Context: an optimization exercise on an open-source flow, tuned for small area. The choices shown serve that exercise and are no tape-out recipe.
The RTL was checked by simulation tests, not by an equivalence proof against the original design.
The series may have gaps, and a smaller design here may also do less where the tests do not look.

**flow/config.mk**
```make
export PLATFORM = sky130hd
export DESIGN_NAME = snake_vga
export DESIGN_NICKNAME = snake_vga
export VERILOG_FILES = /design/flow/design.v
export SDC_FILE = /design/flow/constraint.sdc
export NUM_CORES = 4
export LEC_CHECK = 0
export CAP_MARGIN = 20
export CORE_MARGIN = 2
export CORE_UTILIZATION = 40
export SLEW_MARGIN = 20
```
**flow/constraint.sdc**
```tcl
create_clock -name core_clock -period 40.0 [get_ports {clk}]
set_input_delay 8.0000 -clock core_clock [delete_from_list [all_inputs] [get_ports {clk}]]
set_output_delay 8.0000 -clock core_clock [all_outputs]
set_load 0.01 [all_outputs]
```
**flow/design.v**
```verilog
module vga_driver(
	input  clk25,
	input  rst_n,
	output [3:0] vga_red,
	output [3:0] vga_green,
	output [3:0] vga_blue,
	output reg vga_hsync,
	output reg vga_vsync,
	output [9:0] data_h,
	output [9:0] data_v,
	input [11:0] data
    );
parameter hRez   = 640;
parameter hStartSync   = 640+16;
parameter hEndSync     = 640+16+96;
parameter hMaxCount    = 640+16+96+48;
parameter vRez         = 480;
parameter vStartSync   = 480+10;
parameter vEndSync     = 480+10+2;
parameter vMaxCount    = 480+10+2+33;
parameter hsync_active  = 0;
parameter vsync_active  = 0;
reg [9:0] hCounter;
reg [9:0] vCounter;
reg blank;
wire [11:0] colour;
assign colour = (~blank) ? data : 12'd0;
assign vga_red = colour[11:8];
assign vga_green = colour[7:4];
assign vga_blue = colour[3:0];
assign data_h = (~blank) ? hCounter : 10'd0;
assign data_v = (~blank) ? vCounter : 10'd0;
always@(posedge clk25 or negedge rst_n)begin
    if (~rst_n) begin
        hCounter <= 10'b0;
        vCounter <= 10'b0;
        blank <= 1'b1;
    end
    else begin
        if( hCounter == hMaxCount-1 )begin
            hCounter <=  10'b0;
            if (vCounter == vMaxCount-1)
                vCounter <=  10'b0;
            else
                vCounter <= vCounter+1;
        end
        else
            hCounter <= hCounter+1;
        if(  vCounter  >= 480 ) begin
            blank <= 1;
        end
        else begin
            if ( hCounter  < 640 ) begin
                blank <= 0;
            end
            else
                blank <= 1;
        end
    end
end
always@(posedge clk25)begin
   	if( hCounter > hStartSync && hCounter <= hEndSync)
   		vga_hsync <= hsync_active;
   	else
   		vga_hsync <= ~ hsync_active;
   	if( vCounter >= vStartSync && vCounter < vEndSync )
   		vga_vsync <= vsync_active;
   	else
   		vga_vsync <= ~ vsync_active;
end
endmodule
module vga_display(
	input clk25,
	input rst_n,
	input [1:0] snake,
	input egg,
	input score_char,
	input [1:0] status,
	input [9:0] posx,
	input [9:0] posy,
	output reg [11:0] data
);
localparam RESTART = 2'b00;
localparam START = 2'b01;
localparam PLAY = 2'b10;
localparam DIE = 2'b11;
parameter C_BLACK    =   12'b000000000000;
parameter C_RED    =   12'b111100000000;
parameter C_GREEN    =   12'b000011110000;
parameter C_BLUE    =   12'b000000001111;
parameter C_YELLOW    =   12'b111111110000;
parameter C_WHITE    =   12'b111111111111;
parameter C_START    =   12'h349;
localparam N = 2'b00;
localparam H = 2'b01;
localparam B = 2'b10;
localparam W = 2'b11;
wire [11:0] st_display = C_START;
always @(*)begin
	if(status == RESTART || status == START)begin
	   data = st_display;
	end
	else begin
		if(egg || score_char)
			data = C_BLACK;
		else begin
			case(snake)
				N:data=C_WHITE;
				H:data=C_BLUE;
				B:data=C_GREEN;
				W:data=C_RED;
			endcase
		end
	end
end
endmodule
module key_filter #(
	parameter SCAN = 8           
)(
	input  clk,
	input  rst_n,
	input  [4:0] BOTTOM,
	output b_up,
	output b_down,
	output b_left,
	output b_right,
	output b_center
);
reg [4:0] bottom_scan;
reg [4:0] bottom_scan_d0;
reg [4:0] bottom;    
reg [24:0] b_cnt;
always @(posedge clk or negedge rst_n)begin
	if(~rst_n)begin
		b_cnt <= 25'd0;
		bottom_scan <= 5'b0;
	end
	else if(b_cnt == SCAN-1)begin
		b_cnt <= 25'd0;
		bottom_scan <= BOTTOM;
	end
	else
		b_cnt <= b_cnt + 25'd1;
end
always @(posedge clk or negedge rst_n)begin
	if(~rst_n)begin
		bottom_scan_d0 <= 5'b0;
		bottom <= 5'b0;
	end
	else begin
		bottom_scan_d0 <= bottom_scan;
		bottom <= (~bottom_scan_d0) & bottom_scan;   
	end
end
assign b_up = bottom[4];
assign b_down = bottom[3];
assign b_left = bottom[2];
assign b_right = bottom[1];
assign b_center = bottom[0];
endmodule
module game_control #(
	parameter [31:0] DIE_STEP = 32'd250    
)(
	input clk,
	input rst_n,
	input hitwall,
    input hitbody,
	input key,
	input [15:0] point,
	output reg die,
	output reg [1:0]status,
	output reg score_flag
);
	localparam RESTART = 2'b00;
	localparam START = 2'b01;
	localparam PLAY = 2'b10;
	localparam DIE = 2'b11;
	reg restart ;
	reg[31:0]cnt;
	always@(posedge clk or negedge rst_n)
	begin
		if(~rst_n) begin
			status <= RESTART;
			cnt <= 0;
			die <= 1;
			restart <= 0;
		end
		else begin
			case(status)
				RESTART:begin
					if(cnt <= 20) begin
						cnt <= cnt + 1;
						restart <= 1;
					end
					else begin
						status <= START;
						cnt <= 0;
						restart <= 0;
					end
				end
				START:begin
					if (key)
                        status <= PLAY;
					else
					    status <= START;
				end
				PLAY:begin
					if(hitwall | hitbody)
					   status <= DIE;
					else if(point[11:8]>=1'd1)
					   status <= DIE;
					else
					   status <= PLAY;
				end
				DIE:begin
					if(cnt <= 8*DIE_STEP) begin
						cnt <= cnt + 1'b1;
					   if(cnt == DIE_STEP)
					       die <= 0;
					   else if(cnt == 2*DIE_STEP)
					       die <= 1'b1;
					   else if(cnt == 3*DIE_STEP)
					       die <= 1'b0;
					   else if(cnt == 4*DIE_STEP)
					       die <= 1'b1;
					   else if(cnt == 5*DIE_STEP)
					       die <= 1'b0;
					   else if(cnt == 6*DIE_STEP)
					       die <= 1'b1;
				    end
					else if(key)
						begin
							die <= 1;
							cnt <= 0;
							status <= RESTART;
						end
					else
					      status <= DIE;
                    end
			endcase
		end
	end
    always@(posedge clk or negedge rst_n)
    begin
    	if(!rst_n) begin
			score_flag <= 1'd0;
    	end
		else if (status == DIE)
		    score_flag <= 1'd1;
	    else
		    score_flag <= 1'd0;
	end
endmodule
module snake_control #(
	parameter [31:0] CNT_MAX0 = 32'd140,
	parameter [31:0] CNT_MAX1 = 32'd100,
	parameter [31:0] CNT_MAX2 = 32'd60,
	parameter [31:0] CNT_MAX3 = 32'd20
)
(
    input clk,
    input rst_n,
    input b_left,
    input b_right,
    input b_up,
    input b_down,
	input b_center,
	input [1:0]SW,
    input [9:0]posx,
    input [9:0]posy,
    input add,
    input [1:0]status,
    input die,
    output reg [1:0]snake,
	output [6:0] score,
    output [5:0]headx,
    output [5:0]heady,
    output reg hitbody,
    output reg hitwall
);
	reg [31:0] CNT_MAX;
    localparam UP 	= 2'd0;
    localparam DOWN = 2'd1;
    localparam LEFT = 2'd2;
    localparam RIGHT= 2'd3;
    localparam N = 2'b00;    
    localparam H = 2'b01;    
    localparam B = 2'b10;    
    localparam W = 2'b11;    
    localparam RESTART = 2'b00;
    localparam PLAY = 2'b10;
	localparam SEGS = 100;
	reg [6:0]length;
    reg[31:0]cnt;
    reg[1:0]c_state_snake;
    reg[1:0]n_state_snake;
	reg	stop;
    reg [6*SEGS-1:0]cubex;
	reg [6*SEGS-1:0]cubey;
    reg [SEGS-1:0]exist;
    reg addstate;
    assign headx = cubex[5:0];
    assign heady = cubey[5:0];
	assign score = length-7'd3;
	always @(*)
		case(SW)
			2'b00:CNT_MAX=CNT_MAX0;
			2'b01:CNT_MAX=CNT_MAX1;
			2'b10:CNT_MAX=CNT_MAX2;
			2'b11:CNT_MAX=CNT_MAX3;
		endcase
	always @(posedge clk or negedge rst_n) begin
        if(~rst_n)
            stop <= 1'b0;
        else if(b_center)
            stop <= ~stop;
    end
    always @(posedge clk or negedge rst_n) begin
        if(~rst_n)
            c_state_snake <= RIGHT;
        else if(status == RESTART)
            c_state_snake <= RIGHT;
        else if(status == PLAY)
            c_state_snake <= n_state_snake;
    end
    always @(*) begin
		case ({b_up,b_down,b_left,b_right})
			4'b1000: n_state_snake = (c_state_snake != DOWN	)? UP    : c_state_snake;
			4'b0100: n_state_snake = (c_state_snake != UP	)? DOWN  : c_state_snake;
			4'b0010: n_state_snake = (c_state_snake != RIGHT)? LEFT  : c_state_snake;
			4'b0001: n_state_snake = (c_state_snake != LEFT	)? RIGHT : c_state_snake;
			default: n_state_snake = c_state_snake;
		endcase
    end
	wire wall_ahead = (c_state_snake == UP && heady == 1)|(c_state_snake == DOWN && heady == 28)|
	                  (c_state_snake == LEFT && headx == 1)|(c_state_snake == RIGHT && headx == 35);
	reg body_ahead;
	integer i;
	always @(*) begin
		body_ahead = 1'b0;
		for (i = 1; i < SEGS; i = i + 1)
			if (cubey[6*i +: 6] == heady && cubex[6*i +: 6] == headx && exist[i] == 1)
				body_ahead = 1'b1;
	end
	wire step = (status == PLAY) && (cnt > CNT_MAX) && ~stop;
    always @(posedge clk or negedge rst_n) begin
        if(~rst_n) begin
            cnt <= 0;
            hitwall <= 0;
            hitbody <= 0;
        end
        else if(status == RESTART) begin
            cnt <= 0;
			hitwall <= 0;
            hitbody <= 0;
        end
        else if(status == PLAY) begin
            cnt <= cnt + 1;
            if(cnt > CNT_MAX) begin
                cnt <= 0;
				if(~stop)begin
					if(wall_ahead)
						hitwall <= 1;
					else if(body_ahead)
						hitbody <= 1;
				end
            end
        end
    end
	reg [5:0] new_headx, new_heady;
	always @(*) begin
		new_headx = headx;
		new_heady = heady;
		case(c_state_snake)
			UP:    new_heady = heady - 1;
			DOWN:  new_heady = heady + 1;
			LEFT:  new_headx = headx - 1;
			RIGHT: new_headx = headx + 1;
		endcase
	end
	always @(posedge clk) begin
		if(status == RESTART) begin
			cubex <= {{(6*(SEGS-3)){1'b0}}, 6'd8, 6'd9, 6'd10};
			cubey <= {{(6*(SEGS-3)){1'b0}}, 6'd5, 6'd5, 6'd5};
		end
		else if(step && !wall_ahead && !body_ahead) begin
			cubex <= {cubex[6*(SEGS-1)-1:0], new_headx};
			cubey <= {cubey[6*(SEGS-1)-1:0], new_heady};
		end
	end
	always @(posedge clk or negedge rst_n) begin
        if(~rst_n) begin
            exist <= 100'd7;
            length <= 3;
            addstate <= 0;
        end
        else if (status == RESTART) begin
            exist <= 100'd7;
            length <= 3;
            addstate <= 0;
        end
        else begin
            case(addstate)
                0:begin
                    if(add) begin
                        length <= length + 1;
                        if (length < SEGS)
                            exist[length] <= 1;
                        addstate <= 1;
                    end
                end
                1:begin
                    if(~add)
                        addstate <= 0;
                end
            endcase
        end
    end
	reg body_here;
	integer j;
	always @(*) begin
		body_here = 1'b0;
		for (j = 1; j < SEGS; j = j + 1)
			if (posx[9:4] == cubex[6*j +: 6] && posy[9:4] == cubey[6*j +: 6] && exist[j] == 1)
				body_here = 1'b1;
	end
    always @(*) begin
		snake = N;
        if(posx < 640 && posy < 480) begin
            if(posx[9:4] == 0 | (posy[9:4] == 0&&posx[9:4] <= 36) | posx[9:4] == 36 | (posy[9:4] == 29&&posx[9:4] <= 36))
                snake = W;
            else if(posx[9:4] == headx && posy[9:4] == heady && exist[0] == 1)
                snake = (die == 1) ? H : N;
            else if(body_here)
                snake = (die == 1) ? B : N;
            else snake = N;
        end
    end
endmodule
module egg_fresh(
	input   clk,
	input	rst_n,
	input  [5:0] snake_x,
	input  [5:0] snake_y,
	input  [9:0] posx,
    input  [9:0] posy,
	output [5:0] egg_x,
	output [5:0] egg_y,
	output reg   egg,
	output reg 	 add
);
parameter HPOS = 10'd1;
parameter VPOS = 10'd1;
parameter WIDTH = 10'd34;
parameter HEIGHT = 10'd26;
reg [9:0] random_cnt;
reg [9:0] rand_h ;
reg [9:0] rand_v ;
always @(posedge clk or negedge rst_n)begin
	if(~rst_n)
		random_cnt <= 10'd0;
	else
		random_cnt <= random_cnt + 10'd1;
end
always @(posedge clk or negedge rst_n)begin
	if(~rst_n)
		add <= 1'b0;
	else if(snake_x==egg_x && snake_y==egg_y)
		add <= 1'b1;
	else
		add <= 1'b0;
end
always @(posedge clk)begin
	if(~rst_n)begin
		rand_h <= WIDTH / 2 + HPOS;
		rand_v <= HEIGHT / 2 + VPOS;
	end
	else if(add == 1'b1)begin
		rand_h <= random_cnt[9:1] % (WIDTH) + HPOS;
		rand_v <= random_cnt[9:1] % (HEIGHT) + VPOS;
	end
end
always @(*) begin
	egg = 1'b0;
    if(posx < 640 && posy < 480)
		if(posx[9:4] == egg_x && posy[9:4] == egg_y)
			egg = 1'b1;
end
assign egg_x = rand_h[5:0];
assign egg_y = rand_v[5:0];
endmodule
module score_display(
	input        clk,
	input        rst_n,
	input  [6:0] score,
	input  [9:0] posx,
    input  [9:0] posy,
	output reg   score_char
);
localparam FREM_X_START = 	10'd608  ;	 
localparam FREM_Y_START = 	10'd16 ;	 
localparam LENGTH		=	5'd2	;
localparam OSD_WIDTH   	=  	12'd8  ;	 
localparam OSD_HEGIHT  	=  	12'd16 ;	 
reg	 [6:0]  		score_cnt0 ;
reg	 [6:0]  		score_cnt1 ;
reg	 [5:0]  		addr ;
reg  [127:0]        char_data;
reg  [LENGTH-1:0]   score_region_active;
wire [5:0]          score_data0;
wire [5:0]          score_data1;
assign score_data0 = score/10%10;
assign score_data1 = score  %10;
always@(posedge clk)
begin
	if(posy >= FREM_Y_START && posy <= FREM_Y_START + OSD_HEGIHT - 10'd1
		&& posx >= FREM_X_START  && posx  <= FREM_X_START + OSD_WIDTH-10'd1)
        score_region_active[0] <= 1'b1;
	else
		score_region_active[0] <= 1'b0;
	if(posy >= FREM_Y_START && posy <= FREM_Y_START + OSD_HEGIHT - 10'd1
		&& posx >= FREM_X_START + OSD_WIDTH  && posx  <= FREM_X_START + OSD_WIDTH*2-10'd1)
        score_region_active[1] <= 1'b1;
	else
		score_region_active[1] <= 1'b0;
end
always@(posedge clk or negedge rst_n)
begin
    if(~rst_n) begin
        score_cnt0 <= 7'd0;
        score_cnt1 <= 7'd0;
    end
	else begin
		if(score_region_active[0] == 1'b1)
			score_cnt0 <= score_cnt0 + 7'd1;
		if(score_region_active[1] == 1'b1)
			score_cnt1 <= score_cnt1 + 7'd1;
	end
end
always@(posedge clk)
begin
	case(score_region_active)
		'b01: score_char <= (char_data[127-score_cnt0] == 1'b1)? 1'b1: 1'b0;
		'b10: score_char <= (char_data[127-score_cnt1] == 1'b1)? 1'b1: 1'b0;
		default	: score_char <= 1'b0;
	endcase
end
always@(*)
begin
	case(score_region_active)
		'b01: addr = score_data0;
		'b10: addr = score_data1;
		default	: addr = 6'd0;
	endcase
end
always@(*)
begin
	case(addr)
		6'd0: char_data = 128'h00000018244242424242424224180000;
		6'd1: char_data = 128'h000000083808080808080808083E0000;
		6'd2: char_data = 128'h0000003C4242420204081020427E0000;
		6'd3: char_data = 128'h0000003C4242020418040242423C0000;
		6'd4: char_data = 128'h000000040C0C142424447F04041F0000;
		6'd5: char_data = 128'h0000007E404040784402024244380000;
		6'd6: char_data = 128'h000000182440405C62424242221C0000;
		6'd7: char_data = 128'h0000007E420404080810101010100000;
		6'd8: char_data = 128'h0000003C4242422418244242423C0000;
		6'd9: char_data = 128'h0000003844424242463A020224180000;
		default: char_data = 128'd0;
	endcase
end
endmodule
module snake_vga(
	input clk,
	input rst_n,
	input [4:0] BOTTOM,
	input [1:0] SW,
	output [3:0] vga_red,
	output [3:0] vga_green,
	output [3:0] vga_blue,
	output vga_hsync,
	output vga_vsync,
	output [5:0] head_x,
	output [5:0] head_y,
	output [5:0] egg_x,
	output [5:0] egg_y,
	output [6:0] score,
	output [1:0] game_state
);
wire [9:0] data_h;
wire [9:0] data_v;
wire [11:0] data;
wire b_up,b_down,b_left,b_right,b_center;
wire [1:0]snake;
wire [5:0]headx;
wire [5:0]heady;
wire	hitbody;
wire	hitwall;
wire	die;
wire [1:0]status;
wire	score_flag;
wire [15:0] point = 16'd0;
wire		score_char;
wire	   egg;
wire	add;
assign head_x = headx;
assign head_y = heady;
assign game_state = status;
vga_driver u_vga_driver(
	.clk25		(clk),
	.rst_n		(rst_n),
	.vga_red	(vga_red),
	.vga_green	(vga_green),
	.vga_blue	(vga_blue),
	.vga_hsync	(vga_hsync),
	.vga_vsync	(vga_vsync),
	.data_h		(data_h),
	.data_v		(data_v),
	.data		(data)
);
vga_display u_vga_display(
	.clk25		(clk),
	.rst_n		(rst_n),
	.snake		(snake),
	.egg		(egg),
	.data   	(data),
	.status		(status),
	.posx       (data_h),
	.posy       (data_v),
	.score_char	(score_char)
);
key_filter u_key_filter(
	.clk		(clk),
	.rst_n		(rst_n),
	.BOTTOM		(BOTTOM),
	.b_up		(b_up),
	.b_down		(b_down),
	.b_left		(b_left),
	.b_right	(b_right),
	.b_center	(b_center)
);
game_control u_game_control(
    .clk		(clk),
	.rst_n		(rst_n),
	.hitwall	(hitwall),
    .hitbody	(hitbody),
	.key		(b_center),
	.die		(die),
    .status		(status),
	.score_flag	(score_flag),
	.point		(point)
);
snake_control u_snake_control (
    .clk		(clk),
    .rst_n		(rst_n),
    .b_left		(b_left),
    .b_right	(b_right),
    .b_up		(b_up),
    .b_down		(b_down),
	.b_center	(b_center),
	.SW			(SW),
    .posx		(data_h),
    .posy		(data_v),
    .add		(add),
    .status		(status),
    .die		(die),
    .snake		(snake),
	.score		(score),
    .headx		(headx),
    .heady		(heady),
    .hitbody	(hitbody),
    .hitwall    (hitwall)
);
egg_fresh u_egg_fresh(
	.clk		(clk),
	.rst_n		(rst_n),
	.snake_x	(headx),
	.snake_y	(heady),
	.posx		(data_h),
    .posy		(data_v),
	.egg_x		(egg_x),
	.egg_y		(egg_y),
	.egg		(egg),
	.add        (add)
);
score_display u_score_display(
	.clk		(clk),
	.rst_n		(rst_n),
	.score		(score),
	.posx		(data_h),
    .posy		(data_v),
	.score_char	(score_char)
);
endmodule
```
**flow/run.sh**
```bash
#!/bin/bash
# synth_recipe.tcl (not shown) runs the flow's synth.tcl, then flattens the netlist and writes it again
# the make line also repeats each setting of config.mk as NAME=value (left out here)
make -C /OpenROAD-flow-scripts/flow DESIGN_CONFIG=/design/flow/config.mk WORK_HOME=/design/flow/orfs CLKGATE_MAP_FILE= SYNTH_SCRIPT=/design/flow/synth_recipe.tcl finish
```
Figure 1. The metal 4 layer (run 1).
Scale: 1 px per um. Cells faint in the background.
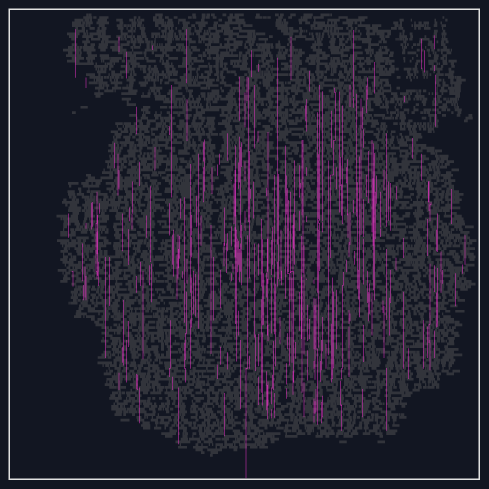
main direction = vertical
share of all routed wire = 4.9%
wire length on this layer = 14,800 um

Figure 2. Track usage over the die (run 1).
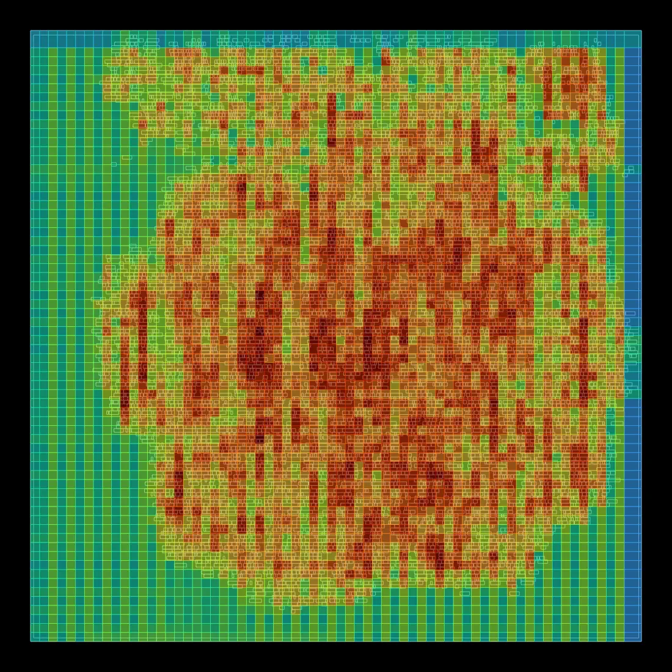
mean routed wirelength per cell: 24.7 um
GRT Total Usage: 0.265
met1 demand-to-capacity share in global routing: 0.354
global routing usage on met3: 0.0515

Figure 3. Cell classes on the final placement (run 1).
Scale: 1 px per um. Fill, decap, tap and diode cells in grey.
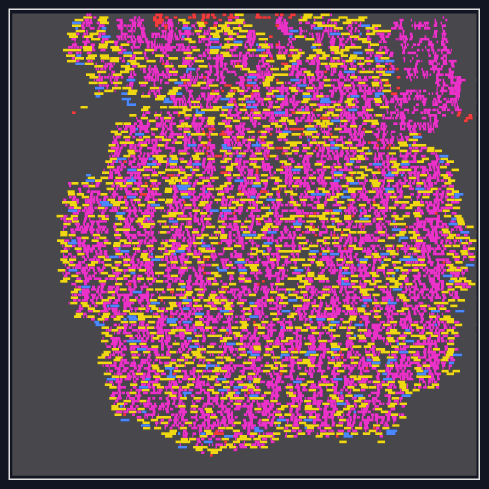
blue -> clock drivers and dummy loads  # cells 309, share of their area 6.2%
red -> other buffers and delay cells  # cells 185, share of their area 1.9%
magenta -> all other logic  # cells 7,267, share of their area 58%
yellow -> flip-flops  # cells 1,482, share of their area 34%
placeable core area: 215,000 um^2
Design Area, Final: 94,800 um^2
final core utilization: 0.442
sequential cell area share: 0.328

==> key figures, run 1 <==
Timing
  – Final Hold Viols: 0
  – Setup_tns: 0 ns
  – Final period utilization: 0.415
  – Relative max-transition margin: 0.211
  – Pin slew with the least headroom to its limit: 1.18 ns
  – Unrepaired setup endpoints after global routing: false
  – Post-layout minimum cycle time: ~17 ns
  – Max Fclk: ~0.06 GHz
  – Count of final setup violators: 0
  – Max-slew violations: 0
  – Worst setup skew after layout: between 0.03 and 0.04 ns

Setup path
  – Origin of the critical flop-to-flop path: u_snake_control.cubey[2]
  – Required time reported for the critical path endpoint: approximately 32 ns
  – Worst path max stage delay: around 0.85 ns
  – Cell depth of the worst flop-to-flop path: 20
  – Crit-path slowest cell: buf_4
  – Startpoint type of the worst setup path: register
  – Critical Path Fanout Max: 32
  – Worst Setup Path Type: reg -> out
  – Kind of end point of the critical path: output pin
  – Worst R2R End: u_snake_control.cubey[424]
  – Crit-path cells: nor2b_4 > buf_4 > buf_4 > buf_4 > xor2_1 > nor4_1 > nand4_1 > nand4_1 > or4_1 > nor4_1 > nand4_1 > a31oi_1 > or2_2 > ha_1 > o21ai_0 > a21oi_1 > clkdlybuf4s50_1
  – Setup slack, reg-to-reg: 28.33 ns

Floorplan
  – Die Y: between 400 and 500 um
  – Number of core rows: 170
  – Number of placed I/O pins: 56
  – Initial cell density of the core: 0.402
  – Full die area: between 200,000 and 250,000 um^2
  – Horizontal die dimension: 469 um

Yosys
  – Total of warnings raised by yosys: 7
  – Number of flip-flops and latches in the synthesized netlist: around 1,500
  – Fraction of registers with async set or reset after synthesis: 0.179
  – Portion of the post-synthesis area used by sequential elements: 0.359
  – Unique cell type count in the Yosys netlist: between 100 and 150
  – Synthesized area: ~86,000 um^2
  – Synth Net Count: 9,485
  – Number of instances in the synthesized netlist: approximately 9,400
  – Post-synth EDFFs: 0
  – Dominant synthesized flop cell: dfxtp_1

Place
  – GP Congestion: approximately 0.94
  – Final HPWL from detailed placement: a little under 200,000 um
  – Port-buffer cells: 55

GRT
  – Leftover overflow at the end of global routing: 0
  – Wire length of the first global-routing pass: approximately 450,000 um
  – Maximum number of pins on one net before global-route repair: 141
  – Antenna violations before repair: 10
  – Vias in the first global route: slightly below 70,000

Detailed routing
  – DR iter-0 viols: 6,845
  – Number of detailed-route iterations in the first pass: 5
  – Total Wirelength: around 300,000 um
  – Number of routed nets with antenna violations: 0
  – Overall via count from detail_route: 69,700
  – Detailed-route DRC error count: 0

Final layout
  – Fraction of final layout cells with drive strength greater than 1: 0.0544
  – Area Growth Syn to Fin: 9.82%

CTS
  – Num Clock Sinks: roughly 1,500
  – TritonCTS clock tree: yes
  – Clk pin slew, worst setup/hold paths: 0.06 ns
  – H-Tree Depth: 4
  – Worst-skew pair later-pin latency: between 0.8 and 0.9 ns
  – Number of buffers created by CTS: about 170
  – Setup fix buffers added after clock tree synthesis: 0
  – Resize count post-CTS: 0
  – Clock root buffer master: clkbuf_16
  – Clock tree buffer depth: 3
  – Total of hold buffers inserted after clock tree synthesis: 0

Min path
  – Kind of path behind the tightest hold check: reg -> reg
  – Number of cells on the worst hold path: 1
  – Endpoint with the worst hold slack: u_key_filter.bottom[4]
  – Launch point of the worst hold path: u_key_filter.bottom_scan_d0[4]

Status
  – Result of the run: finished clean

Job
  – # Max-Cap Violations: 0
[run 1: per-layer routing]
layer  up-vias  GRT usage  wire length (um)
met4        12      0.126             14800
met2      2807      0.409            132000
met3       737     0.0515             23100
met5         -          0                81
li1      31500          -                 -
met1     34600      0.354            129000
[run 1: placed cells by master, fill, tap and decap left out, types with 39 or more instances in the layout]
cell	count
a21oi_1	186
and3_1	39
buf_4	114
clkbuf_1	40
clkbuf_16	172
clkbuf_8	44
clkdlybuf4s50_1	54
dfrtp_1	257
dfxtp_1	1204
ha_1	58
inv_1	67
mux2i_1	1204
nand2_1	143
nand3_1	71
nand4_1	484
nor2_1	1501
nor3_1	43
nor4_1	446
o21ai_0	66
xnor2_1	1079
xor2_1	1455
[run 1: layout make-up]
type / instances / area, um^2
antenna: 8 / 20.0
clock inverter: 53 / 586
tap: 2838 / 3550
sequential: 1482 / 31100
inverter: 71 / 267
clock buffer: 256 / 5060
multi-input combinational: 7196 / 52500
timing repair buffer: 185 / 1730
fill: 20400 / 120000
[run 1: cell families (layout without fill, tap and decap cells)]
logic type                 count (synthesis)  in the layout  share of synthesized area
AOI/OAI and AO/OA                        490            490                     0.0374
xor gates and xnor gates                2535           2535                      0.257
adders and majority gates                 60             60                    0.00867
buffers and inverters                    739            565                     0.0339
DFF                                     1482           1482                      0.359
muxes                                   1222           1222                      0.142
other                                      0              8                          0
and+or+nand+nor                         2889           2889                      0.161
[run 1: flip-flops by register name (all words and copies together), names as in the netlist, 10 cells and up]
name and flops:
u_egg_fresh.random_cnt 10, u_game_control.cnt 32, u_key_filter.b_cnt 25, u_snake_control.cnt 32, u_snake_control.cubex 600, u_snake_control.cubey 600, u_snake_control.exist 100, u_vga_driver.hCounter 10
u_vga_driver.vCounter 10
[run 1: through the flow]
step	hold slack, ns	util	cell area [um^2]	setup slack (ns)	instances
2_1_floorplan	0.363	-	86300	27.47	9417
3_3_place_gp	0.379	0.415	89100	23.88	11800
3_5_place_dp	0.382	0.415	89100	23.84	11800
4_1_cts	0.381	0.441	94700	23.50	12100
5_1_grt	0.401	0.442	94800	23.39	12100
6_report	0.371	0.442	94800	23.41	12100
[run 1: worst max-delay path by stage]
stage | startpoint | end | slack (ns)
floorplan | u_vga_driver.blank | vga_red[1] | 27.47
global placement | SW[1] | u_snake_control.cubey[426] | 23.88
detailed placement | SW[1] | u_snake_control.cubex[479] | 23.84
CTS | u_vga_driver.blank | vga_blue[3] | 23.50
global route | u_vga_driver.blank | vga_blue[0] | 23.39
finish | u_vga_driver.blank | vga_blue[3] | 23.41
[run 1: synthesized netlist by cell type (all sizes together) (17+ instances only)]
library cell	instances	area [um^2]
a211oi	21	168
a21oi	189	957
a31oi	30	188
and2	17	108
and3	39	244
buf	310	1320
clkbuf	358	1340
dfrtp	257	6430
dfxtp	1216	24300
ha	59	738
inv	70	263
mux2i	1206	12100
nand2	143	537
nand2b	25	156
nand3	71	355
nand4	484	3030
nor2	1509	5670
nor2b	42	263
nor3	47	240
nor4	448	2820
o21ai	76	388
xnor2	1080	9470
xor2	1455	12700
[run 1: critical path, delay by kind of cell, from the launching register on]
kind,cells,cell delay (ns)
simple gates,8,3.16
buf+inv,4,2.88
compound gates,3,0.70
fa+ha+maj,1,0.15
flops,1,0.60
xor+xnor,1,0.19
Figure 4. Met1 routing (run 1).
Scale: 1 px per um.
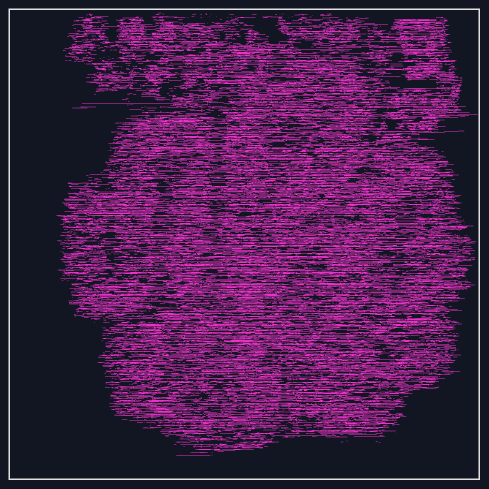

--- run 2 (changed files replaced; the others as in run 1) ---
==> flow/design.v <==
module vga_driver(
	input clk,
	input rst_n,
	output reg [9:0] hc,
	output reg [9:0] vc,
	output reg blank,
	output reg vga_hsync,
	output reg vga_vsync
);
always @(posedge clk or negedge rst_n) begin
	if (~rst_n) begin
		hc <= 10'd0;
		vc <= 10'd0;
		blank <= 1'b1;
	end
	else begin
		if (hc == 10'd799) begin
			hc <= 10'd0;
			vc <= (vc == 10'd524) ? 10'd0 : vc + 10'd1;
		end
		else
			hc <= hc + 10'd1;
		blank <= (vc >= 10'd480) | (hc >= 10'd640);
	end
end
always @(posedge clk) begin
	vga_hsync <= ~(hc > 10'd656 && hc <= 10'd752);
	vga_vsync <= ~(vc >= 10'd490 && vc < 10'd492);
end
endmodule
module vga_display(
	input        blank,
	input  [9:0] hc,
	input  [9:0] vc,
	input  [1:0] status,
	input        die,
	input  [5:0] headx,
	input  [5:0] heady,
	input  [5:0] egg_x,
	input  [5:0] egg_y,
	input        body_here,
	input        score_char,
	output [3:0] vga_red,
	output [3:0] vga_green,
	output [3:0] vga_blue
);
wire [5:0] cx = hc[9:4];
wire [5:0] cy = vc[9:4];
wire vis = (hc != 10'd640);
wire wall = (cx == 6'd0) | (cx == 6'd36) | ((cy == 6'd0 || cy == 6'd29) && cx <= 6'd36);
wire head = (cx == headx) && (cy == heady);
wire egg = vis && (cx == egg_x) && (cy == egg_y);
reg [11:0] data;
always @(*) begin
	if (~status[1])
		data = 12'h349;
	else if (egg || score_char)
		data = 12'h000;
	else if (!vis)
		data = 12'hfff;
	else if (wall)
		data = 12'hf00;
	else if (head)
		data = die ? 12'h00f : 12'hfff;
	else if (body_here)
		data = die ? 12'h0f0 : 12'hfff;
	else
		data = 12'hfff;
end
wire [11:0] colour = blank ? 12'd0 : data;
assign vga_red = colour[11:8];
assign vga_green = colour[7:4];
assign vga_blue = colour[3:0];
endmodule
module key_filter(
	input  clk,
	input  rst_n,
	input  [4:0] BOTTOM,
	output [4:0] keys
);
reg [2:0] b_cnt;
reg [4:0] bottom_scan;
reg [4:0] bottom_scan_d0;
reg [4:0] bottom;
always @(posedge clk or negedge rst_n) begin
	if (~rst_n) begin
		b_cnt <= 3'd0;
		bottom_scan <= 5'b0;
		bottom_scan_d0 <= 5'b0;
		bottom <= 5'b0;
	end
	else begin
		b_cnt <= b_cnt + 3'd1;
		if (b_cnt == 3'd7)
			bottom_scan <= BOTTOM;
		bottom_scan_d0 <= bottom_scan;
		bottom <= (~bottom_scan_d0) & bottom_scan;
	end
end
assign keys = bottom;
endmodule
module game_control(
	input clk,
	input rst_n,
	input hit,
	input key,
	output reg die,
	output reg [1:0] status
);
	localparam RESTART = 2'b00;
	localparam START = 2'b01;
	localparam PLAY = 2'b10;
	localparam DIE = 2'b11;
	reg [10:0] cnt;
	always @(posedge clk or negedge rst_n) begin
		if (~rst_n) begin
			status <= RESTART;
			cnt <= 11'd0;
			die <= 1'b1;
		end
		else begin
			case (status)
				RESTART: begin
					if (cnt <= 11'd20)
						cnt <= cnt + 11'd1;
					else begin
						status <= START;
						cnt <= 11'd0;
					end
				end
				START: begin
					if (key)
						status <= PLAY;
				end
				PLAY: begin
					if (hit)
						status <= DIE;
				end
				DIE: begin
					if (cnt <= 11'd2000) begin
						cnt <= cnt + 11'd1;
						if (cnt == 11'd250 || cnt == 11'd750 || cnt == 11'd1250)
							die <= 1'b0;
						else if (cnt == 11'd500 || cnt == 11'd1000 || cnt == 11'd1500)
							die <= 1'b1;
					end
					else if (key) begin
						die <= 1'b1;
						cnt <= 11'd0;
						status <= RESTART;
					end
				end
			endcase
		end
	end
endmodule
module snake_control #(
	parameter [7:0] CNT_MAX0 = 8'd140,
	parameter [7:0] CNT_MAX1 = 8'd100,
	parameter [7:0] CNT_MAX2 = 8'd60,
	parameter [7:0] CNT_MAX3 = 8'd20
)(
	input            clk,
	input            rst_n,
	input      [4:0] keys,       
	input      [1:0] SW,
	input            add,
	input      [1:0] status,
	input      [9:0] hc,
	input      [9:0] vc,
	output reg [5:0] headx,
	output reg [5:0] heady,
	output reg [6:0] score,
	output           body_here,
	output reg       hit
);
	localparam UP    = 2'd0;
	localparam DOWN  = 2'd1;
	localparam LEFT  = 2'd2;
	localparam RIGHT = 2'd3;
	localparam RESTART = 2'b00;
	localparam PLAY    = 2'b10;
	wire rs = (status == RESTART);
	wire play = (status == PLAY);
	function [11:0] fwd(input [11:0] p, input [1:0] d);
		case (d)
			UP:    fwd = {p[11:6], p[5:0] - 6'd1};
			DOWN:  fwd = {p[11:6], p[5:0] + 6'd1};
			LEFT:  fwd = {p[11:6] - 6'd1, p[5:0]};
			RIGHT: fwd = {p[11:6] + 6'd1, p[5:0]};
		endcase
	endfunction
	function [11:0] back(input [11:0] p, input [1:0] d);
		case (d)
			UP:    back = {p[11:6], p[5:0] + 6'd1};
			DOWN:  back = {p[11:6], p[5:0] - 6'd1};
			LEFT:  back = {p[11:6] + 6'd1, p[5:0]};
			RIGHT: back = {p[11:6] - 6'd1, p[5:0]};
		endcase
	endfunction
	reg stop;
	always @(posedge clk or negedge rst_n)
		if (~rst_n)
			stop <= 1'b0;
		else if (keys[0])
			stop <= ~stop;
	reg [1:0] dir;
	reg [1:0] ndir;
	always @(*) begin
		case (keys[4:1])
			4'b1000: ndir = (dir != DOWN)  ? UP    : dir;
			4'b0100: ndir = (dir != UP)    ? DOWN  : dir;
			4'b0010: ndir = (dir != RIGHT) ? LEFT  : dir;
			4'b0001: ndir = (dir != LEFT)  ? RIGHT : dir;
			default: ndir = dir;
		endcase
	end
	always @(posedge clk or negedge rst_n)
		if (~rst_n)
			dir <= RIGHT;
		else if (rs)
			dir <= RIGHT;
		else if (play)
			dir <= ndir;
	reg [7:0] cnt_max;
	always @(*)
		case (SW)
			2'b00: cnt_max = CNT_MAX0;
			2'b01: cnt_max = CNT_MAX1;
			2'b10: cnt_max = CNT_MAX2;
			2'b11: cnt_max = CNT_MAX3;
		endcase
	reg [7:0] cnt;
	wire due = (cnt > cnt_max);
	wire [11:0] H = {headx, heady};
	wire wall_ahead = (dir == UP && heady == 6'd1) | (dir == DOWN && heady == 6'd28) |
	                  (dir == LEFT && headx == 6'd1) | (dir == RIGHT && headx == 6'd35);
	reg found;           
	wire step = play & due & ~stop;
	wire mv = step & ~wall_ahead & ~found;
	always @(posedge clk or negedge rst_n) begin
		if (~rst_n) begin
			cnt <= 8'd0;
			hit <= 1'b0;
		end
		else if (rs) begin
			cnt <= 8'd0;
			hit <= 1'b0;
		end
		else if (play) begin
			cnt <= due ? 8'd0 : cnt + 8'd1;
			if (step & (wall_ahead | found))
				hit <= 1'b1;
		end
	end
	reg [6:0] N;         
	reg [6:0] hist;      
	reg addstate;
	wire add_rise = ~rs & ~addstate & add;
	wire gr = add_rise & (N != 7'd100);
	always @(posedge clk or negedge rst_n) begin
		if (~rst_n) begin
			score <= 7'd0;
			addstate <= 1'b0;
		end
		else if (rs) begin
			score <= 7'd0;
			addstate <= 1'b0;
		end
		else if (~addstate) begin
			if (add) begin
				score <= score + 7'd1;
				addstate <= 1'b1;
			end
		end
		else if (~add)
			addstate <= 1'b0;
	end
	always @(posedge clk) begin
		if (rs) begin
			N <= 7'd3;
			hist <= 7'd3;
		end
		else begin
			if (gr)
				N <= N + 7'd1;
			if (mv && hist != 7'd100)
				hist <= hist + 7'd1;
		end
	end
	reg [197:0] D;
	wire [199:0] Dp = {2'b00, D};
	always @(posedge clk) begin
		if (rs) begin
			D[3:0] <= {RIGHT, RIGHT};
		end
		else if (mv)
			D <= {D[195:0], dir};
	end
	wire [11:0] new_head = fwd(H, dir);
	always @(posedge clk) begin
		if (rs)
			{headx, heady} <= {6'd10, 6'd5};
		else if (mv)
			{headx, heady} <= new_head;
	end
	reg  [11:0] TP;
	wire le = (N <= hist);
	wire lt = (N < hist);
	wire [6:0] tidx = gr ? N - 7'd1 : N - 7'd2;
	wire [1:0] dt = Dp[{tidx, 1'b0} +: 2];
	wire [11:0] Tn = back(TP, dt);        
	always @(posedge clk) begin
		if (rs)
			TP <= {6'd8, 6'd5};
		else if (mv & ~gr)
			TP <= le ? fwd(TP, dt) : {6'd8, 6'd5};
		else if (gr & ~mv)
			TP <= Tn;
	end
	reg        busy, doM, hs;
	reg [4:0]  g;
	reg [11:0] P;
	reg [5:0]  r;
	reg [35:1] M, MN;
	wire [5:0] target = vc[9:4] + {5'd0, (vc[3:0] == 4'hf) && (hc >= 10'd640)};
	wire need_rb = (r != target);
	wire [6:0] B = {g, 2'b00} + {2'b00, g};
	wire [6:0] L1 = le ? N : hist;
	wire [7:0] diff = {1'b0, L1} - {1'b0, B};
	wire [7:0] diff2 = diff - {7'd0, le};
	wire done = diff[7] | (diff[6:0] <= 7'd5);
	wire [9:0] win = Dp[g * 10 +: 10];
	reg [11:0] Q [0:4];
	reg [4:0] en, en2, hm, rm;
	integer i, k;
	always @(*) begin
		Q[0] = P;
		for (i = 1; i < 5; i = i + 1)
			Q[i] = back(Q[i-1], win[2*(i-1) +: 2]);
		for (i = 0; i < 5; i = i + 1) begin
			en[i]  = !diff[7] && (diff[6:0] > i) && !(g == 5'd0 && i == 0);
			en2[i] = !diff2[7] && (diff2[6:0] > i);
			hm[i]  = (Q[i] == H);
			rm[i]  = (Q[i][5:0] == r);
		end
	end
	reg [35:1] wsetM, wsetN;
	reg wfound;
	always @(*) begin
		wsetM = 35'd0;
		wsetN = 35'd0;
		wfound = 1'b0;
		for (i = 0; i < 5; i = i + 1) begin
			for (k = 1; k <= 35; k = k + 1)
				if (Q[i][11:6] == k) begin
					if (en[i] & rm[i] & doM)
						wsetM[k] = 1'b1;
					if (en2[i] & rm[i])
						wsetN[k] = 1'b1;
				end
			if (en[i] & hm[i] & hs)
				wfound = 1'b1;
		end
	end
	reg [35:1] gsetM, gsetN;
	always @(*) begin
		gsetM = 35'd0;
		gsetN = 35'd0;
		for (k = 1; k <= 35; k = k + 1) begin
			if (gr && lt && Tn[5:0] == r && Tn[11:6] == k)
				gsetM[k] = 1'b1;
			if (gr && le && TP[5:0] == r && TP[11:6] == k)
				gsetN[k] = 1'b1;
		end
	end
	wire gfound = gr && lt && (Tn == H);
	always @(posedge clk) begin
		if (rs) begin
			busy <= 1'b0;
			doM <= 1'b0;
			hs <= 1'b0;
			found <= 1'b0;
			r <= target;
			M <= (target == 6'd5) ? (35'd1 << 8) | (35'd1 << 7) : 35'd0;
			MN <= (target == 6'd5) ? (35'd1 << 9) | (35'd1 << 8) : 35'd0;
		end
		else if (mv) begin
			busy <= 1'b1;
			hs <= 1'b1;
			g <= 5'd0;
			P <= new_head;
			found <= 1'b0;
			MN <= 35'd0;
			if (need_rb | (busy & doM)) begin
				doM <= 1'b1;
				r <= target;
				M <= 35'd0;
			end
			else begin
				doM <= 1'b0;
				M <= MN | gsetN;
			end
		end
		else if (need_rb & ~busy) begin
			busy <= 1'b1;
			hs <= 1'b0;
			doM <= 1'b1;
			g <= 5'd0;
			P <= H;
			r <= target;
			M <= 35'd0;
			MN <= 35'd0;
			found <= found | gfound;
		end
		else begin
			if (busy) begin
				g <= g + 5'd1;
				P <= back(Q[4], win[9:8]);
				if (done)
					busy <= 1'b0;
			end
			M <= M | gsetM | (busy ? wsetM : 35'd0);
			MN <= MN | gsetN | (busy ? wsetN : 35'd0);
			found <= found | gfound | (busy & wfound);
		end
	end
	assign body_here = (hc[9:4] >= 6'd1 && hc[9:4] <= 6'd35) ? M[hc[9:4]] : 1'b0;
endmodule
module egg_fresh(
	input        clk,
	input        rst_n,
	input  [5:0] snake_x,
	input  [5:0] snake_y,
	output [5:0] egg_x,
	output [5:0] egg_y,
	output reg   add
);
reg [9:0] random_cnt;
reg [5:0] rand_h;
reg [4:0] rand_v;
always @(posedge clk or negedge rst_n) begin
	if (~rst_n)
		random_cnt <= 10'd0;
	else
		random_cnt <= random_cnt + 10'd1;
end
always @(posedge clk or negedge rst_n) begin
	if (~rst_n)
		add <= 1'b0;
	else
		add <= (snake_x == egg_x) && (snake_y == egg_y);
end
always @(posedge clk) begin
	if (~rst_n) begin
		rand_h <= 6'd18;
		rand_v <= 5'd14;
	end
	else if (add) begin
		rand_h <= random_cnt[9:1] % 9'd34 + 9'd1;
		rand_v <= random_cnt[9:1] % 9'd26 + 9'd1;
	end
end
assign egg_x = rand_h;
assign egg_y = {1'b0, rand_v};
endmodule
module score_display(
	input        clk,
	input  [6:0] score,
	input  [9:0] hc,
	input  [9:0] vc,
	input        blank,
	output reg   score_char
);
reg  [1:0]   region;
always @(posedge clk) begin
	region[0] <= ~blank && vc[9:4] == 6'd1 && hc[9:3] == 7'd76;
	region[1] <= ~blank && vc[9:4] == 6'd1 && hc[9:3] == 7'd77;
end
wire [3:0] tens = score / 7'd10 % 7'd10;
wire [3:0] ones = score % 7'd10;
wire [3:0] digit = region[0] ? tens : ones;
wire [2:0] col = hc[2:0] - 3'd1;
wire [6:0] idx = {vc[3:0], col};
reg [127:0] char_data;
always @(*) begin
	case (digit)
		4'd0: char_data = 128'h00000018244242424242424224180000;
		4'd1: char_data = 128'h000000083808080808080808083E0000;
		4'd2: char_data = 128'h0000003C4242420204081020427E0000;
		4'd3: char_data = 128'h0000003C4242020418040242423C0000;
		4'd4: char_data = 128'h000000040C0C142424447F04041F0000;
		4'd5: char_data = 128'h0000007E404040784402024244380000;
		4'd6: char_data = 128'h000000182440405C62424242221C0000;
		4'd7: char_data = 128'h0000007E420404080810101010100000;
		4'd8: char_data = 128'h0000003C4242422418244242423C0000;
		4'd9: char_data = 128'h0000003844424242463A020224180000;
		default: char_data = 128'd0;
	endcase
end
always @(posedge clk)
	score_char <= (region[0] ^ region[1]) & char_data[~idx];
endmodule
module snake_vga(
	input clk,
	input rst_n,
	input [4:0] BOTTOM,
	input [1:0] SW,
	output [3:0] vga_red,
	output [3:0] vga_green,
	output [3:0] vga_blue,
	output vga_hsync,
	output vga_vsync,
	output [5:0] head_x,
	output [5:0] head_y,
	output [5:0] egg_x,
	output [5:0] egg_y,
	output [6:0] score,
	output [1:0] game_state
);
wire [9:0] hc, vc;
wire blank;
wire [4:0] keys;
wire die, hit, add, body_here, score_char;
vga_driver u_vga_driver(
	.clk		(clk),
	.rst_n		(rst_n),
	.hc			(hc),
	.vc			(vc),
	.blank		(blank),
	.vga_hsync	(vga_hsync),
	.vga_vsync	(vga_vsync)
);
key_filter u_key_filter(
	.clk		(clk),
	.rst_n		(rst_n),
	.BOTTOM		(BOTTOM),
	.keys		(keys)
);
game_control u_game_control(
	.clk		(clk),
	.rst_n		(rst_n),
	.hit		(hit),
	.key		(keys[0]),
	.die		(die),
	.status		(game_state)
);
snake_control u_snake_control(
	.clk		(clk),
	.rst_n		(rst_n),
	.keys		(keys),
	.SW			(SW),
	.add		(add),
	.status		(game_state),
	.hc			(hc),
	.vc			(vc),
	.headx		(head_x),
	.heady		(head_y),
	.score		(score),
	.body_here	(body_here),
	.hit		(hit)
);
egg_fresh u_egg_fresh(
	.clk		(clk),
	.rst_n		(rst_n),
	.snake_x	(head_x),
	.snake_y	(head_y),
	.egg_x		(egg_x),
	.egg_y		(egg_y),
	.add		(add)
);
score_display u_score_display(
	.clk		(clk),
	.score		(score),
	.hc			(hc),
	.vc			(vc),
	.blank		(blank),
	.score_char	(score_char)
);
vga_display u_vga_display(
	.blank		(blank),
	.hc			(hc),
	.vc			(vc),
	.status		(game_state),
	.die		(die),
	.headx		(head_x),
	.heady		(head_y),
	.egg_x		(egg_x),
	.egg_y		(egg_y),
	.body_here	(body_here),
	.score_char	(score_char),
	.vga_red	(vga_red),
	.vga_green	(vga_green),
	.vga_blue	(vga_blue)
);
endmodule
Figure 5. Met1 routing (run 2).
Scale: 2 px per um.
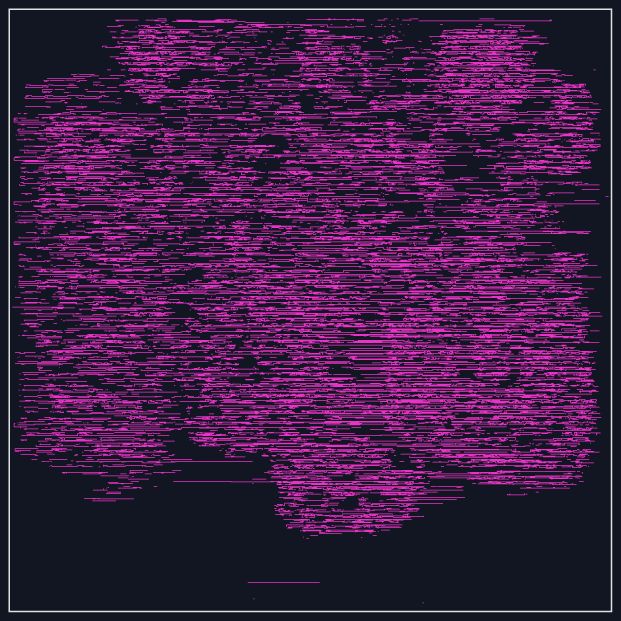
longest straight run = 75.4 um
main direction = horizontal
nets with wire on the layer = 3,790
share of all routed wire = 43%
wire length on this layer = 52.5 mm
met1 demand-to-capacity share in global routing: 0.359
overall via count from detail_route: 32,000
Total Wirelength: 122,000 um

Figure 6. Routed clock nets over the placement (run 2).
Scale: 1 px per um.
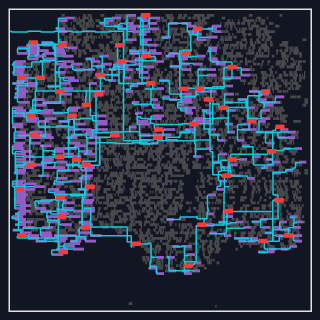
purple -> flip-flops  # count 432
cyan -> clock wires  # length 6,530 um
red -> cells driving clock nets  # count 51
flops lie = spread over the die

==> run 2 against run 1 <==
Effect of this change:
- clock skew grew 0.0070 ns
- non-clock buffer count shrank 64
- final area shrank 60%
- die area shrank 59%
- core utilization shrank 0.21 points
- count of clock-buffer cells in the layout shrank 191
- critical path depth grew 2
- sequential cell count shrank 1050
==> key figures, run 2 <==
Status
  – Result of the run: finished clean

GRT
  – Antenna violations before repair: 0 (-10)
  – Wire length of the first global-routing pass: 186,000 um (-58%)

CTS
  – Clock tree buffer depth: 3 (unchanged)
  – TritonCTS clock tree: yes
  – Total of hold buffers inserted after clock tree synthesis: 0 (unchanged)
  – Worst-skew pair later-pin latency: 0.64 ns (-0.20 ns)
  – Clock root buffer master: clkbuf_16
  – Number of buffers created by CTS: 51 (-69%)
  – Clk pin slew, worst setup/hold paths: 0.06 ns (about the same)

Min path
  – Kind of path behind the tightest hold check: reg -> reg
  – Number of cells on the worst hold path: 0 (-1)

Setup path
  – Kind of end point of the critical path: register
  – Startpoint type of the worst setup path: input port
  – Origin of the critical flop-to-flop path: u_snake_control.g[0]
  – Required time reported for the critical path endpoint: 40.50 ns (+8.50 ns)
  – Critical Path Fanout Max: 57 (+78%)

Timing
  – Post-layout minimum cycle time: 12.86 ns (-3.72 ns)
  – Setup ws final: 27.14 ns (+3.72 ns)
  – Max-slew violations: 0 (unchanged)
  – Final Hold Viols: 0 (unchanged)
  – Unrepaired setup endpoints after global routing: false
  – Pin slew with the least headroom to its limit: 1.25 ns (+0.0693 ns)
  – Setup_tns: 0 ns (unchanged)
  – Final period utilization: 0.322 (-0.0931)
  – Relative max-transition margin: 0.167 (-0.0436)

Yosys
  – Library cell with the highest instance count after synthesis: nand2_1
  – Post-synth EDFFs: 217 (+217)
  – Portion of the post-synthesis area used by sequential elements: 0.320 (-0.0392)
  – Unique cell type count in the Yosys netlist: 123 (+15%)
  – Leading post-synthesis cells by instance count: 381 x nand2_1, 283 x nor2_1, 217 x edfxtp_1
  – Number of flip-flops and latches in the synthesized netlist: 432 (-71%)

Place
  – GP Congestion: 1.01 (+7.7%)
  – Port-buffer cells: 54 (-1.8%)

Floorplan
  – Initial cell density of the core: 0.404 (+0.00223)
  – Horizontal die dimension: 300 um (-36%)
  – Placeable core area: 86,900 um^2 (-60%)
  – Full die area: 90,200 um^2 (-59%)

Detailed routing
  – Number of detailed-route iterations in the first pass: 8 (+3)
  – DR iter-0 viols: 3,657 (-47%)
  – Number of routed nets with antenna violations: 0 (unchanged)

Final layout
  – Area Growth Syn to Fin: 8.71%
  – Regs by FF count: u_snake_control.D x198, u_snake_control.MN x35, u_snake_control.M x35
  – Commonest non-fill, non-tap cells in the layout: 381 x nand2_1, 280 x nor2_1, 217 x edfxtp_1, 214 x nand3_1, 205 x a21oi_1
  – Area taken by multi-input logic gates: 22,100 um^2 (-58%)
  – Flip-flop count of the largest register, all copies and words added: a little under 200
Figure 7. Track usage over the die (run 2).
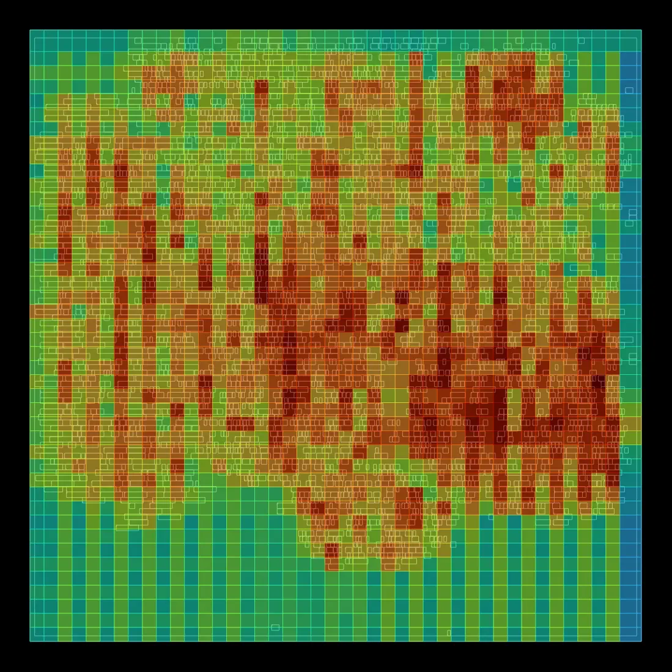
final core utilization: 0.440
layer with the highest usage after global routing: met2
GRT Total Usage: 0.262
mean routed wirelength per cell: 24.1 um
global routing usage on met3: 0.0413

==> run 2: layer usage <==
| metal | track usage | vias to the layer above | part of all wire |
|---|---|---|---|
| met5 | 0 | - | 0 |
| met4 | 0.114 | 0 | 0.047 |
| met3 | 0.0413 | 320 | 0.076 |
| met2 | 0.410 | 1455 | 0.45 |
| met1 | 0.359 | 15600 | 0.43 |
| li1 | - | 14600 | - |
==> run 2: critical path, stage by stage <==
cell	delay [ns]
clkdlybuf4s50_1	0.56
inv_1	0.09
ha_1	0.28
inv_1	0.04
ha_1	0.30
a21o_1	0.18
a21oi_1	0.15
nor2b_1	0.06
o32ai_1	0.53
inv_1	0.09
nand2_1	0.16
or3_1	0.78
nor2_4	0
buf_4	0.37
nand2_1	0.91
o21ai_0	0.26
a211oi_1	0.27
o21ai_0	0.12
o22a_1	0.19
==> run 2: worst max path at each step <==
stage | startpoint | endpoint | slack, ns
2_1_floorplan | SW[0] | u_snake_control.M[9] | 19.88
3_3_place_gp | SW[0] | u_snake_control.MN[9] | 26.70
3_5_place_dp | SW[0] | u_snake_control.MN[9] | 26.55
4_1_cts | SW[0] | u_snake_control.MN[9] | 27.18
5_1_grt | SW[0] | u_snake_control.TP[8] | 26.65
6_report | SW[0] | u_snake_control.M[9] | 27.14
==> run 2: kinds of logic (layout without fill, tap and decap cells) <==
| family | after synthesis | in the layout | synth area share |
|---|---|---|---|
| DFF | 432 | 432 | 0.320 |
| xor gates and xnor gates | 313 | 313 | 0.0846 |
| adders and majority gates | 150 | 150 | 0.0548 |
| muxes | 216 | 216 | 0.0812 |
| AOI/OAI and AO/OA | 1049 | 1049 | 0.210 |
| and+or+nand+nor | 1383 | 1383 | 0.196 |
| buffers and inverters | 452 | 368 | 0.0536 |
| other | 1 | 1 | 0.000107 |
==> run 2: layout make-up <==
type | instances | area share
inverter | 152 | 0.0150
clock buffer | 65 | 0.0372
tap | 1155 | 0.0378
multi-input combinational | 3112 | 0.578
timing repair buffer | 121 | 0.0273
sequential | 432 | 0.294
clock inverter | 30 | 0.0104
==> run 2: per-stage QoR <==
stage / hold WS, ns / std cells / cell area, um^2 / util
global placement: 0.375 / 4972 / 36400 / 0.419
floorplan: 0.363 / 3996 / 35100 / -
CTS: 0.398 / 5067 / 38200 / 0.440
finish: 0.395 / 5067 / 38200 / 0.440
global route: 0.414 / 5067 / 38200 / 0.440
detailed placement: 0.385 / 4972 / 36400 / 0.419
Figure 8. The metal 4 layer (run 2).
Scale: 1.5 px per um. Cells faint in the background.
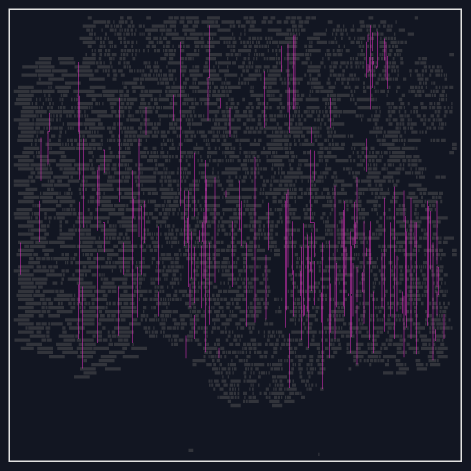

==> run 3: a larger rewrite; changed files in full <==
==> flow/design.v <==
module vga_driver(
	input clk,
	input rst_n,
	output reg [9:0] hc,
	output reg [9:0] vc,
	output reg blank,
	output reg vga_hsync,
	output reg vga_vsync
);
always @(posedge clk or negedge rst_n) begin
	if (~rst_n) begin
		hc <= 10'd0;
		vc <= 10'd0;
		blank <= 1'b1;
	end
	else begin
		if (hc == 10'd799) begin
			hc <= 10'd0;
			vc <= (vc == 10'd524) ? 10'd0 : vc + 10'd1;
		end
		else
			hc <= hc + 10'd1;
		blank <= (vc >= 10'd480) | (hc >= 10'd640);
	end
end
always @(posedge clk) begin
	vga_hsync <= ~(hc > 10'd656 && hc <= 10'd752);
	vga_vsync <= ~(vc >= 10'd490 && vc < 10'd492);
end
endmodule
module vga_display(
	input        blank,
	input  [9:0] hc,
	input  [9:0] vc,
	input  [1:0] status,
	input        die,
	input  [5:0] headx,
	input  [5:0] heady,
	input  [5:0] egg_x,
	input  [5:0] egg_y,
	input        body_here,
	input        score_char,
	output [3:0] vga_red,
	output [3:0] vga_green,
	output [3:0] vga_blue
);
wire [5:0] cx = hc[9:4];
wire [5:0] cy = vc[9:4];
wire vis = (hc != 10'd640);
wire wall = (cx == 6'd0) | (cx == 6'd36) | ((cy == 6'd0 || cy == 6'd29) && cx <= 6'd36);
wire head = (cx == headx) && (cy == heady);
wire egg = vis && (cx == egg_x) && (cy == egg_y);
reg [11:0] data;
always @(*) begin
	if (~status[1])
		data = 12'h349;
	else if (egg || score_char)
		data = 12'h000;
	else if (!vis)
		data = 12'hfff;
	else if (wall)
		data = 12'hf00;
	else if (head)
		data = die ? 12'h00f : 12'hfff;
	else if (body_here)
		data = die ? 12'h0f0 : 12'hfff;
	else
		data = 12'hfff;
end
wire [11:0] colour = blank ? 12'd0 : data;
assign vga_red = colour[11:8];
assign vga_green = colour[7:4];
assign vga_blue = colour[3:0];
endmodule
module key_filter(
	input  clk,
	input  rst_n,
	input  [4:0] BOTTOM,
	output [4:0] keys
);
reg [2:0] b_cnt;
reg [4:0] bottom_scan;
reg [4:0] bottom_scan_d0;
reg [4:0] bottom;
always @(posedge clk or negedge rst_n) begin
	if (~rst_n) begin
		b_cnt <= 3'd0;
		bottom_scan <= 5'b0;
		bottom_scan_d0 <= 5'b0;
		bottom <= 5'b0;
	end
	else begin
		b_cnt <= b_cnt + 3'd1;
		if (b_cnt == 3'd7)
			bottom_scan <= BOTTOM;
		bottom_scan_d0 <= bottom_scan;
		bottom <= (~bottom_scan_d0) & bottom_scan;
	end
end
assign keys = bottom;
endmodule
module game_control(
	input clk,
	input rst_n,
	input hit,
	input key,
	output reg die,
	output reg [1:0] status
);
	localparam RESTART = 2'b00;
	localparam START = 2'b01;
	localparam PLAY = 2'b10;
	localparam DIE = 2'b11;
	reg [10:0] cnt;
	always @(posedge clk or negedge rst_n) begin
		if (~rst_n) begin
			status <= RESTART;
			cnt <= 11'd0;
			die <= 1'b1;
		end
		else begin
			case (status)
				RESTART: begin
					if (cnt <= 11'd20)
						cnt <= cnt + 11'd1;
					else begin
						status <= START;
						cnt <= 11'd0;
					end
				end
				START: begin
					if (key)
						status <= PLAY;
				end
				PLAY: begin
					if (hit)
						status <= DIE;
				end
				DIE: begin
					if (cnt <= 11'd2000) begin
						cnt <= cnt + 11'd1;
						if (cnt == 11'd250 || cnt == 11'd750 || cnt == 11'd1250)
							die <= 1'b0;
						else if (cnt == 11'd500 || cnt == 11'd1000 || cnt == 11'd1500)
							die <= 1'b1;
					end
					else if (key) begin
						die <= 1'b1;
						cnt <= 11'd0;
						status <= RESTART;
					end
				end
			endcase
		end
	end
endmodule
module snake_control #(
	parameter [7:0] CNT_MAX0 = 8'd140,
	parameter [7:0] CNT_MAX1 = 8'd100,
	parameter [7:0] CNT_MAX2 = 8'd60,
	parameter [7:0] CNT_MAX3 = 8'd20
)(
	input            clk,
	input            rst_n,
	input      [4:0] keys,       
	input      [1:0] SW,
	input            add,
	input      [1:0] status,
	input      [9:0] hc,
	input      [9:0] vc,
	output reg [5:0] headx,
	output reg [5:0] heady,
	output reg [6:0] score,
	output reg [3:0] tens,
	output reg [3:0] ones,
	output           body_here,
	output reg       hit
);
	localparam UP    = 2'd0;
	localparam DOWN  = 2'd1;
	localparam LEFT  = 2'd2;
	localparam RIGHT = 2'd3;
	localparam RESTART = 2'b00;
	localparam PLAY    = 2'b10;
	wire rs = (status == RESTART);
	wire play = (status == PLAY);
	function [11:0] fwd(input [11:0] p, input [1:0] d);
		case (d)
			UP:    fwd = {p[11:6], p[5:0] - 6'd1};
			DOWN:  fwd = {p[11:6], p[5:0] + 6'd1};
			LEFT:  fwd = {p[11:6] - 6'd1, p[5:0]};
			RIGHT: fwd = {p[11:6] + 6'd1, p[5:0]};
		endcase
	endfunction
	function [11:0] back(input [11:0] p, input [1:0] d);
		case (d)
			UP:    back = {p[11:6], p[5:0] + 6'd1};
			DOWN:  back = {p[11:6], p[5:0] - 6'd1};
			LEFT:  back = {p[11:6] + 6'd1, p[5:0]};
			RIGHT: back = {p[11:6] - 6'd1, p[5:0]};
		endcase
	endfunction
	reg stop;
	always @(posedge clk or negedge rst_n)
		if (~rst_n)
			stop <= 1'b0;
		else if (keys[0])
			stop <= ~stop;
	reg [1:0] dir;
	reg [1:0] ndir;
	always @(*) begin
		case (keys[4:1])
			4'b1000: ndir = (dir != DOWN)  ? UP    : dir;
			4'b0100: ndir = (dir != UP)    ? DOWN  : dir;
			4'b0010: ndir = (dir != RIGHT) ? LEFT  : dir;
			4'b0001: ndir = (dir != LEFT)  ? RIGHT : dir;
			default: ndir = dir;
		endcase
	end
	always @(posedge clk)
		if (rs)
			dir <= RIGHT;
		else if (play)
			dir <= ndir;
	reg [7:0] cnt_max;
	always @(*)
		case (SW)
			2'b00: cnt_max = CNT_MAX0;
			2'b01: cnt_max = CNT_MAX1;
			2'b10: cnt_max = CNT_MAX2;
			2'b11: cnt_max = CNT_MAX3;
		endcase
	reg [7:0] cnt;
	wire due = (cnt > cnt_max);
	wire [11:0] H = {headx, heady};
	wire wall_ahead = (dir == UP && heady == 6'd1) | (dir == DOWN && heady == 6'd28) |
	                  (dir == LEFT && headx == 6'd1) | (dir == RIGHT && headx == 6'd35);
	reg found;           
	wire step = play & due & ~stop;
	wire mv = step & ~wall_ahead & ~found;
	always @(posedge clk) begin
		if (rs) begin
			cnt <= 8'd0;
			hit <= 1'b0;
		end
		else if (play) begin
			cnt <= due ? 8'd0 : cnt + 8'd1;
			if (step & (wall_ahead | found))
				hit <= 1'b1;
		end
	end
	reg [6:0] N;         
	reg [6:0] hist;      
	reg addstate;
	wire add_rise = ~rs & ~addstate & add;
	wire gr = add_rise & (N != 7'd100);
	always @(posedge clk) begin
		if (rs) begin
			score <= 7'd0;
			tens <= 4'd0;
			ones <= 4'd0;
			addstate <= 1'b0;
		end
		else if (~addstate) begin
			if (add) begin
				score <= score + 7'd1;
				addstate <= 1'b1;
				if (score == 7'd127) begin
					tens <= 4'd0;
					ones <= 4'd0;
				end
				else if (ones == 4'd9) begin
					ones <= 4'd0;
					tens <= (tens == 4'd9) ? 4'd0 : tens + 4'd1;
				end
				else
					ones <= ones + 4'd1;
			end
		end
		else if (~add)
			addstate <= 1'b0;
	end
	always @(posedge clk) begin
		if (rs) begin
			N <= 7'd3;
			hist <= 7'd3;
		end
		else begin
			if (gr)
				N <= N + 7'd1;
			if (mv && hist != 7'd100)
				hist <= hist + 7'd1;
		end
	end
	reg [197:0] D;
	wire [199:0] Dp = {2'b00, D};
	always @(posedge clk) begin
		if (rs)
			D[3:0] <= {RIGHT, RIGHT};
		else if (mv)
			D <= {D[195:0], dir};
	end
	wire [11:0] new_head = fwd(H, dir);
	always @(posedge clk) begin
		if (rs)
			{headx, heady} <= {6'd10, 6'd5};
		else if (mv)
			{headx, heady} <= new_head;
	end
	reg  [11:0] TP;
	wire le = (N <= hist);
	wire lt = (N < hist);
	wire [6:0] tidx = gr ? N - 7'd1 : N - 7'd2;
	wire [1:0] dt = Dp[{tidx, 1'b0} +: 2];
	wire [11:0] Tn = back(TP, dt);        
	always @(posedge clk) begin
		if (rs)
			TP <= {6'd8, 6'd5};
		else if (mv & ~gr)
			TP <= le ? fwd(TP, dt) : {6'd8, 6'd5};
		else if (gr & ~mv)
			TP <= Tn;
	end
	reg        busy, doM, hs, u;
	reg [4:0]  g;
	reg [11:0] P;
	reg [5:0]  r;
	reg [35:1] M;
	wire [5:0] target = vc[9:4] + {5'd0, (vc[3:0] == 4'hf) && (hc >= 10'd640)};
	wire need_rb = (r != target);
	wire [6:0] B = {g, 2'b00} + {2'b00, g};
	wire [6:0] L1 = le ? N : hist;
	wire [7:0] diff = {1'b0, L1} - {1'b0, B};
	wire [7:0] diff2 = diff - {7'd0, le};
	wire done = diff[7] | (diff[6:0] <= 7'd5);
	wire [9:0] win = Dp[g * 10 +: 10];
	reg [11:0] Q [0:4];
	reg [4:0] en, en2;
	reg [35:1] wsetM;
	reg wfound, wtail;
	integer i, k;
	always @(*) begin
		Q[0] = P;
		for (i = 1; i < 5; i = i + 1)
			Q[i] = back(Q[i-1], win[2*(i-1) +: 2]);
		wsetM = 35'd0;
		wfound = 1'b0;
		wtail = 1'b0;
		for (i = 0; i < 5; i = i + 1) begin
			en[i]  = !diff[7] && (diff[6:0] > i) && !(g == 5'd0 && i == 0);
			en2[i] = en[i] && !diff2[7] && (diff2[6:0] > i);
			for (k = 1; k <= 35; k = k + 1)
				if (Q[i][11:6] == k && Q[i][5:0] == r && en[i])
					wsetM[k] = 1'b1;
			if (en[i] && Q[i] == H)
				wfound = 1'b1;
			if (en2[i] && Q[i] == TP)
				wtail = 1'b1;
		end
	end
	reg [35:1] hbit, tbit, nbit;
	always @(*) begin
		for (k = 1; k <= 35; k = k + 1) begin
			hbit[k] = (heady == r) && (headx == k);
			tbit[k] = (TP[5:0] == r) && (TP[11:6] == k);
			nbit[k] = lt && (Tn[5:0] == r) && (Tn[11:6] == k);
		end
	end
	wire [35:1] Mw = M | (doM ? wsetM : 35'd0);
	wire Tn_in_body = |(Mw & nbit);           
	wire gfound = gr && lt && (Tn == H);
	always @(posedge clk) begin
		if (rs) begin
			busy <= 1'b0;
			doM <= 1'b0;
			hs <= 1'b0;
			found <= 1'b0;
			u <= 1'b1;
			r <= target;
			M <= (target == 6'd5) ? (35'd1 << 8) | (35'd1 << 7) : 35'd0;
		end
		else if (mv) begin
			busy <= 1'b1;
			hs <= 1'b1;
			g <= 5'd0;
			P <= new_head;
			found <= 1'b0;
			u <= 1'b1;
			if (need_rb | (busy & doM)) begin
				doM <= 1'b1;
				r <= target;
				M <= 35'd0;
			end
			else begin
				doM <= 1'b0;
				M <= (M | hbit) & ~((~gr & le & u) ? tbit : 35'd0);
			end
		end
		else if (need_rb & ~busy) begin
			busy <= 1'b1;
			hs <= 1'b0;
			doM <= 1'b1;
			g <= 5'd0;
			P <= H;
			r <= target;
			M <= 35'd0;
			u <= 1'b1;
			found <= found | gfound;
		end
		else begin
			if (busy) begin
				g <= g + 5'd1;
				P <= back(Q[4], win[9:8]);
				if (done)
					busy <= 1'b0;
			end
			M <= Mw | (gr ? nbit : 35'd0);
			found <= found | gfound | (busy & hs & wfound);
			if (gr)
				u <= ~Tn_in_body;
			else if (busy & wtail)
				u <= 1'b0;
		end
	end
	assign body_here = (hc[9:4] >= 6'd1 && hc[9:4] <= 6'd35) ? M[hc[9:4]] : 1'b0;
endmodule
module egg_fresh(
	input        clk,
	input        rst_n,
	input  [5:0] snake_x,
	input  [5:0] snake_y,
	output [5:0] egg_x,
	output [5:0] egg_y,
	output reg   add
);
reg [9:0] random_cnt;
reg [5:0] mh;
reg [4:0] mv;
reg [5:0] rand_h;
reg [4:0] rand_v;
always @(posedge clk or negedge rst_n) begin
	if (~rst_n) begin
		random_cnt <= 10'd0;
		mh <= 6'd1;
		mv <= 5'd1;
	end
	else begin
		random_cnt <= random_cnt + 10'd1;
		if (random_cnt[0]) begin
			if (random_cnt[9:1] == 9'd511) begin
				mh <= 6'd1;
				mv <= 5'd1;
			end
			else begin
				mh <= (mh == 6'd34) ? 6'd1 : mh + 6'd1;
				mv <= (mv == 5'd26) ? 5'd1 : mv + 5'd1;
			end
		end
	end
end
always @(posedge clk or negedge rst_n) begin
	if (~rst_n)
		add <= 1'b0;
	else
		add <= (snake_x == egg_x) && (snake_y == egg_y);
end
always @(posedge clk) begin
	if (~rst_n) begin
		rand_h <= 6'd18;
		rand_v <= 5'd14;
	end
	else if (add) begin
		rand_h <= mh;
		rand_v <= mv;
	end
end
assign egg_x = rand_h;
assign egg_y = {1'b0, rand_v};
endmodule
module score_display(
	input        clk,
	input  [3:0] tens,
	input  [3:0] ones,
	input  [9:0] hc,
	input  [9:0] vc,
	input        blank,
	output reg   score_char
);
reg  [1:0]   region;
always @(posedge clk) begin
	region[0] <= ~blank && vc[9:4] == 6'd1 && hc[9:3] == 7'd76;
	region[1] <= ~blank && vc[9:4] == 6'd1 && hc[9:3] == 7'd77;
end
wire [3:0] digit = region[0] ? tens : ones;
wire [2:0] col = hc[2:0] - 3'd1;
reg [7:0] rowbits;
always @(*) begin
	case ({digit, vc[3:0]})
		8'h03: rowbits = 8'h18;
		8'h04: rowbits = 8'h24;
		8'h05: rowbits = 8'h42;
		8'h06: rowbits = 8'h42;
		8'h07: rowbits = 8'h42;
		8'h08: rowbits = 8'h42;
		8'h09: rowbits = 8'h42;
		8'h0a: rowbits = 8'h42;
		8'h0b: rowbits = 8'h42;
		8'h0c: rowbits = 8'h24;
		8'h0d: rowbits = 8'h18;
		8'h13: rowbits = 8'h08;
		8'h14: rowbits = 8'h38;
		8'h15: rowbits = 8'h08;
		8'h16: rowbits = 8'h08;
		8'h17: rowbits = 8'h08;
		8'h18: rowbits = 8'h08;
		8'h19: rowbits = 8'h08;
		8'h1a: rowbits = 8'h08;
		8'h1b: rowbits = 8'h08;
		8'h1c: rowbits = 8'h08;
		8'h1d: rowbits = 8'h3e;
		8'h23: rowbits = 8'h3c;
		8'h24: rowbits = 8'h42;
		8'h25: rowbits = 8'h42;
		8'h26: rowbits = 8'h42;
		8'h27: rowbits = 8'h02;
		8'h28: rowbits = 8'h04;
		8'h29: rowbits = 8'h08;
		8'h2a: rowbits = 8'h10;
		8'h2b: rowbits = 8'h20;
		8'h2c: rowbits = 8'h42;
		8'h2d: rowbits = 8'h7e;
		8'h33: rowbits = 8'h3c;
		8'h34: rowbits = 8'h42;
		8'h35: rowbits = 8'h42;
		8'h36: rowbits = 8'h02;
		8'h37: rowbits = 8'h04;
		8'h38: rowbits = 8'h18;
		8'h39: rowbits = 8'h04;
		8'h3a: rowbits = 8'h02;
		8'h3b: rowbits = 8'h42;
		8'h3c: rowbits = 8'h42;
		8'h3d: rowbits = 8'h3c;
		8'h43: rowbits = 8'h04;
		8'h44: rowbits = 8'h0c;
		8'h45: rowbits = 8'h0c;
		8'h46: rowbits = 8'h14;
		8'h47: rowbits = 8'h24;
		8'h48: rowbits = 8'h24;
		8'h49: rowbits = 8'h44;
		8'h4a: rowbits = 8'h7f;
		8'h4b: rowbits = 8'h04;
		8'h4c: rowbits = 8'h04;
		8'h4d: rowbits = 8'h1f;
		8'h53: rowbits = 8'h7e;
		8'h54: rowbits = 8'h40;
		8'h55: rowbits = 8'h40;
		8'h56: rowbits = 8'h40;
		8'h57: rowbits = 8'h78;
		8'h58: rowbits = 8'h44;
		8'h59: rowbits = 8'h02;
		8'h5a: rowbits = 8'h02;
		8'h5b: rowbits = 8'h42;
		8'h5c: rowbits = 8'h44;
		8'h5d: rowbits = 8'h38;
		8'h63: rowbits = 8'h18;
		8'h64: rowbits = 8'h24;
		8'h65: rowbits = 8'h40;
		8'h66: rowbits = 8'h40;
		8'h67: rowbits = 8'h5c;
		8'h68: rowbits = 8'h62;
		8'h69: rowbits = 8'h42;
		8'h6a: rowbits = 8'h42;
		8'h6b: rowbits = 8'h42;
		8'h6c: rowbits = 8'h22;
		8'h6d: rowbits = 8'h1c;
		8'h73: rowbits = 8'h7e;
		8'h74: rowbits = 8'h42;
		8'h75: rowbits = 8'h04;
		8'h76: rowbits = 8'h04;
		8'h77: rowbits = 8'h08;
		8'h78: rowbits = 8'h08;
		8'h79: rowbits = 8'h10;
		8'h7a: rowbits = 8'h10;
		8'h7b: rowbits = 8'h10;
		8'h7c: rowbits = 8'h10;
		8'h7d: rowbits = 8'h10;
		8'h83: rowbits = 8'h3c;
		8'h84: rowbits = 8'h42;
		8'h85: rowbits = 8'h42;
		8'h86: rowbits = 8'h42;
		8'h87: rowbits = 8'h24;
		8'h88: rowbits = 8'h18;
		8'h89: rowbits = 8'h24;
		8'h8a: rowbits = 8'h42;
		8'h8b: rowbits = 8'h42;
		8'h8c: rowbits = 8'h42;
		8'h8d: rowbits = 8'h3c;
		8'h93: rowbits = 8'h38;
		8'h94: rowbits = 8'h44;
		8'h95: rowbits = 8'h42;
		8'h96: rowbits = 8'h42;
		8'h97: rowbits = 8'h42;
		8'h98: rowbits = 8'h46;
		8'h99: rowbits = 8'h3a;
		8'h9a: rowbits = 8'h02;
		8'h9b: rowbits = 8'h02;
		8'h9c: rowbits = 8'h24;
		8'h9d: rowbits = 8'h18;
		default: rowbits = 8'h00;
	endcase
end
always @(posedge clk)
	score_char <= (region[0] ^ region[1]) & rowbits[~col];
endmodule
module snake_vga(
	input clk,
	input rst_n,
	input [4:0] BOTTOM,
	input [1:0] SW,
	output [3:0] vga_red,
	output [3:0] vga_green,
	output [3:0] vga_blue,
	output vga_hsync,
	output vga_vsync,
	output [5:0] head_x,
	output [5:0] head_y,
	output [5:0] egg_x,
	output [5:0] egg_y,
	output [6:0] score,
	output [1:0] game_state
);
wire [9:0] hc, vc;
wire blank;
wire [4:0] keys;
wire [3:0] tens, ones;
wire die, hit, add, body_here, score_char;
vga_driver u_vga_driver(
	.clk		(clk),
	.rst_n		(rst_n),
	.hc			(hc),
	.vc			(vc),
	.blank		(blank),
	.vga_hsync	(vga_hsync),
	.vga_vsync	(vga_vsync)
);
key_filter u_key_filter(
	.clk		(clk),
	.rst_n		(rst_n),
	.BOTTOM		(BOTTOM),
	.keys		(keys)
);
game_control u_game_control(
	.clk		(clk),
	.rst_n		(rst_n),
	.hit		(hit),
	.key		(keys[0]),
	.die		(die),
	.status		(game_state)
);
snake_control u_snake_control(
	.clk		(clk),
	.rst_n		(rst_n),
	.keys		(keys),
	.SW			(SW),
	.add		(add),
	.status		(game_state),
	.hc			(hc),
	.vc			(vc),
	.headx		(head_x),
	.heady		(head_y),
	.score		(score),
	.tens		(tens),
	.ones		(ones),
	.body_here	(body_here),
	.hit		(hit)
);
egg_fresh u_egg_fresh(
	.clk		(clk),
	.rst_n		(rst_n),
	.snake_x	(head_x),
	.snake_y	(head_y),
	.egg_x		(egg_x),
	.egg_y		(egg_y),
	.add		(add)
);
score_display u_score_display(
	.clk		(clk),
	.tens		(tens),
	.ones		(ones),
	.hc			(hc),
	.vc			(vc),
	.blank		(blank),
	.score_char	(score_char)
);
vga_display u_vga_display(
	.blank		(blank),
	.hc			(hc),
	.vc			(vc),
	.status		(game_state),
	.die		(die),
	.headx		(head_x),
	.heady		(head_y),
	.egg_x		(egg_x),
	.egg_y		(egg_y),
	.body_here	(body_here),
	.score_char	(score_char),
	.vga_red	(vga_red),
	.vga_green	(vga_green),
	.vga_blue	(vga_blue)
);
endmodule
==> flow/config.mk <==
export PLATFORM = sky130hd
export DESIGN_NAME = snake_vga
export DESIGN_NICKNAME = snake_vga
export VERILOG_FILES = /design/flow/design.v
export SDC_FILE = /design/flow/constraint.sdc
export NUM_CORES = 4
export LEC_CHECK = 0
export ABC_AREA = 1
export CAP_MARGIN = 0
export CORE_MARGIN = 2
export CORE_UTILIZATION = 55
export CTS_BUF_LIST = sky130_fd_sc_hd__clkbuf_4
export GPL_TIMING_DRIVEN = 0
export SLEW_MARGIN = 0
Figure 9. The metal 4 layer (run 3).
Scale: 2 px per um. Cells faint in the background.
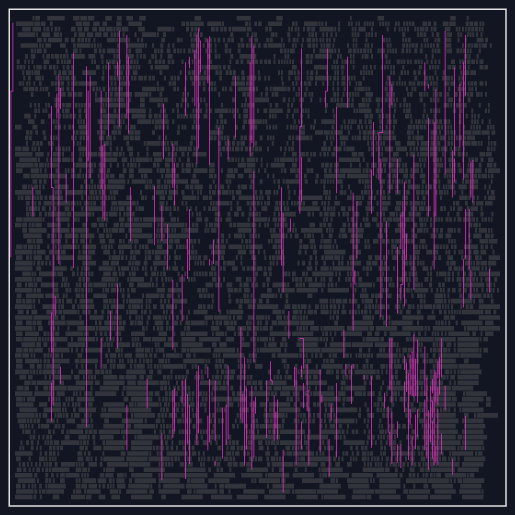
wire length on this layer = 5,660 um
nets with wire on the layer = 144
longest straight run = 180 um
main direction = vertical
overall via count from detail_route: 35,400
Total Wirelength: 128,000 um

Figure 10. Cell classes on the final placement (run 3).
Scale: 1.5 px per um. Fill, decap, tap and diode cells in grey.
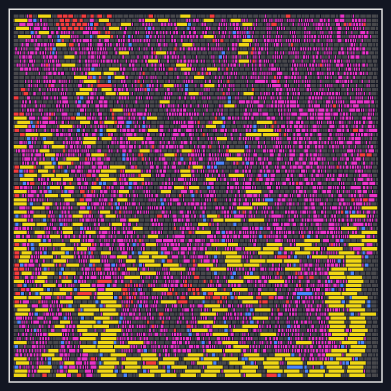
magenta -> all other logic  # cells 4,065, share of their area 59%
red -> other buffers and delay cells  # cells 258, share of their area 4.9%
yellow -> flip-flops  # cells 418, share of their area 31%
blue -> clock drivers and dummy loads  # cells 213, share of their area 4.4%

Figure 11. Met1 routing (run 3).
Scale: 2 px per um.
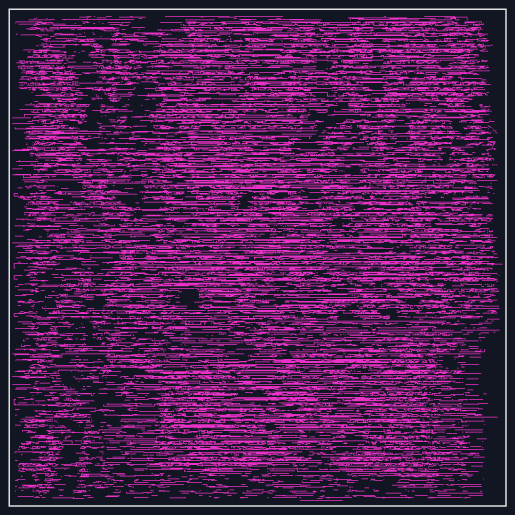
longest straight run = 63.5 um
wire length on this layer = 50.6 mm
nets with wire on the layer = 4,729
share of all routed wire = 40%

==> run 3 against run 2 <==
Effect of this change:
- still clean on timing, DRC and antenna
- sequential share of layout area is 1.0 points higher
- register-to-register slack better by 1.2 ns
- cell count increased by 13%
- area after synthesis is 7.1% lower
- worst setup slack got worse by 0.56 ns
- die area shrank 32%
- via count increased by 10%
- final area shrank 6.1%
- largest cell class unchanged
==> key figures, run 3 <==
CTS
  – Clock root buffer master: clkbuf_4
  – Clock tree buffer depth: 3 (unchanged)
  – Worst-skew pair later-pin latency: 0.98 ns (+0.34 ns)
  – Number of buffers created by CTS: 113 (+120%)
  – Total of hold buffers inserted after clock tree synthesis: 0 (unchanged)
  – TritonCTS clock tree: yes
  – Clk pin slew, worst setup/hold paths: 0.07 ns (about the same)

Timing
  – Final period utilization: 0.335 (+0.0139)
  – Unrepaired setup endpoints after global routing: false
  – Max-slew violations: 0 (unchanged)
  – Setup_tns: 0 ns (unchanged)

Min path
  – Kind of path behind the tightest hold check: reg -> reg

Detailed routing
  – Number of routed nets with antenna violations: 0 (unchanged)
  – Number of detailed-route iterations in the first pass: 11 (+3)
  – Mean routed wirelength per cell: 22.3 um (-7.7%)

Floorplan
  – Horizontal die dimension: 248 um (-18%)
  – Initial cell density of the core: 0.555 (+0.151)
  – Placeable core area: 58,800 um^2 (-32%)
  – Full die area: 61,300 um^2 (-32%)

Setup path
  – Combined buffer and inverter count along the critical path: 6 (+1)
  – Required time reported for the critical path endpoint: 32.00 ns (-8.50 ns)
  – Crit-path slowest cell: clkdlybuf4s50_1
  – Worst path max stage delay: 0.52 ns (-0.39 ns)
  – Crit-path cells: buf_1 > inv_1 > ha_1 > clkbuf_1 > clkinv_1 > a21oi_1 > o21ai_0 > nand3_1 > nand3_1 > o21ai_0 > nand2_1 > nand3_1 > o21ai_0 > nand3_1 > nand2_1 > a21oi_1 > buf_4 > clkdlybuf4s50_1
  – CP endpoint: vga_red[1]
  – Critical path depth in cells: 18 (-1)
  – Kind of end point of the critical path: output pin
  – Origin of the critical flop-to-flop path: u_snake_control.g[1]

Yosys
  – Post-synth EDFFs: 217 (unchanged)
  – Unique cell type count in the Yosys netlist: 78 (-37%)
  – Portion of the post-synthesis area used by sequential elements: 0.335 (+0.0148)
  – Library cell with the highest instance count after synthesis: nand2_1
  – Leading post-synthesis cells by instance count: 1,098 x nand2_1, 549 x inv_1, 476 x nor2_1

Final layout
  – Cell Count, Final, Fillers Out: 5,734 (+13%)
  – Regs by FF count: u_snake_control.D x198, u_snake_control.M x35
  – Flip-flop count of the largest register, all copies and words added: 198 (unchanged)
  – Final core utilization: 0.610 (+0.170)
  – Area Growth Syn to Fin: 9.87%

Status
  – Result of the run: finished clean

GRT
  – GRT Total Usage: 0.407 (+0.145)
  – Wire length of the first global-routing pass: 189,000 um (+2.0%)
  – Antenna violations before repair: 3 (+3)

Place
  – Placed Cells incl. Taps: 5,514 (+11%)
  – GP Congestion: 1.06 (+4.3%)
run 3: cell count changes after synthesis, moves of 49 or more:
cell      previous run  this run
o22a_1              56         0
o211ai_1            28        89
xnor2_1            200        43
mux4_2              49         0
o21ai_0            181       324
nor2_1             283       476
nand2_1            381      1098
inv_1              139       549
clkbuf_1           210       104
a211oi_1            73        15
nand3_1            214       362
mux2i_1            134         1
and3_1              62         2
run 3: cells by family after synthesis:
kind of cell	synth area share
AOI/OAI and AO/OA	0.163
and+or+nand+nor	0.298
muxes	0.000307
xor gates and xnor gates	0.0496
DFF	0.335
buffers and inverters	0.0993
adders and majority gates	0.0553
other	0.000115
run 3: metal layers:
| metal | share of wire | vias to the layer above | wire (um) | track usage |
|---|---|---|---|---|
| met3 | 0.15 | 441 | 18900 | 0.134 |
| li1 | - | 16200 | - | - |
| met4 | 0.044 | 0 | 5660 | 0.167 |
| met2 | 0.41 | 2542 | 52500 | 0.589 |
| met5 | 0 | - | 0 | 0 |
| met1 | 0.40 | 16200 | 50600 | 0.557 |
run 3: worst min-delay path by stage:
stage | startpoint | to | cells past startpoint
floorplan | u_key_filter.bottom_scan[0] | u_key_filter.bottom_scan_d0[0] | 0
global placement | u_key_filter.bottom_scan[1] | u_key_filter.bottom_scan_d0[1] | 0
detailed placement | u_key_filter.bottom_scan[1] | u_key_filter.bottom_scan_d0[1] | 0
CTS | u_key_filter.bottom_scan[3] | u_key_filter.bottom_scan_d0[3] | 0
global route | u_key_filter.bottom_scan[1] | u_key_filter.bottom_scan_d0[1] | 0
finish | u_key_filter.bottom_scan[3] | u_key_filter.bottom_scan_d0[3] | 0
run 3: layout make-up:
class                           instances  area (um^2)  share of cell area
Antenna cell                            7         17.5            0.000489
Timing Repair Buffer                   61          701              0.0195
Buffer                                197          993              0.0277
Multi-Input combinational cell       3467        18500               0.515
Clock buffer                          166         1250              0.0348
Sequential cell                       418        10900               0.305
Inverter                              598         2250              0.0627
Tap cell                              773          967              0.0270
Clock inverter                         47          282             0.00785
run 3: per-stage QoR:
stage / area [um^2] / worst slack [ns]
finish: 35900 / 26.58
global route: 35800 / 26.24
CTS: 35800 / 26.67
detailed placement: 34300 / 26.21
global placement: 34100 / 13.69
floorplan: 32600 / 20.31
Figure 12. Routed clock nets over the placement (run 3).
Scale: 1.5 px per um.
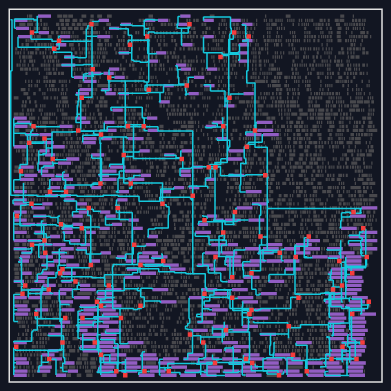

==> run 4: changes to the inputs <==
==> flow/flow/run.sh (new file) <==
#!/bin/bash
# Layout flow: the standard layout (standard.sh), with the synthesis
# script swapped for flow/area_synth.tcl, which maps the logic with ABC's
# area-oriented script flow/area.abc. Everything else is standard.sh's.
set -euo pipefail
W=$(pwd)
export AREA_ABC_SCRIPT="$W/flow/area.abc"
grep -q "SYNTH_SCRIPT=" standard.sh
sed -E "s#SYNTH_SCRIPT=[^ ]+#SYNTH_SCRIPT=$W/flow/area_synth.tcl#" standard.sh > area_standard.sh
grep -q "SYNTH_SCRIPT=$W/flow/area_synth.tcl" area_standard.sh
bash area_standard.sh > area_standard.log 2>&1
test -s out/final.def
==> flow/flow/area.abc (new file) <==
strash
balance -l
resub -K 6 -l
rewrite -l
resub -K 6 -N 2 -l
refactor -l
resub -K 8 -l
balance -l
resub -K 8 -N 2 -l
rewrite -l
resub -K 10 -l
rewrite -z -l
resub -K 10 -N 2 -l
balance -l
resub -K 12 -l
refactor -z -l
resub -K 12 -N 2 -l
rewrite -z -l
balance -l
dch
map -a
mfs2
strash
dch
map -a
mfs2
strash
dch
map -a
topo
dnsize -c
==> flow/flow/area_synth.tcl (new file) <==
# The standard flow's synthesis script (synth_recipe.tcl), with ABC's technology mapping
# run with an area-oriented script (flow/area.abc) in place of ORFS's own.
# Only ABC's mapping of the logic between registers changes: the registers,
# their names and their cells are those of the standard synthesis.
proc synth {args} { yosys synth -nofsm -noshare {*}$args }
proc abc {args} {
  set i [lsearch -exact $args -script]
  if { $i >= 0 } { lset args [expr {$i + 1}] $::env(AREA_ABC_SCRIPT) }
  yosys abc {*}$args
}
source $::env(SCRIPTS_DIR)/synth.tcl
# left out here: clear keep_hierarchy, flatten, clean up, hide names made inside functions, write 1_2_yosys.v
==> flow/standard.sh (new file) <==
#!/bin/bash
# synth_recipe.tcl (not shown) runs the flow's synth.tcl, then flattens the netlist and writes it again
# the make line also repeats each setting of config.mk as NAME=value (left out here)
make -C /OpenROAD-flow-scripts/flow DESIGN_CONFIG=/design/flow/config.mk WORK_HOME=/design/flow/orfs CLKGATE_MAP_FILE= SYNTH_SCRIPT=/design/flow/synth_recipe.tcl "${@:-finish}"
removed: flow/run.sh
Figure 13. Routed clock nets over the placement (run 4).
Scale: 1.5 px per um.
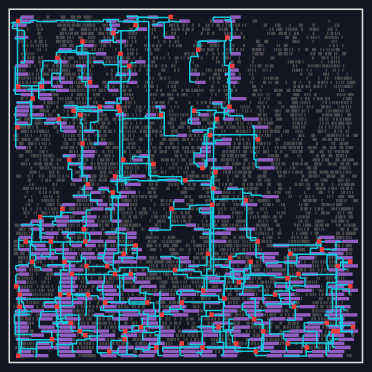
red -> cells driving clock nets  # count 110
cyan -> clock wires  # length 6,440 um
purple -> flip-flops  # count 418
flops lie = spread over the die
routed clock nets = 111
worst-skew pair later-pin latency: 0.92 ns
worst setup skew after layout: 0.0610 ns

Figure 14. The metal 4 layer (run 4).
Scale: 2 px per um. Cells faint in the background.
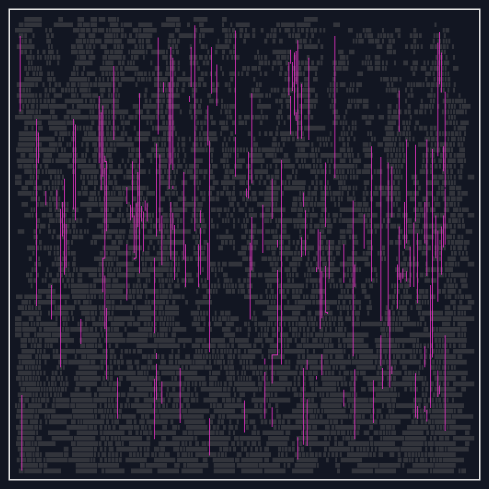
nets with wire on the layer = 126
wire length on this layer = 4,560 um
longest straight run = 105 um

Figure 15. Met1 routing (run 4).
Scale: 2 px per um.
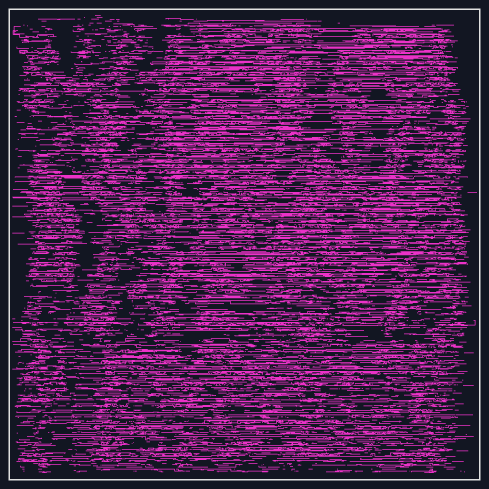
Total Wirelength: 111,000 um
overall via count from detail_route: 31,700
met1 demand-to-capacity share in global routing: 0.537

==> run 4 against run 3 <==
Effect of this change:
- still clean on timing, DRC and antenna
- global-route usage fell by 1.0 points
- wire length decreased by 13%
- sequential share of layout area is 3.0 points higher
- critical endpoint is now u_snake_control.u
- largest cell class unchanged
==> key figures, run 4 <==
CTS
  – Clk pin slew, worst setup/hold paths: 0.07 ns (about the same)
  – TritonCTS clock tree: yes
  – Clock tree buffer depth: 3 (unchanged)
  – Number of buffers created by CTS: 110 (-2.7%)
  – Total of hold buffers inserted after clock tree synthesis: 0 (unchanged)
  – H-Tree Depth: 3
  – Num Clock Sinks: around 420
  – Clock root buffer master: clkbuf_4

Floorplan
  – Initial cell density of the core: 0.556 (+0.00120)
  – Full die area: 55,000 um^2 (-10%)
  – Horizontal die dimension: 235 um (-5.3%)
  – Die Y: 235 um
  – Placeable core area: 52,600 um^2 (-11%)
  – Number of placed I/O pins: 56

Yosys
  – Adder-cell share of the synthesized area: 0.0617 (+0.00644)
  – Synthesized-area fraction occupied by ao, oa, aoi and oai cells: 0.254 (+0.0916)
  – Dominant synthesized flop cell: edfxtp_1
  – Cells taking the most area after synthesis: edfxtp_1 22%, dfxtp_1 8.6%, clkinv_1 6.8%, nor2_1 6.4%, o21ai_0 6.3%
  – Post-Synth XOR/XNOR Area: 0.0503 (+0.000764)
  – Basic-gate share of the synthesized area counting and, or, nand and nor cells: 0.190 (-0.108)
  – Unique cell type count in the Yosys netlist: 53 (-32%)
  – Fraction of synthesized cell area taken by the top area cell type: 0.223
  – Library cell with the highest instance count after synthesis: clkinv_1
  – Number of instances in the synthesized netlist: 3,804
  – Leading post-synthesis cells by instance count: 529 x clkinv_1, 499 x nor2_1, 465 x nand2_1
  – Portion of the post-synthesis area used by sequential elements: 0.374 (+0.0390)
  – Multiplexer share of the synthesized area: 0 (-0.000307)
  – Post-synth EDFFs: 217 (unchanged)
  – Main combinational cell family by area after synthesis: compound AO/OA/AOI/OAI gates

Setup path
  – Startpoint type of the worst setup path: register
  – Crit-path slowest cell: clkinv_1
  – Worst path max stage delay: 1.51 ns (+0.99 ns)
  – Kind of end point of the critical path: register
  – Worst Setup Path Type: reg -> reg
  – Combined buffer and inverter count along the critical path: 9 (+3)
  – Critical path's top delay family: compound AO/OA/AOI/OAI gates
  – Required time reported for the critical path endpoint: 40.72 ns (+8.72 ns)
  – Setup slack, reg-to-reg: ~24 ns
  – Critical path depth in cells: 45 (+27)
  – Origin of the critical flop-to-flop path: u_snake_control.g[0]

Timing
  – Hold slack: just under 0.4 ns
  – Setup ws final: 23.74 ns (-2.84 ns)
  – Max-slew violations: 0 (unchanged)
  – Unrepaired setup endpoints after global routing: false
  – Max Fclk: a little over 0.06 GHz
  – Setup_tns: 0 ns (unchanged)
  – Final period utilization: 0.406 (+0.0710)

Final layout
  – Area Growth Syn to Fin: 11.6%
  – Register containing the most flip-flops in the final layout: u_snake_control.D
  – Regs by FF count: u_snake_control.D x198, u_snake_control.M x35
  – Final core utilization: 0.621 (+0.0110)
  – Design Area, Final: 32,600 um^2 (-9.0%)
  – Flip-flop count of the largest register, all copies and words added: 198 (unchanged)
  – Most frequent standard cell in the layout excluding fill and tap cells: clkinv_1
  – Total Nets Final: about 4,100

Place
  – GP Congestion: 1.03 (-2.0%)
  – Post-placement worst setup slack: 24.76 ns (-1.45 ns)
  – Placement-stage cell area: 31,100 um^2 (-9.3%)

Detailed routing
  – Number of routed nets with antenna violations: 0 (unchanged)
  – DR iter-0 viols: roughly 5,100
  – Mean routed wirelength per cell: 23.3 um (+4.5%)
  – Number of detailed-route iterations in the first pass: 8 (-3)

Min path
  – Kind of path behind the tightest hold check: reg -> reg
  – Endpoint with the worst hold slack: u_key_filter.bottom_scan_d0[2]
  – Number of cells on the worst hold path: 0 (unchanged)
  – Launch point of the worst hold path: u_key_filter.bottom_scan[2]

GRT
  – Antenna violations before repair: 2 (-1)
  – GRT Total Usage: 0.396 (-0.0105)
  – Leftover overflow at the end of global routing: 0
  – Vias in the first global route: between 20,000 and 30,000
  – Wire length of the first global-routing pass: 169,000 um (-11%)

Job
  – # Max-Cap Violations: 0

Status
  – Result of the run: finished clean
==> run 4: logic make-up (layout without fill, tap and decap cells) <==
group                      count (synthesis)  count (layout)
DFF                                      418             418
AOI/OAI and AO/OA                       1213            1213
and+or+nand+nor                         1328            1328
adders and majority gates                140             140
xor gates and xnor gates                 168             168
buffers and inverters                    536             821
other                                      1               2
==> run 4: how the worst max path moves through the flow <==
stage	startpoint	to	slack, ns
CTS	u_snake_control.g[0]	u_snake_control.u	24.60
global route	u_snake_control.g[0]	u_snake_control.u	23.10
floorplan	SW[0]	u_snake_control.r[0]	18.12
global placement	SW[0]	u_snake_control.r[4]	11.29
finish	u_snake_control.g[0]	u_snake_control.u	23.74
detailed placement	u_snake_control.g[0]	u_snake_control.u	24.76
==> run 4: routing by layer <==
| metal | share of wire | global-route usage | up-vias | routed length, um |
|---|---|---|---|---|
| li1 | - | - | 14200 | - |
| met1 | 0.40 | 0.537 | 14900 | 44500 |
| met2 | 0.43 | 0.599 | 2243 | 48000 |
| met3 | 0.13 | 0.108 | 356 | 14100 |
| met4 | 0.041 | 0.161 | 2 | 4560 |
| met5 | 0.00012 | 0 | - | 13 |
==> run 4: worst register-to-register path, delay by kind of cell, from the launching register on <==
family | cells | cell delay [ns]
AOI/OAI and AO/OA | 18 | 5.13
xor gates and xnor gates | 2 | 0.33
adders and majority gates | 4 | 1.59
buffers and inverters | 9 | 3.96
DFF | 1 | 0.99
and+or+nand+nor | 12 | 4.11
==> run 4: layout make-up <==
cell class | count | area (um^2) | share of cell area
Multi-Input combinational cell | 2850 | 16300 | 0.500
Sequential cell | 418 | 10900 | 0.335
Inverter | 529 | 1990 | 0.0609
Clock buffer | 172 | 1290 | 0.0396
Timing Repair Buffer | 78 | 981 | 0.0301
Tap cell | 688 | 861 | 0.0264
Clock inverter | 35 | 199 | 0.00610
Buffer | 7 | 52.6 | 0.00161
Antenna cell | 1 | 2.50 | 0.0000767
==> run 4: per-stage QoR <==
step,cells
finish,4778
global route,4778
CTS,4776
detailed placement,4569
global placement,4546
floorplan,3804
Figure 16. Track usage over the die (run 4).
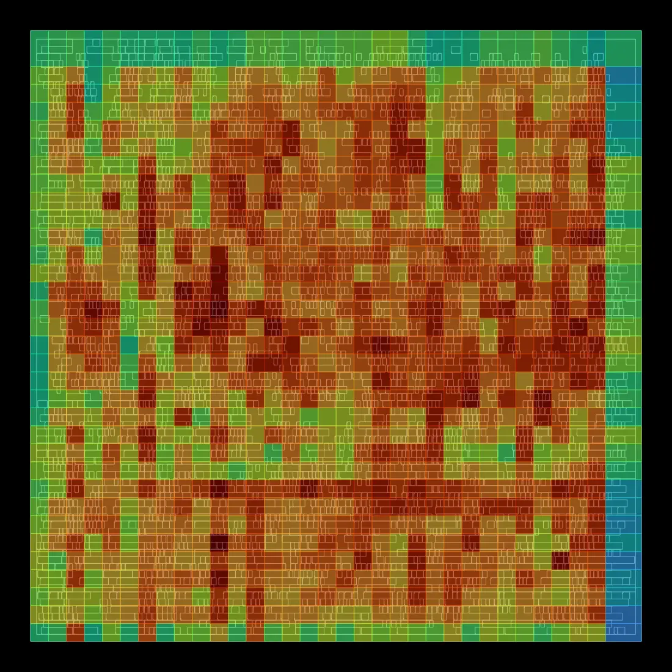

==> run 5: changes to the inputs <==
--- a/flow/design.v
+++ b/flow/design.v
@@ -86,17 +86,17 @@
 	if (~rst_n) begin
 		b_cnt <= 3'd0;
 		bottom_scan <= 5'b0;
-		bottom_scan_d0 <= 5'b0;
-		bottom <= 5'b0;
 	end
 	else begin
 		b_cnt <= b_cnt + 3'd1;
 		if (b_cnt == 3'd7)
 			bottom_scan <= BOTTOM;
-		bottom_scan_d0 <= bottom_scan;
-		bottom <= (~bottom_scan_d0) & bottom_scan;
 	end
 end
+always @(posedge clk) begin
+	bottom_scan_d0 <= bottom_scan;
+	bottom <= (~bottom_scan_d0) & bottom_scan;
+end
 assign keys = bottom;
 endmodule
 module game_control(
@@ -249,11 +249,12 @@
 				hit <= 1'b1;
 		end
 	end
-	reg [6:0] N;         
+	reg sat;             
+	wire [6:0] N = sat ? 7'd100 : score + 7'd3;    
 	reg [6:0] hist;      
 	reg addstate;
 	wire add_rise = ~rs & ~addstate & add;
-	wire gr = add_rise & (N != 7'd100);
+	wire gr = add_rise & ~sat;
 	always @(posedge clk) begin
 		if (rs) begin
 			score <= 7'd0;
@@ -282,12 +283,12 @@
 	end
 	always @(posedge clk) begin
 		if (rs) begin
-			N <= 7'd3;
+			sat <= 1'b0;
 			hist <= 7'd3;
 		end
 		else begin
-			if (gr)
-				N <= N + 7'd1;
+			if (gr && score == 7'd96)
+				sat <= 1'b1;
 			if (mv && hist != 7'd100)
 				hist <= hist + 7'd1;
 		end
@@ -321,7 +322,7 @@
 		else if (gr & ~mv)
 			TP <= Tn;
 	end
-	reg        busy, doM, hs, u;
+	reg        busy, doM, u;
 	reg [4:0]  g;
 	reg [11:0] P;
 	reg [5:0]  r;
@@ -373,7 +374,6 @@
 		if (rs) begin
 			busy <= 1'b0;
 			doM <= 1'b0;
-			hs <= 1'b0;
 			found <= 1'b0;
 			u <= 1'b1;
 			r <= target;
@@ -381,7 +381,6 @@
 		end
 		else if (mv) begin
 			busy <= 1'b1;
-			hs <= 1'b1;
 			g <= 5'd0;
 			P <= new_head;
 			found <= 1'b0;
@@ -398,7 +397,6 @@
 		end
 		else if (need_rb & ~busy) begin
 			busy <= 1'b1;
-			hs <= 1'b0;
 			doM <= 1'b1;
 			g <= 5'd0;
 			P <= H;
@@ -415,7 +413,7 @@
 					busy <= 1'b0;
 			end
 			M <= Mw | (gr ? nbit : 35'd0);
-			found <= found | gfound | (busy & hs & wfound);
+			found <= found | gfound | (busy & wfound);
 			if (gr)
 				u <= ~Tn_in_body;
 			else if (busy & wtail)
==> flow/flow/run.sh (replaced) <==
#!/bin/bash
# Layout flow: the standard layout (standard.sh) with three changes.
#  - Synthesis runs flow/area_synth.tcl, the standard flow's synthesis script with ABC's
#    technology mapping done by the area-oriented script flow/area.abc.
#  - ADDER_MAP_FILE is empty, so adders are left to ABC as plain logic
#    rather than mapped to half/full-adder cells.
#  - Port buffers use the smallest buffer, sky130_fd_sc_hd__buf_1.
# The registers, their names and cells are those of the standard synthesis;
# floorplan, power grid, placement, clock tree and routing are standard.sh's.
# Each tool's log is under orfs/logs; make's own output is area_standard.log.
set -euo pipefail
W=$(pwd)
export AREA_ABC_SCRIPT="$W/flow/area.abc"
export ADDER_MAP_FILE=
export BUFFER_PORTS_ARGS="-buffer_cell sky130_fd_sc_hd__buf_1"
grep -q "SYNTH_SCRIPT=" standard.sh
sed -E "s#SYNTH_SCRIPT=[^ ]+#SYNTH_SCRIPT=$W/flow/area_synth.tcl#" standard.sh > area_standard.sh
grep -q "SYNTH_SCRIPT=$W/flow/area_synth.tcl" area_standard.sh
bash area_standard.sh > area_standard.log 2>&1
test -s out/final.def
--- a/flow/flow/area.abc
+++ b/flow/flow/area.abc
@@ -18,14 +18,14 @@
 rewrite -z -l
 balance -l
 dch
-map -a
+amap
 mfs2
 strash
 dch
-map -a
+amap
 mfs2
 strash
 dch
-map -a
+amap
 topo
 dnsize -c
Figure 17. Track usage over the die (run 5).
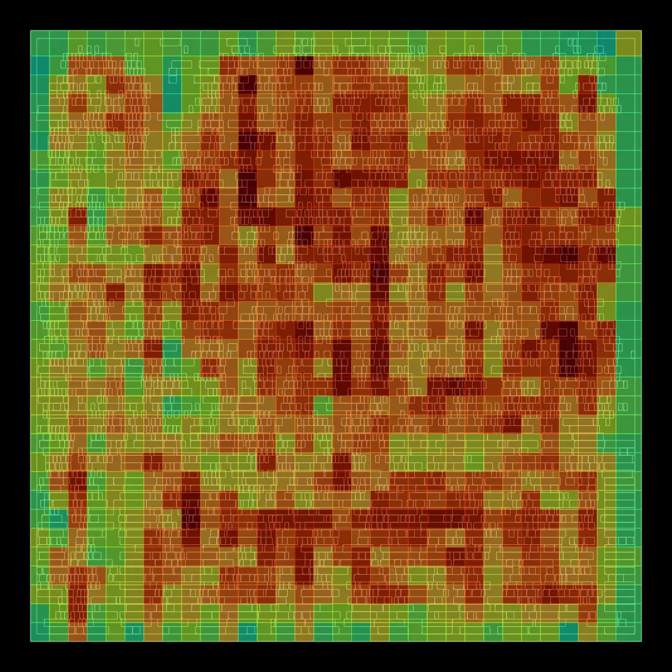
GR Layer Usage met2: 0.584
global routing usage on met3: 0.136
GRT Total Usage: 0.407
final core utilization: 0.616

Figure 18. Cell classes on the final placement (run 5).
Scale: 1.5 px per um. Fill, decap, tap and diode cells in grey.
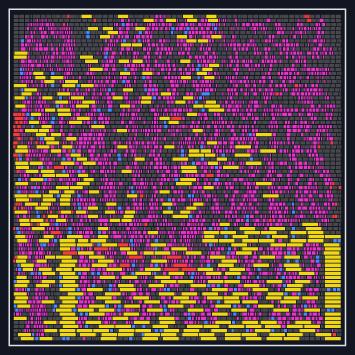
yellow -> flip-flops  # cells 411, share of their area 38%
magenta -> all other logic  # cells 2,918, share of their area 55%
red -> other buffers and delay cells  # cells 79, share of their area 2.1%
blue -> clock drivers and dummy loads  # cells 204, share of their area 5.0%

==> run 5 against run 4 <==
Effect of this change:
- clock skew up 0.040 ns
- first-iteration DRC count increased by 16%
- sequential share of layout area rose by 3.2 points
- synthesized cell count down 12%
- non-clock buffer count is 6 lower
- critical path type unchanged
- now fails the layout checks on max-capacitance violations, max-slew violations
- global-route usage grew 1.1 points
==> key figures, run 5 <==
Status
  – Checks that blocked a clean result: max-capacitance violations, max-slew violations
  – Result of the run: failed layout checks

Timing
  – Setup_tns: 0 ns (unchanged)
  – Final Hold Viols: 0
  – Max Fclk: 0.0686 GHz (+12%)
  – Unrepaired setup endpoints after global routing: false
  – Count of final setup violators: 0
  – Post-layout minimum cycle time: ~15 ns
  – Final period utilization: 0.364 (-0.0422)
  – Max-slew violations: 13 (+13)
  – Relative max-transition margin: -0.00739
  – Pin slew with the least headroom to its limit: ~1.5 ns
  – Worst setup skew after layout: 0.101 ns (+0.0396 ns)

Final layout
  – Design Area, Final: 29,300 um^2 (-10%)
  – Total Nets Final: 3,528 (-15%)
  – Area Growth Syn to Fin: 10.8%
  – Most frequent standard cell in the layout excluding fill and tap cells: nor2_1
  – Fraction of final layout cells with drive strength greater than 1: 0.0623
  – Flip-flop count of the largest register, all copies and words added: 198 (unchanged)
  – Commonest non-fill, non-tap cells in the layout: 681 x nor2_1, 368 x clkinv_1, 252 x o22ai_1, 232 x o21ai_0, 217 x edfxtp_1
  – Register containing the most flip-flops in the final layout: u_snake_control.D
  – Regs by FF count: u_snake_control.D x198, u_snake_control.M x35
  – Cell Count, Final, Fillers Out: 4,232 (-11%)

Yosys
  – Unique cell type count in the Yosys netlist: 60 (+13%)
  – Post-synth EDFFs: 217 (unchanged)
  – Fraction of synthesized cell area taken by the top area cell type: 0.247 (+0.0236)
  – Largest area contributor in the synthesized netlist: edfxtp_1
  – Leading post-synthesis cells by instance count: 688 x nor2_1, 346 x clkinv_1, 253 x o22ai_1
  – Portion of the post-synthesis area used by sequential elements: 0.406 (+0.0324)
  – Library cell with the highest instance count after synthesis: nor2_1
  – Synth Net Count: around 3,300
  – Avg Cell Area, Syn: about 7.9 um^2
  – Fraction of registers with async set or reset after synthesis: 0.161
  – Synthesized area: around 26,000 um^2
  – Dominant synthesized flop cell: edfxtp_1
  – Cells taking the most area after synthesis: edfxtp_1 25%, nor2_1 9.8%, dfxtp_1 9.7%, o22ai_1 6.0%, dfrtp_1 5.9%
  – Number of flip-flops and latches in the synthesized netlist: 411
  – Number of instances in the synthesized netlist: 3,336 (-12%)
  – Total of warnings raised by yosys: 8

Floorplan
  – Number of placed I/O pins: 56 (unchanged)
  – Full die area: 49,800 um^2 (-9.4%)
  – Horizontal die dimension: 223 um (-4.8%)
  – Number of core rows: 80
  – Die Y: 223 um (-4.8%)
  – Placeable core area: 47,500 um^2 (-9.5%)
  – Initial cell density of the core: 0.556 (about the same)

Setup path
  – Kind of end point of the critical path: register
  – Crit-path slowest cell: a21oi_1
  – Critical Path Fanout Max: 35
  – Cell depth of the worst flop-to-flop path: 42
  – Worst path max stage delay: 1.20 ns (-0.31 ns)
  – Arrival time worst endpoint: between 15 and 20 ns
  – Setup slack, reg-to-reg: 25.43 ns (+1.69 ns)
  – CP startpoint: u_snake_control.g[0]
  – Critical path's top delay family: compound AO/OA/AOI/OAI gates
  – CP endpoint: u_snake_control.u
  – Required time reported for the critical path endpoint: 40.87 ns (+0.15 ns)
  – Worst R2R End: u_snake_control.u
  – Startpoint type of the worst setup path: register
  – Origin of the critical flop-to-flop path: u_snake_control.g[0]
  – Worst Setup Path Type: reg -> reg
  – Combined buffer and inverter count along the critical path: 9 (unchanged)
  – Critical path depth in cells: 42 (-6.7%)

Place
  – GP Congestion: 1.06 (+2.0%)
  – Placement-stage cell area: 27,800 um^2 (-11%)
  – Port-buffer cells: 54
  – Placed Cells incl. Taps: 4,021 (-12%)
  – Final HPWL from detailed placement: around 74,000 um

CTS
  – Number of buffers created by CTS: 109 (-0.91%)
  – Clock root buffer master: clkbuf_4
  – Clock tree buffer depth: 3 (unchanged)
  – Worst-skew pair later-pin latency: 0.96 ns (+0.04 ns)
  – Total of hold buffers inserted after clock tree synthesis: 0 (unchanged)
  – TritonCTS clock tree: yes
  – Resize count post-CTS: 0
  – Setup fix buffers added after clock tree synthesis: 0
  – Clk pin slew, worst setup/hold paths: 0.07 ns (about the same)
  – H-Tree Depth: 3 (unchanged)
  – Num Clock Sinks: 411 (-1.7%)

Detailed routing
  – Mean routed wirelength per cell: 24.9 um (+6.8%)
  – Number of routed nets with antenna violations: 0 (unchanged)
  – Via density per instance: slightly above 7
  – Overall via count from detail_route: 30,600 (-3.5%)
  – Detailed-route DRC error count: 0
  – Total Wirelength: 105,000 um (-5.4%)
  – Number of detailed-route iterations in the first pass: 10 (+2)
  – DR iter-0 viols: 5,845 (+16%)

Job
  – # Max-Cap Violations: 1 (+1)

GRT
  – Maximum number of pins on one net before global-route repair: about 110
  – Vias in the first global route: 27,800 (-6.8%)
  – Wire length of the first global-routing pass: 159,000 um (-6.1%)
  – Leftover overflow at the end of global routing: 0 (unchanged)
  – Antenna violations before repair: 2 (unchanged)

Min path
  – Kind of path behind the tightest hold check: reg -> reg
Figure 19. Met1 routing (run 5).
Scale: 2 px per um.
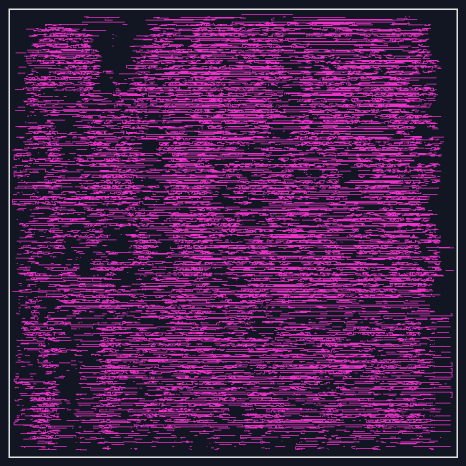
wire length on this layer = 40.8 mm
main direction = horizontal
share of all routed wire = 39%
longest straight run = 81.9 um

run 5: cell types whose count changed after synthesis, sizes merged, moves of 112 or more:
cell	previous run	this run
o21ai	368	237
nand3	179	67
a21oi	336	199
nor2	499	688
clkinv	529	346
nand2	465	191
xor2	123	1
ha	133	0
o22ai	92	253
run 5: cell families (layout without fill, tap and decap cells):
group | Yosys count | count (layout) | synth area share
compound gates | 1233 | 1233 | 0.315
xor+xnor | 1 | 1 | 0.000331
flops | 411 | 411 | 0.406
buf+inv | 353 | 629 | 0.0511
other cells | 1 | 6 | 0.000142
simple gates | 1337 | 1337 | 0.227
run 5: worst min path at each step:
stage / start / endpoint / slack, ns / depth (start not counted)
3_3_place_gp: u_key_filter.bottom_scan[3] / u_key_filter.bottom_scan_d0[3] / 0.36 / 0
6_report: u_key_filter.bottom_scan[3] / u_key_filter.bottom_scan_d0[3] / 0.38 / 0
5_1_grt: u_key_filter.bottom_scan_d0[0] / u_key_filter.bottom[0] / 0.39 / 1
2_1_floorplan: u_key_filter.bottom_scan[0] / u_key_filter.bottom_scan_d0[0] / 0.35 / 0
4_1_cts: u_key_filter.bottom_scan_d0[3] / u_key_filter.bottom[3] / 0.38 / 1
3_5_place_dp: u_key_filter.bottom_scan[3] / u_key_filter.bottom_scan_d0[3] / 0.36 / 0
run 5: final cells by class:
cell class	count	area, um^2
Sequential cell	411	10700
Inverter	346	1310
Tap cell	615	769
Clock inverter	44	210
Multi-Input combinational cell	2572	14400
Buffer	7	52.6
Antenna cell	5	12.5
Clock buffer	160	1200
Timing Repair Buffer	72	549
Fill cell	4264	18300
run 5: layer usage:
layer / track usage / vias up / part of all wire
met1: 0.562 / 14100 / 0.39
li1: - / 13400 / -
met5: 0 / - / 0
met2: 0.584 / 2618 / 0.41
met4: 0.171 / 0 / 0.046
met3: 0.136 / 476 / 0.16
run 5: metrics by stage:
| step | utilization | hold WS, ns | setup WS [ns] |
|---|---|---|---|
| global placement | 0.576 | 0.359 | 19.13 |
| CTS | 0.615 | 0.378 | 26.13 |
| detailed placement | 0.585 | 0.359 | 26.21 |
| floorplan | - | 0.354 | 23.36 |
| global route | 0.616 | 0.391 | 24.68 |
| finish | 0.616 | 0.375 | 25.43 |
Figure 20. The metal 4 layer (run 5).
Scale: 2 px per um. Cells faint in the background.
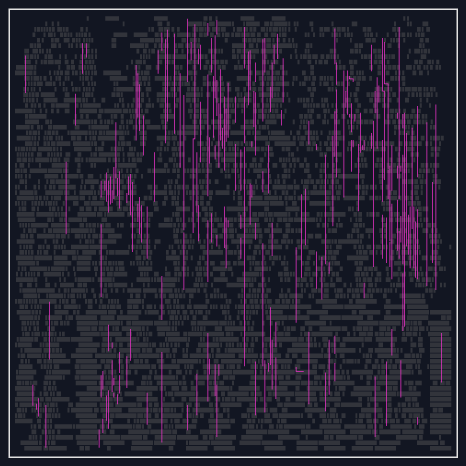

==> run 6: changes to the inputs <==
==> flow/flow/run.sh (replaced) <==
#!/bin/bash
# Layout flow: the standard layout (standard.sh) with these changes.
#  - Synthesis runs flow/area_synth.tcl, the standard flow's synthesis script with ABC's
#    technology mapping done by the area-oriented script flow/area.abc.
#  - ADDER_MAP_FILE is empty, so adders are left to ABC as plain logic
#    rather than mapped to half/full-adder cells.
#  - Port buffers use the smallest buffer, sky130_fd_sc_hd__buf_1.
#  - Clock tree synthesis builds the tree from sky130_fd_sc_hd__clkbuf_4
#    and inserts no dummy loads.
# The registers, their names and cells are those of the standard synthesis;
# floorplan, power grid, placement, clock tree and routing are standard.sh's.
# Each tool's log is under orfs/logs; make's own output is area_standard.log.
set -euo pipefail
W=$(pwd)
export AREA_ABC_SCRIPT="$W/flow/area.abc"
export ADDER_MAP_FILE=
export BUFFER_PORTS_ARGS="-buffer_cell sky130_fd_sc_hd__buf_1"
export CTS_ARGS="-sink_clustering_enable -repair_clock_nets -dont_use_dummy_load -buf_list sky130_fd_sc_hd__clkbuf_4"
grep -q "SYNTH_SCRIPT=" standard.sh
sed -E "s#SYNTH_SCRIPT=[^ ]+#SYNTH_SCRIPT=$W/flow/area_synth.tcl#" standard.sh > area_standard.sh
grep -q "SYNTH_SCRIPT=$W/flow/area_synth.tcl" area_standard.sh
bash area_standard.sh > area_standard.log 2>&1
test -s out/final.def
--- a/flow/config.mk
+++ b/flow/config.mk
@@ -6,9 +6,9 @@
 export NUM_CORES = 4
 export LEC_CHECK = 0
 export ABC_AREA = 1
-export CAP_MARGIN = 0
+export CAP_MARGIN = 15
 export CORE_MARGIN = 2
-export CORE_UTILIZATION = 55
+export CORE_UTILIZATION = 65
 export CTS_BUF_LIST = sky130_fd_sc_hd__clkbuf_4
 export GPL_TIMING_DRIVEN = 0
-export SLEW_MARGIN = 0
+export SLEW_MARGIN = 15
Figure 21. The metal 4 layer (run 6).
Scale: 2 px per um. Cells faint in the background.
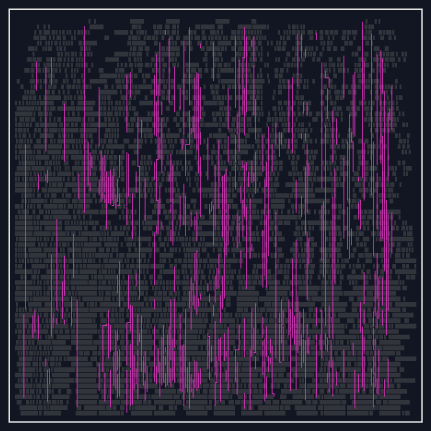
wire length on this layer = 7,530 um
longest straight run = 100 um
share of all routed wire = 6.9%
overall via count from detail_route: 31,900
Total Wirelength: 108,000 um

Figure 22. Cell classes on the final placement (run 6).
Scale: 2 px per um. Fill, decap, tap and diode cells in grey.
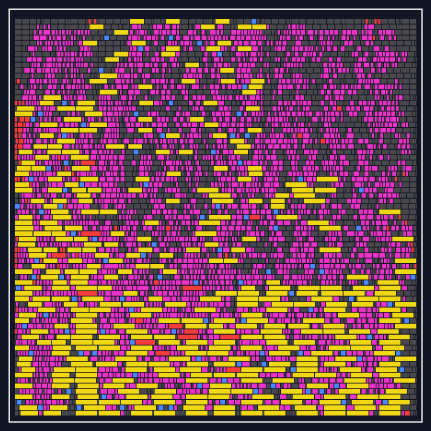
blue -> cells driving clock nets  # cells 106, share of their area 2.9%
red -> other buffers and delay cells  # cells 82, share of their area 2.2%
magenta -> all other logic  # cells 2,918, share of their area 56%
yellow -> flip-flops  # cells 411, share of their area 38%
final core utilization: 0.716
Design Area, Final: 28,600 um^2
number of core rows: 73
placeable core area: 39,900 um^2

Figure 23. Met1 routing (run 6).
Scale: 3 px per um.
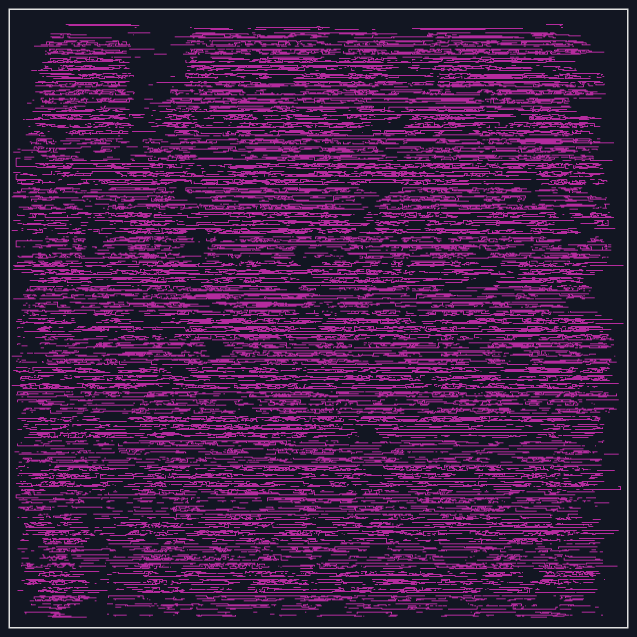
wire length on this layer = 36.4 mm
longest straight run = 59.8 um
main direction = horizontal
nets with wire on the layer = 3,362
share of all routed wire = 34%
met1 demand-to-capacity share in global routing: 0.650

==> run 6 against run 5 <==
Effect of this change:
- the run now finishes clean
- final area down 2.4%
- largest cell class unchanged
- sequential cell count unchanged
- critical endpoint unchanged
- critical path depth down 3
==> key figures, run 6 <==
CTS
  – Resize count post-CTS: 0 (unchanged)
  – H-Tree Depth: 3 (unchanged)
  – Clock root buffer master: clkbuf_4
  – TritonCTS clock tree: yes
  – Setup fix buffers added after clock tree synthesis: 0 (unchanged)
  – Number of buffers created by CTS: 106 (-2.8%)
  – Worst-skew pair later-pin latency: 0.90 ns (-0.06 ns)
  – Clk pin slew, worst setup/hold paths: 0.07 ns (about the same)

Yosys
  – Cells taking the most area after synthesis: edfxtp_1 25%, nor2_1 9.8%, dfxtp_1 9.7%, o22ai_1 6.0%, dfrtp_1 5.9%
  – Unique cell type count in the Yosys netlist: 60 (unchanged)
  – Dominant synthesized flop cell: edfxtp_1
  – Avg Cell Area, Syn: 7.92 um^2 (unchanged)
  – Fraction of registers with async set or reset after synthesis: 0.161 (unchanged)
  – Leading post-synthesis cells by instance count: 688 x nor2_1, 346 x clkinv_1, 253 x o22ai_1
  – Total of warnings raised by yosys: 8 (unchanged)
  – Number of instances in the synthesized netlist: 3,336 (unchanged)

GRT
  – Maximum number of pins on one net before global-route repair: 87 (-19%)
  – Vias in the first global route: 29,700 (+6.9%)
  – Leftover overflow at the end of global routing: 0 (unchanged)
  – Antenna violations before repair: 3 (+1)

Floorplan
  – Horizontal die dimension: 206 um (-7.9%)
  – Die Y: 206 um (-7.9%)
  – Number of placed I/O pins: 56 (unchanged)
  – Full die area: 42,300 um^2 (-15%)

Final layout
  – Area Growth Syn to Fin: 8.15%
  – Area taken by multi-input logic gates: 14,500 um^2 (+0.18%)
  – Total Nets Final: 3,528 (unchanged)
  – Fraction of final layout cells with drive strength greater than 1: 0.0466 (-0.0157)
  – Most frequent standard cell in the layout excluding fill and tap cells: nor2_1
  – Flip-flop count of the largest register, all copies and words added: 198 (unchanged)
  – Register containing the most flip-flops in the final layout: u_snake_control.D
  – Fill cell instance count of the final layout: 2,996 (-30%)

Timing
  – Final period utilization: 0.362 (-0.00204)
  – Count of final setup violators: 0 (unchanged)
  – Setup_tns: 0 ns (unchanged)
  – Worst setup skew after layout: 0.147 ns (+0.0463 ns)

Detailed routing
  – Detailed-route DRC error count: 0 (unchanged)
  – Number of routed nets with antenna violations: 0 (unchanged)
  – Number of detailed-route iterations in the first pass: 20 (+10)

Setup path
  – Worst R2R End: u_snake_control.u
  – Critical Path Fanout Max: 18 (-49%)
  – Cell depth of the worst flop-to-flop path: 39 (-7.1%)
  – Arrival time worst endpoint: 15.29 ns (-0.15 ns)
  – Required time reported for the critical path endpoint: 40.80 ns (-0.07 ns)
  – Startpoint type of the worst setup path: register
  – Setup slack, reg-to-reg: 25.51 ns (+0.08 ns)

Status
  – Result of the run: finished clean

Place
  – Placement-stage cell area: 27,700 um^2 (-0.25%)
  – Final HPWL from detailed placement: 74,900 um (+1.2%)
==> run 6: cell counts after synthesis <==
Identical to the previous run, type by type.
==> run 6: cell families (layout without fill, tap and decap cells) <==
kind of cell / count (synthesis) / in the layout / share of synthesized area
AOI/OAI and AO/OA: 1233 / 1233 / 0.315
xor gates and xnor gates: 1 / 1 / 0.000331
and+or+nand+nor: 1337 / 1337 / 0.227
other: 1 / 3 / 0.000142
buffers and inverters: 353 / 534 / 0.0511
DFF: 411 / 411 / 0.406
==> run 6: worst min path at each step <==
stage	endpoint	start	cells past startpoint
finish	u_key_filter.bottom_scan_d0[4]	u_key_filter.bottom_scan[4]	0
global placement	u_key_filter.bottom_scan_d0[2]	u_key_filter.bottom_scan[2]	0
detailed placement	u_key_filter.bottom_scan_d0[4]	u_key_filter.bottom_scan[4]	0
global route	u_key_filter.bottom_scan_d0[4]	u_key_filter.bottom_scan[4]	0
CTS	u_key_filter.bottom_scan_d0[4]	u_key_filter.bottom_scan[4]	0
floorplan	u_key_filter.bottom_scan_d0[0]	u_key_filter.bottom_scan[0]	0
==> run 6: metrics by stage <==
step                setup WS, ns  std cells  hold WS, ns  utilization
detailed placement         25.95       3934        0.368        0.695
finish                     25.51       4044        0.276        0.716
global placement           19.65       3915        0.357        0.684
floorplan                  23.36       3336        0.354            -
CTS                        26.70       4040        0.282        0.715
global route               25.04       4044        0.286        0.716
==> run 6: final cells by class <==
class,count,area share
diodes,2,0.000175
plain buffers,7,0.00184
clock buffers,106,0.0278
inverters,346,0.0458
multi-input cells,2572,0.506
flip-flops and latches,411,0.376
well taps,525,0.0230
repair buffers,75,0.0197
==> run 6: worst max-delay path: cells and delay by family (launching register included) <==
family	cells	cell delay (ns)
DFF	1	0.95
buffers and inverters	8	3.57
AOI/OAI and AO/OA	17	6.04
and+or+nand+nor	14	3.81
==> run 6: per-layer routing <==
layer,up-vias,global-route usage,routed length [um]
met5,-,0,13
met2,3410,0.735,44800
met3,852,0.186,19800
li1,13300,-,-
met1,14300,0.650,36400
met4,2,0.270,7530

[what the ideal ports hide]
Ports are ideal in the flow. The routed layouts listed here were re-timed in OpenROAD. Step 1 sets driving cells, clkbuf_16 on the clock port and buf_2 on the other inputs (assumed; they add their load-dependent delay and slew). Step 2 moves the port delays by t, midway between the first and last clock arrival at a register: inputs arrive t later, outputs are due t later. That takes back most of the time a late clock gives input paths. Slacks: ideal ports / drivers / drivers and shift; pairs: ideal ports / drivers.
| run | t (ns) | slack for setup (ns) | hold WS [ns] | latest minus earliest clock arrival (ns) | worst register clock-pin slew, ns |
|---|---|---|---|---|---|
| run 1 | 0.909 | 23.413 / 23.322 / 23.667 | 0.371 / 0.371 / 0.371 | 0.035 / 0.035 | 0.06 / 0.06 |
| run 2 | 0.682 | 27.137 / 27.174 / 26.492 | 0.395 / 0.395 / 0.395 | 0.042 / 0.042 | 0.07 / 0.07 |
| run 3 | 1.000 | 26.581 / 26.524 / 26.030 | 0.362 / 0.362 / 0.362 | 0.085 / 0.085 | 0.10 / 0.10 |
| run 4 | 0.948 | 23.740 / 23.740 / 23.740 | 0.388 / 0.388 / 0.388 | 0.061 / 0.061 | 0.08 / 0.08 |
| run 5 | 0.965 | 25.428 / 25.428 / 25.428 | 0.375 / 0.375 / 0.375 | 0.101 / 0.100 | 0.08 / 0.08 |
| run 6 | 0.888 | 25.510 / 25.510 / 25.367 | 0.276 / 0.276 / 0.276 | 0.147 / 0.147 | 0.08 / 0.08 |
The setup slack of run 2, which loses most, moves by +0.037 ns with the drivers and by -0.645 ns with both steps.
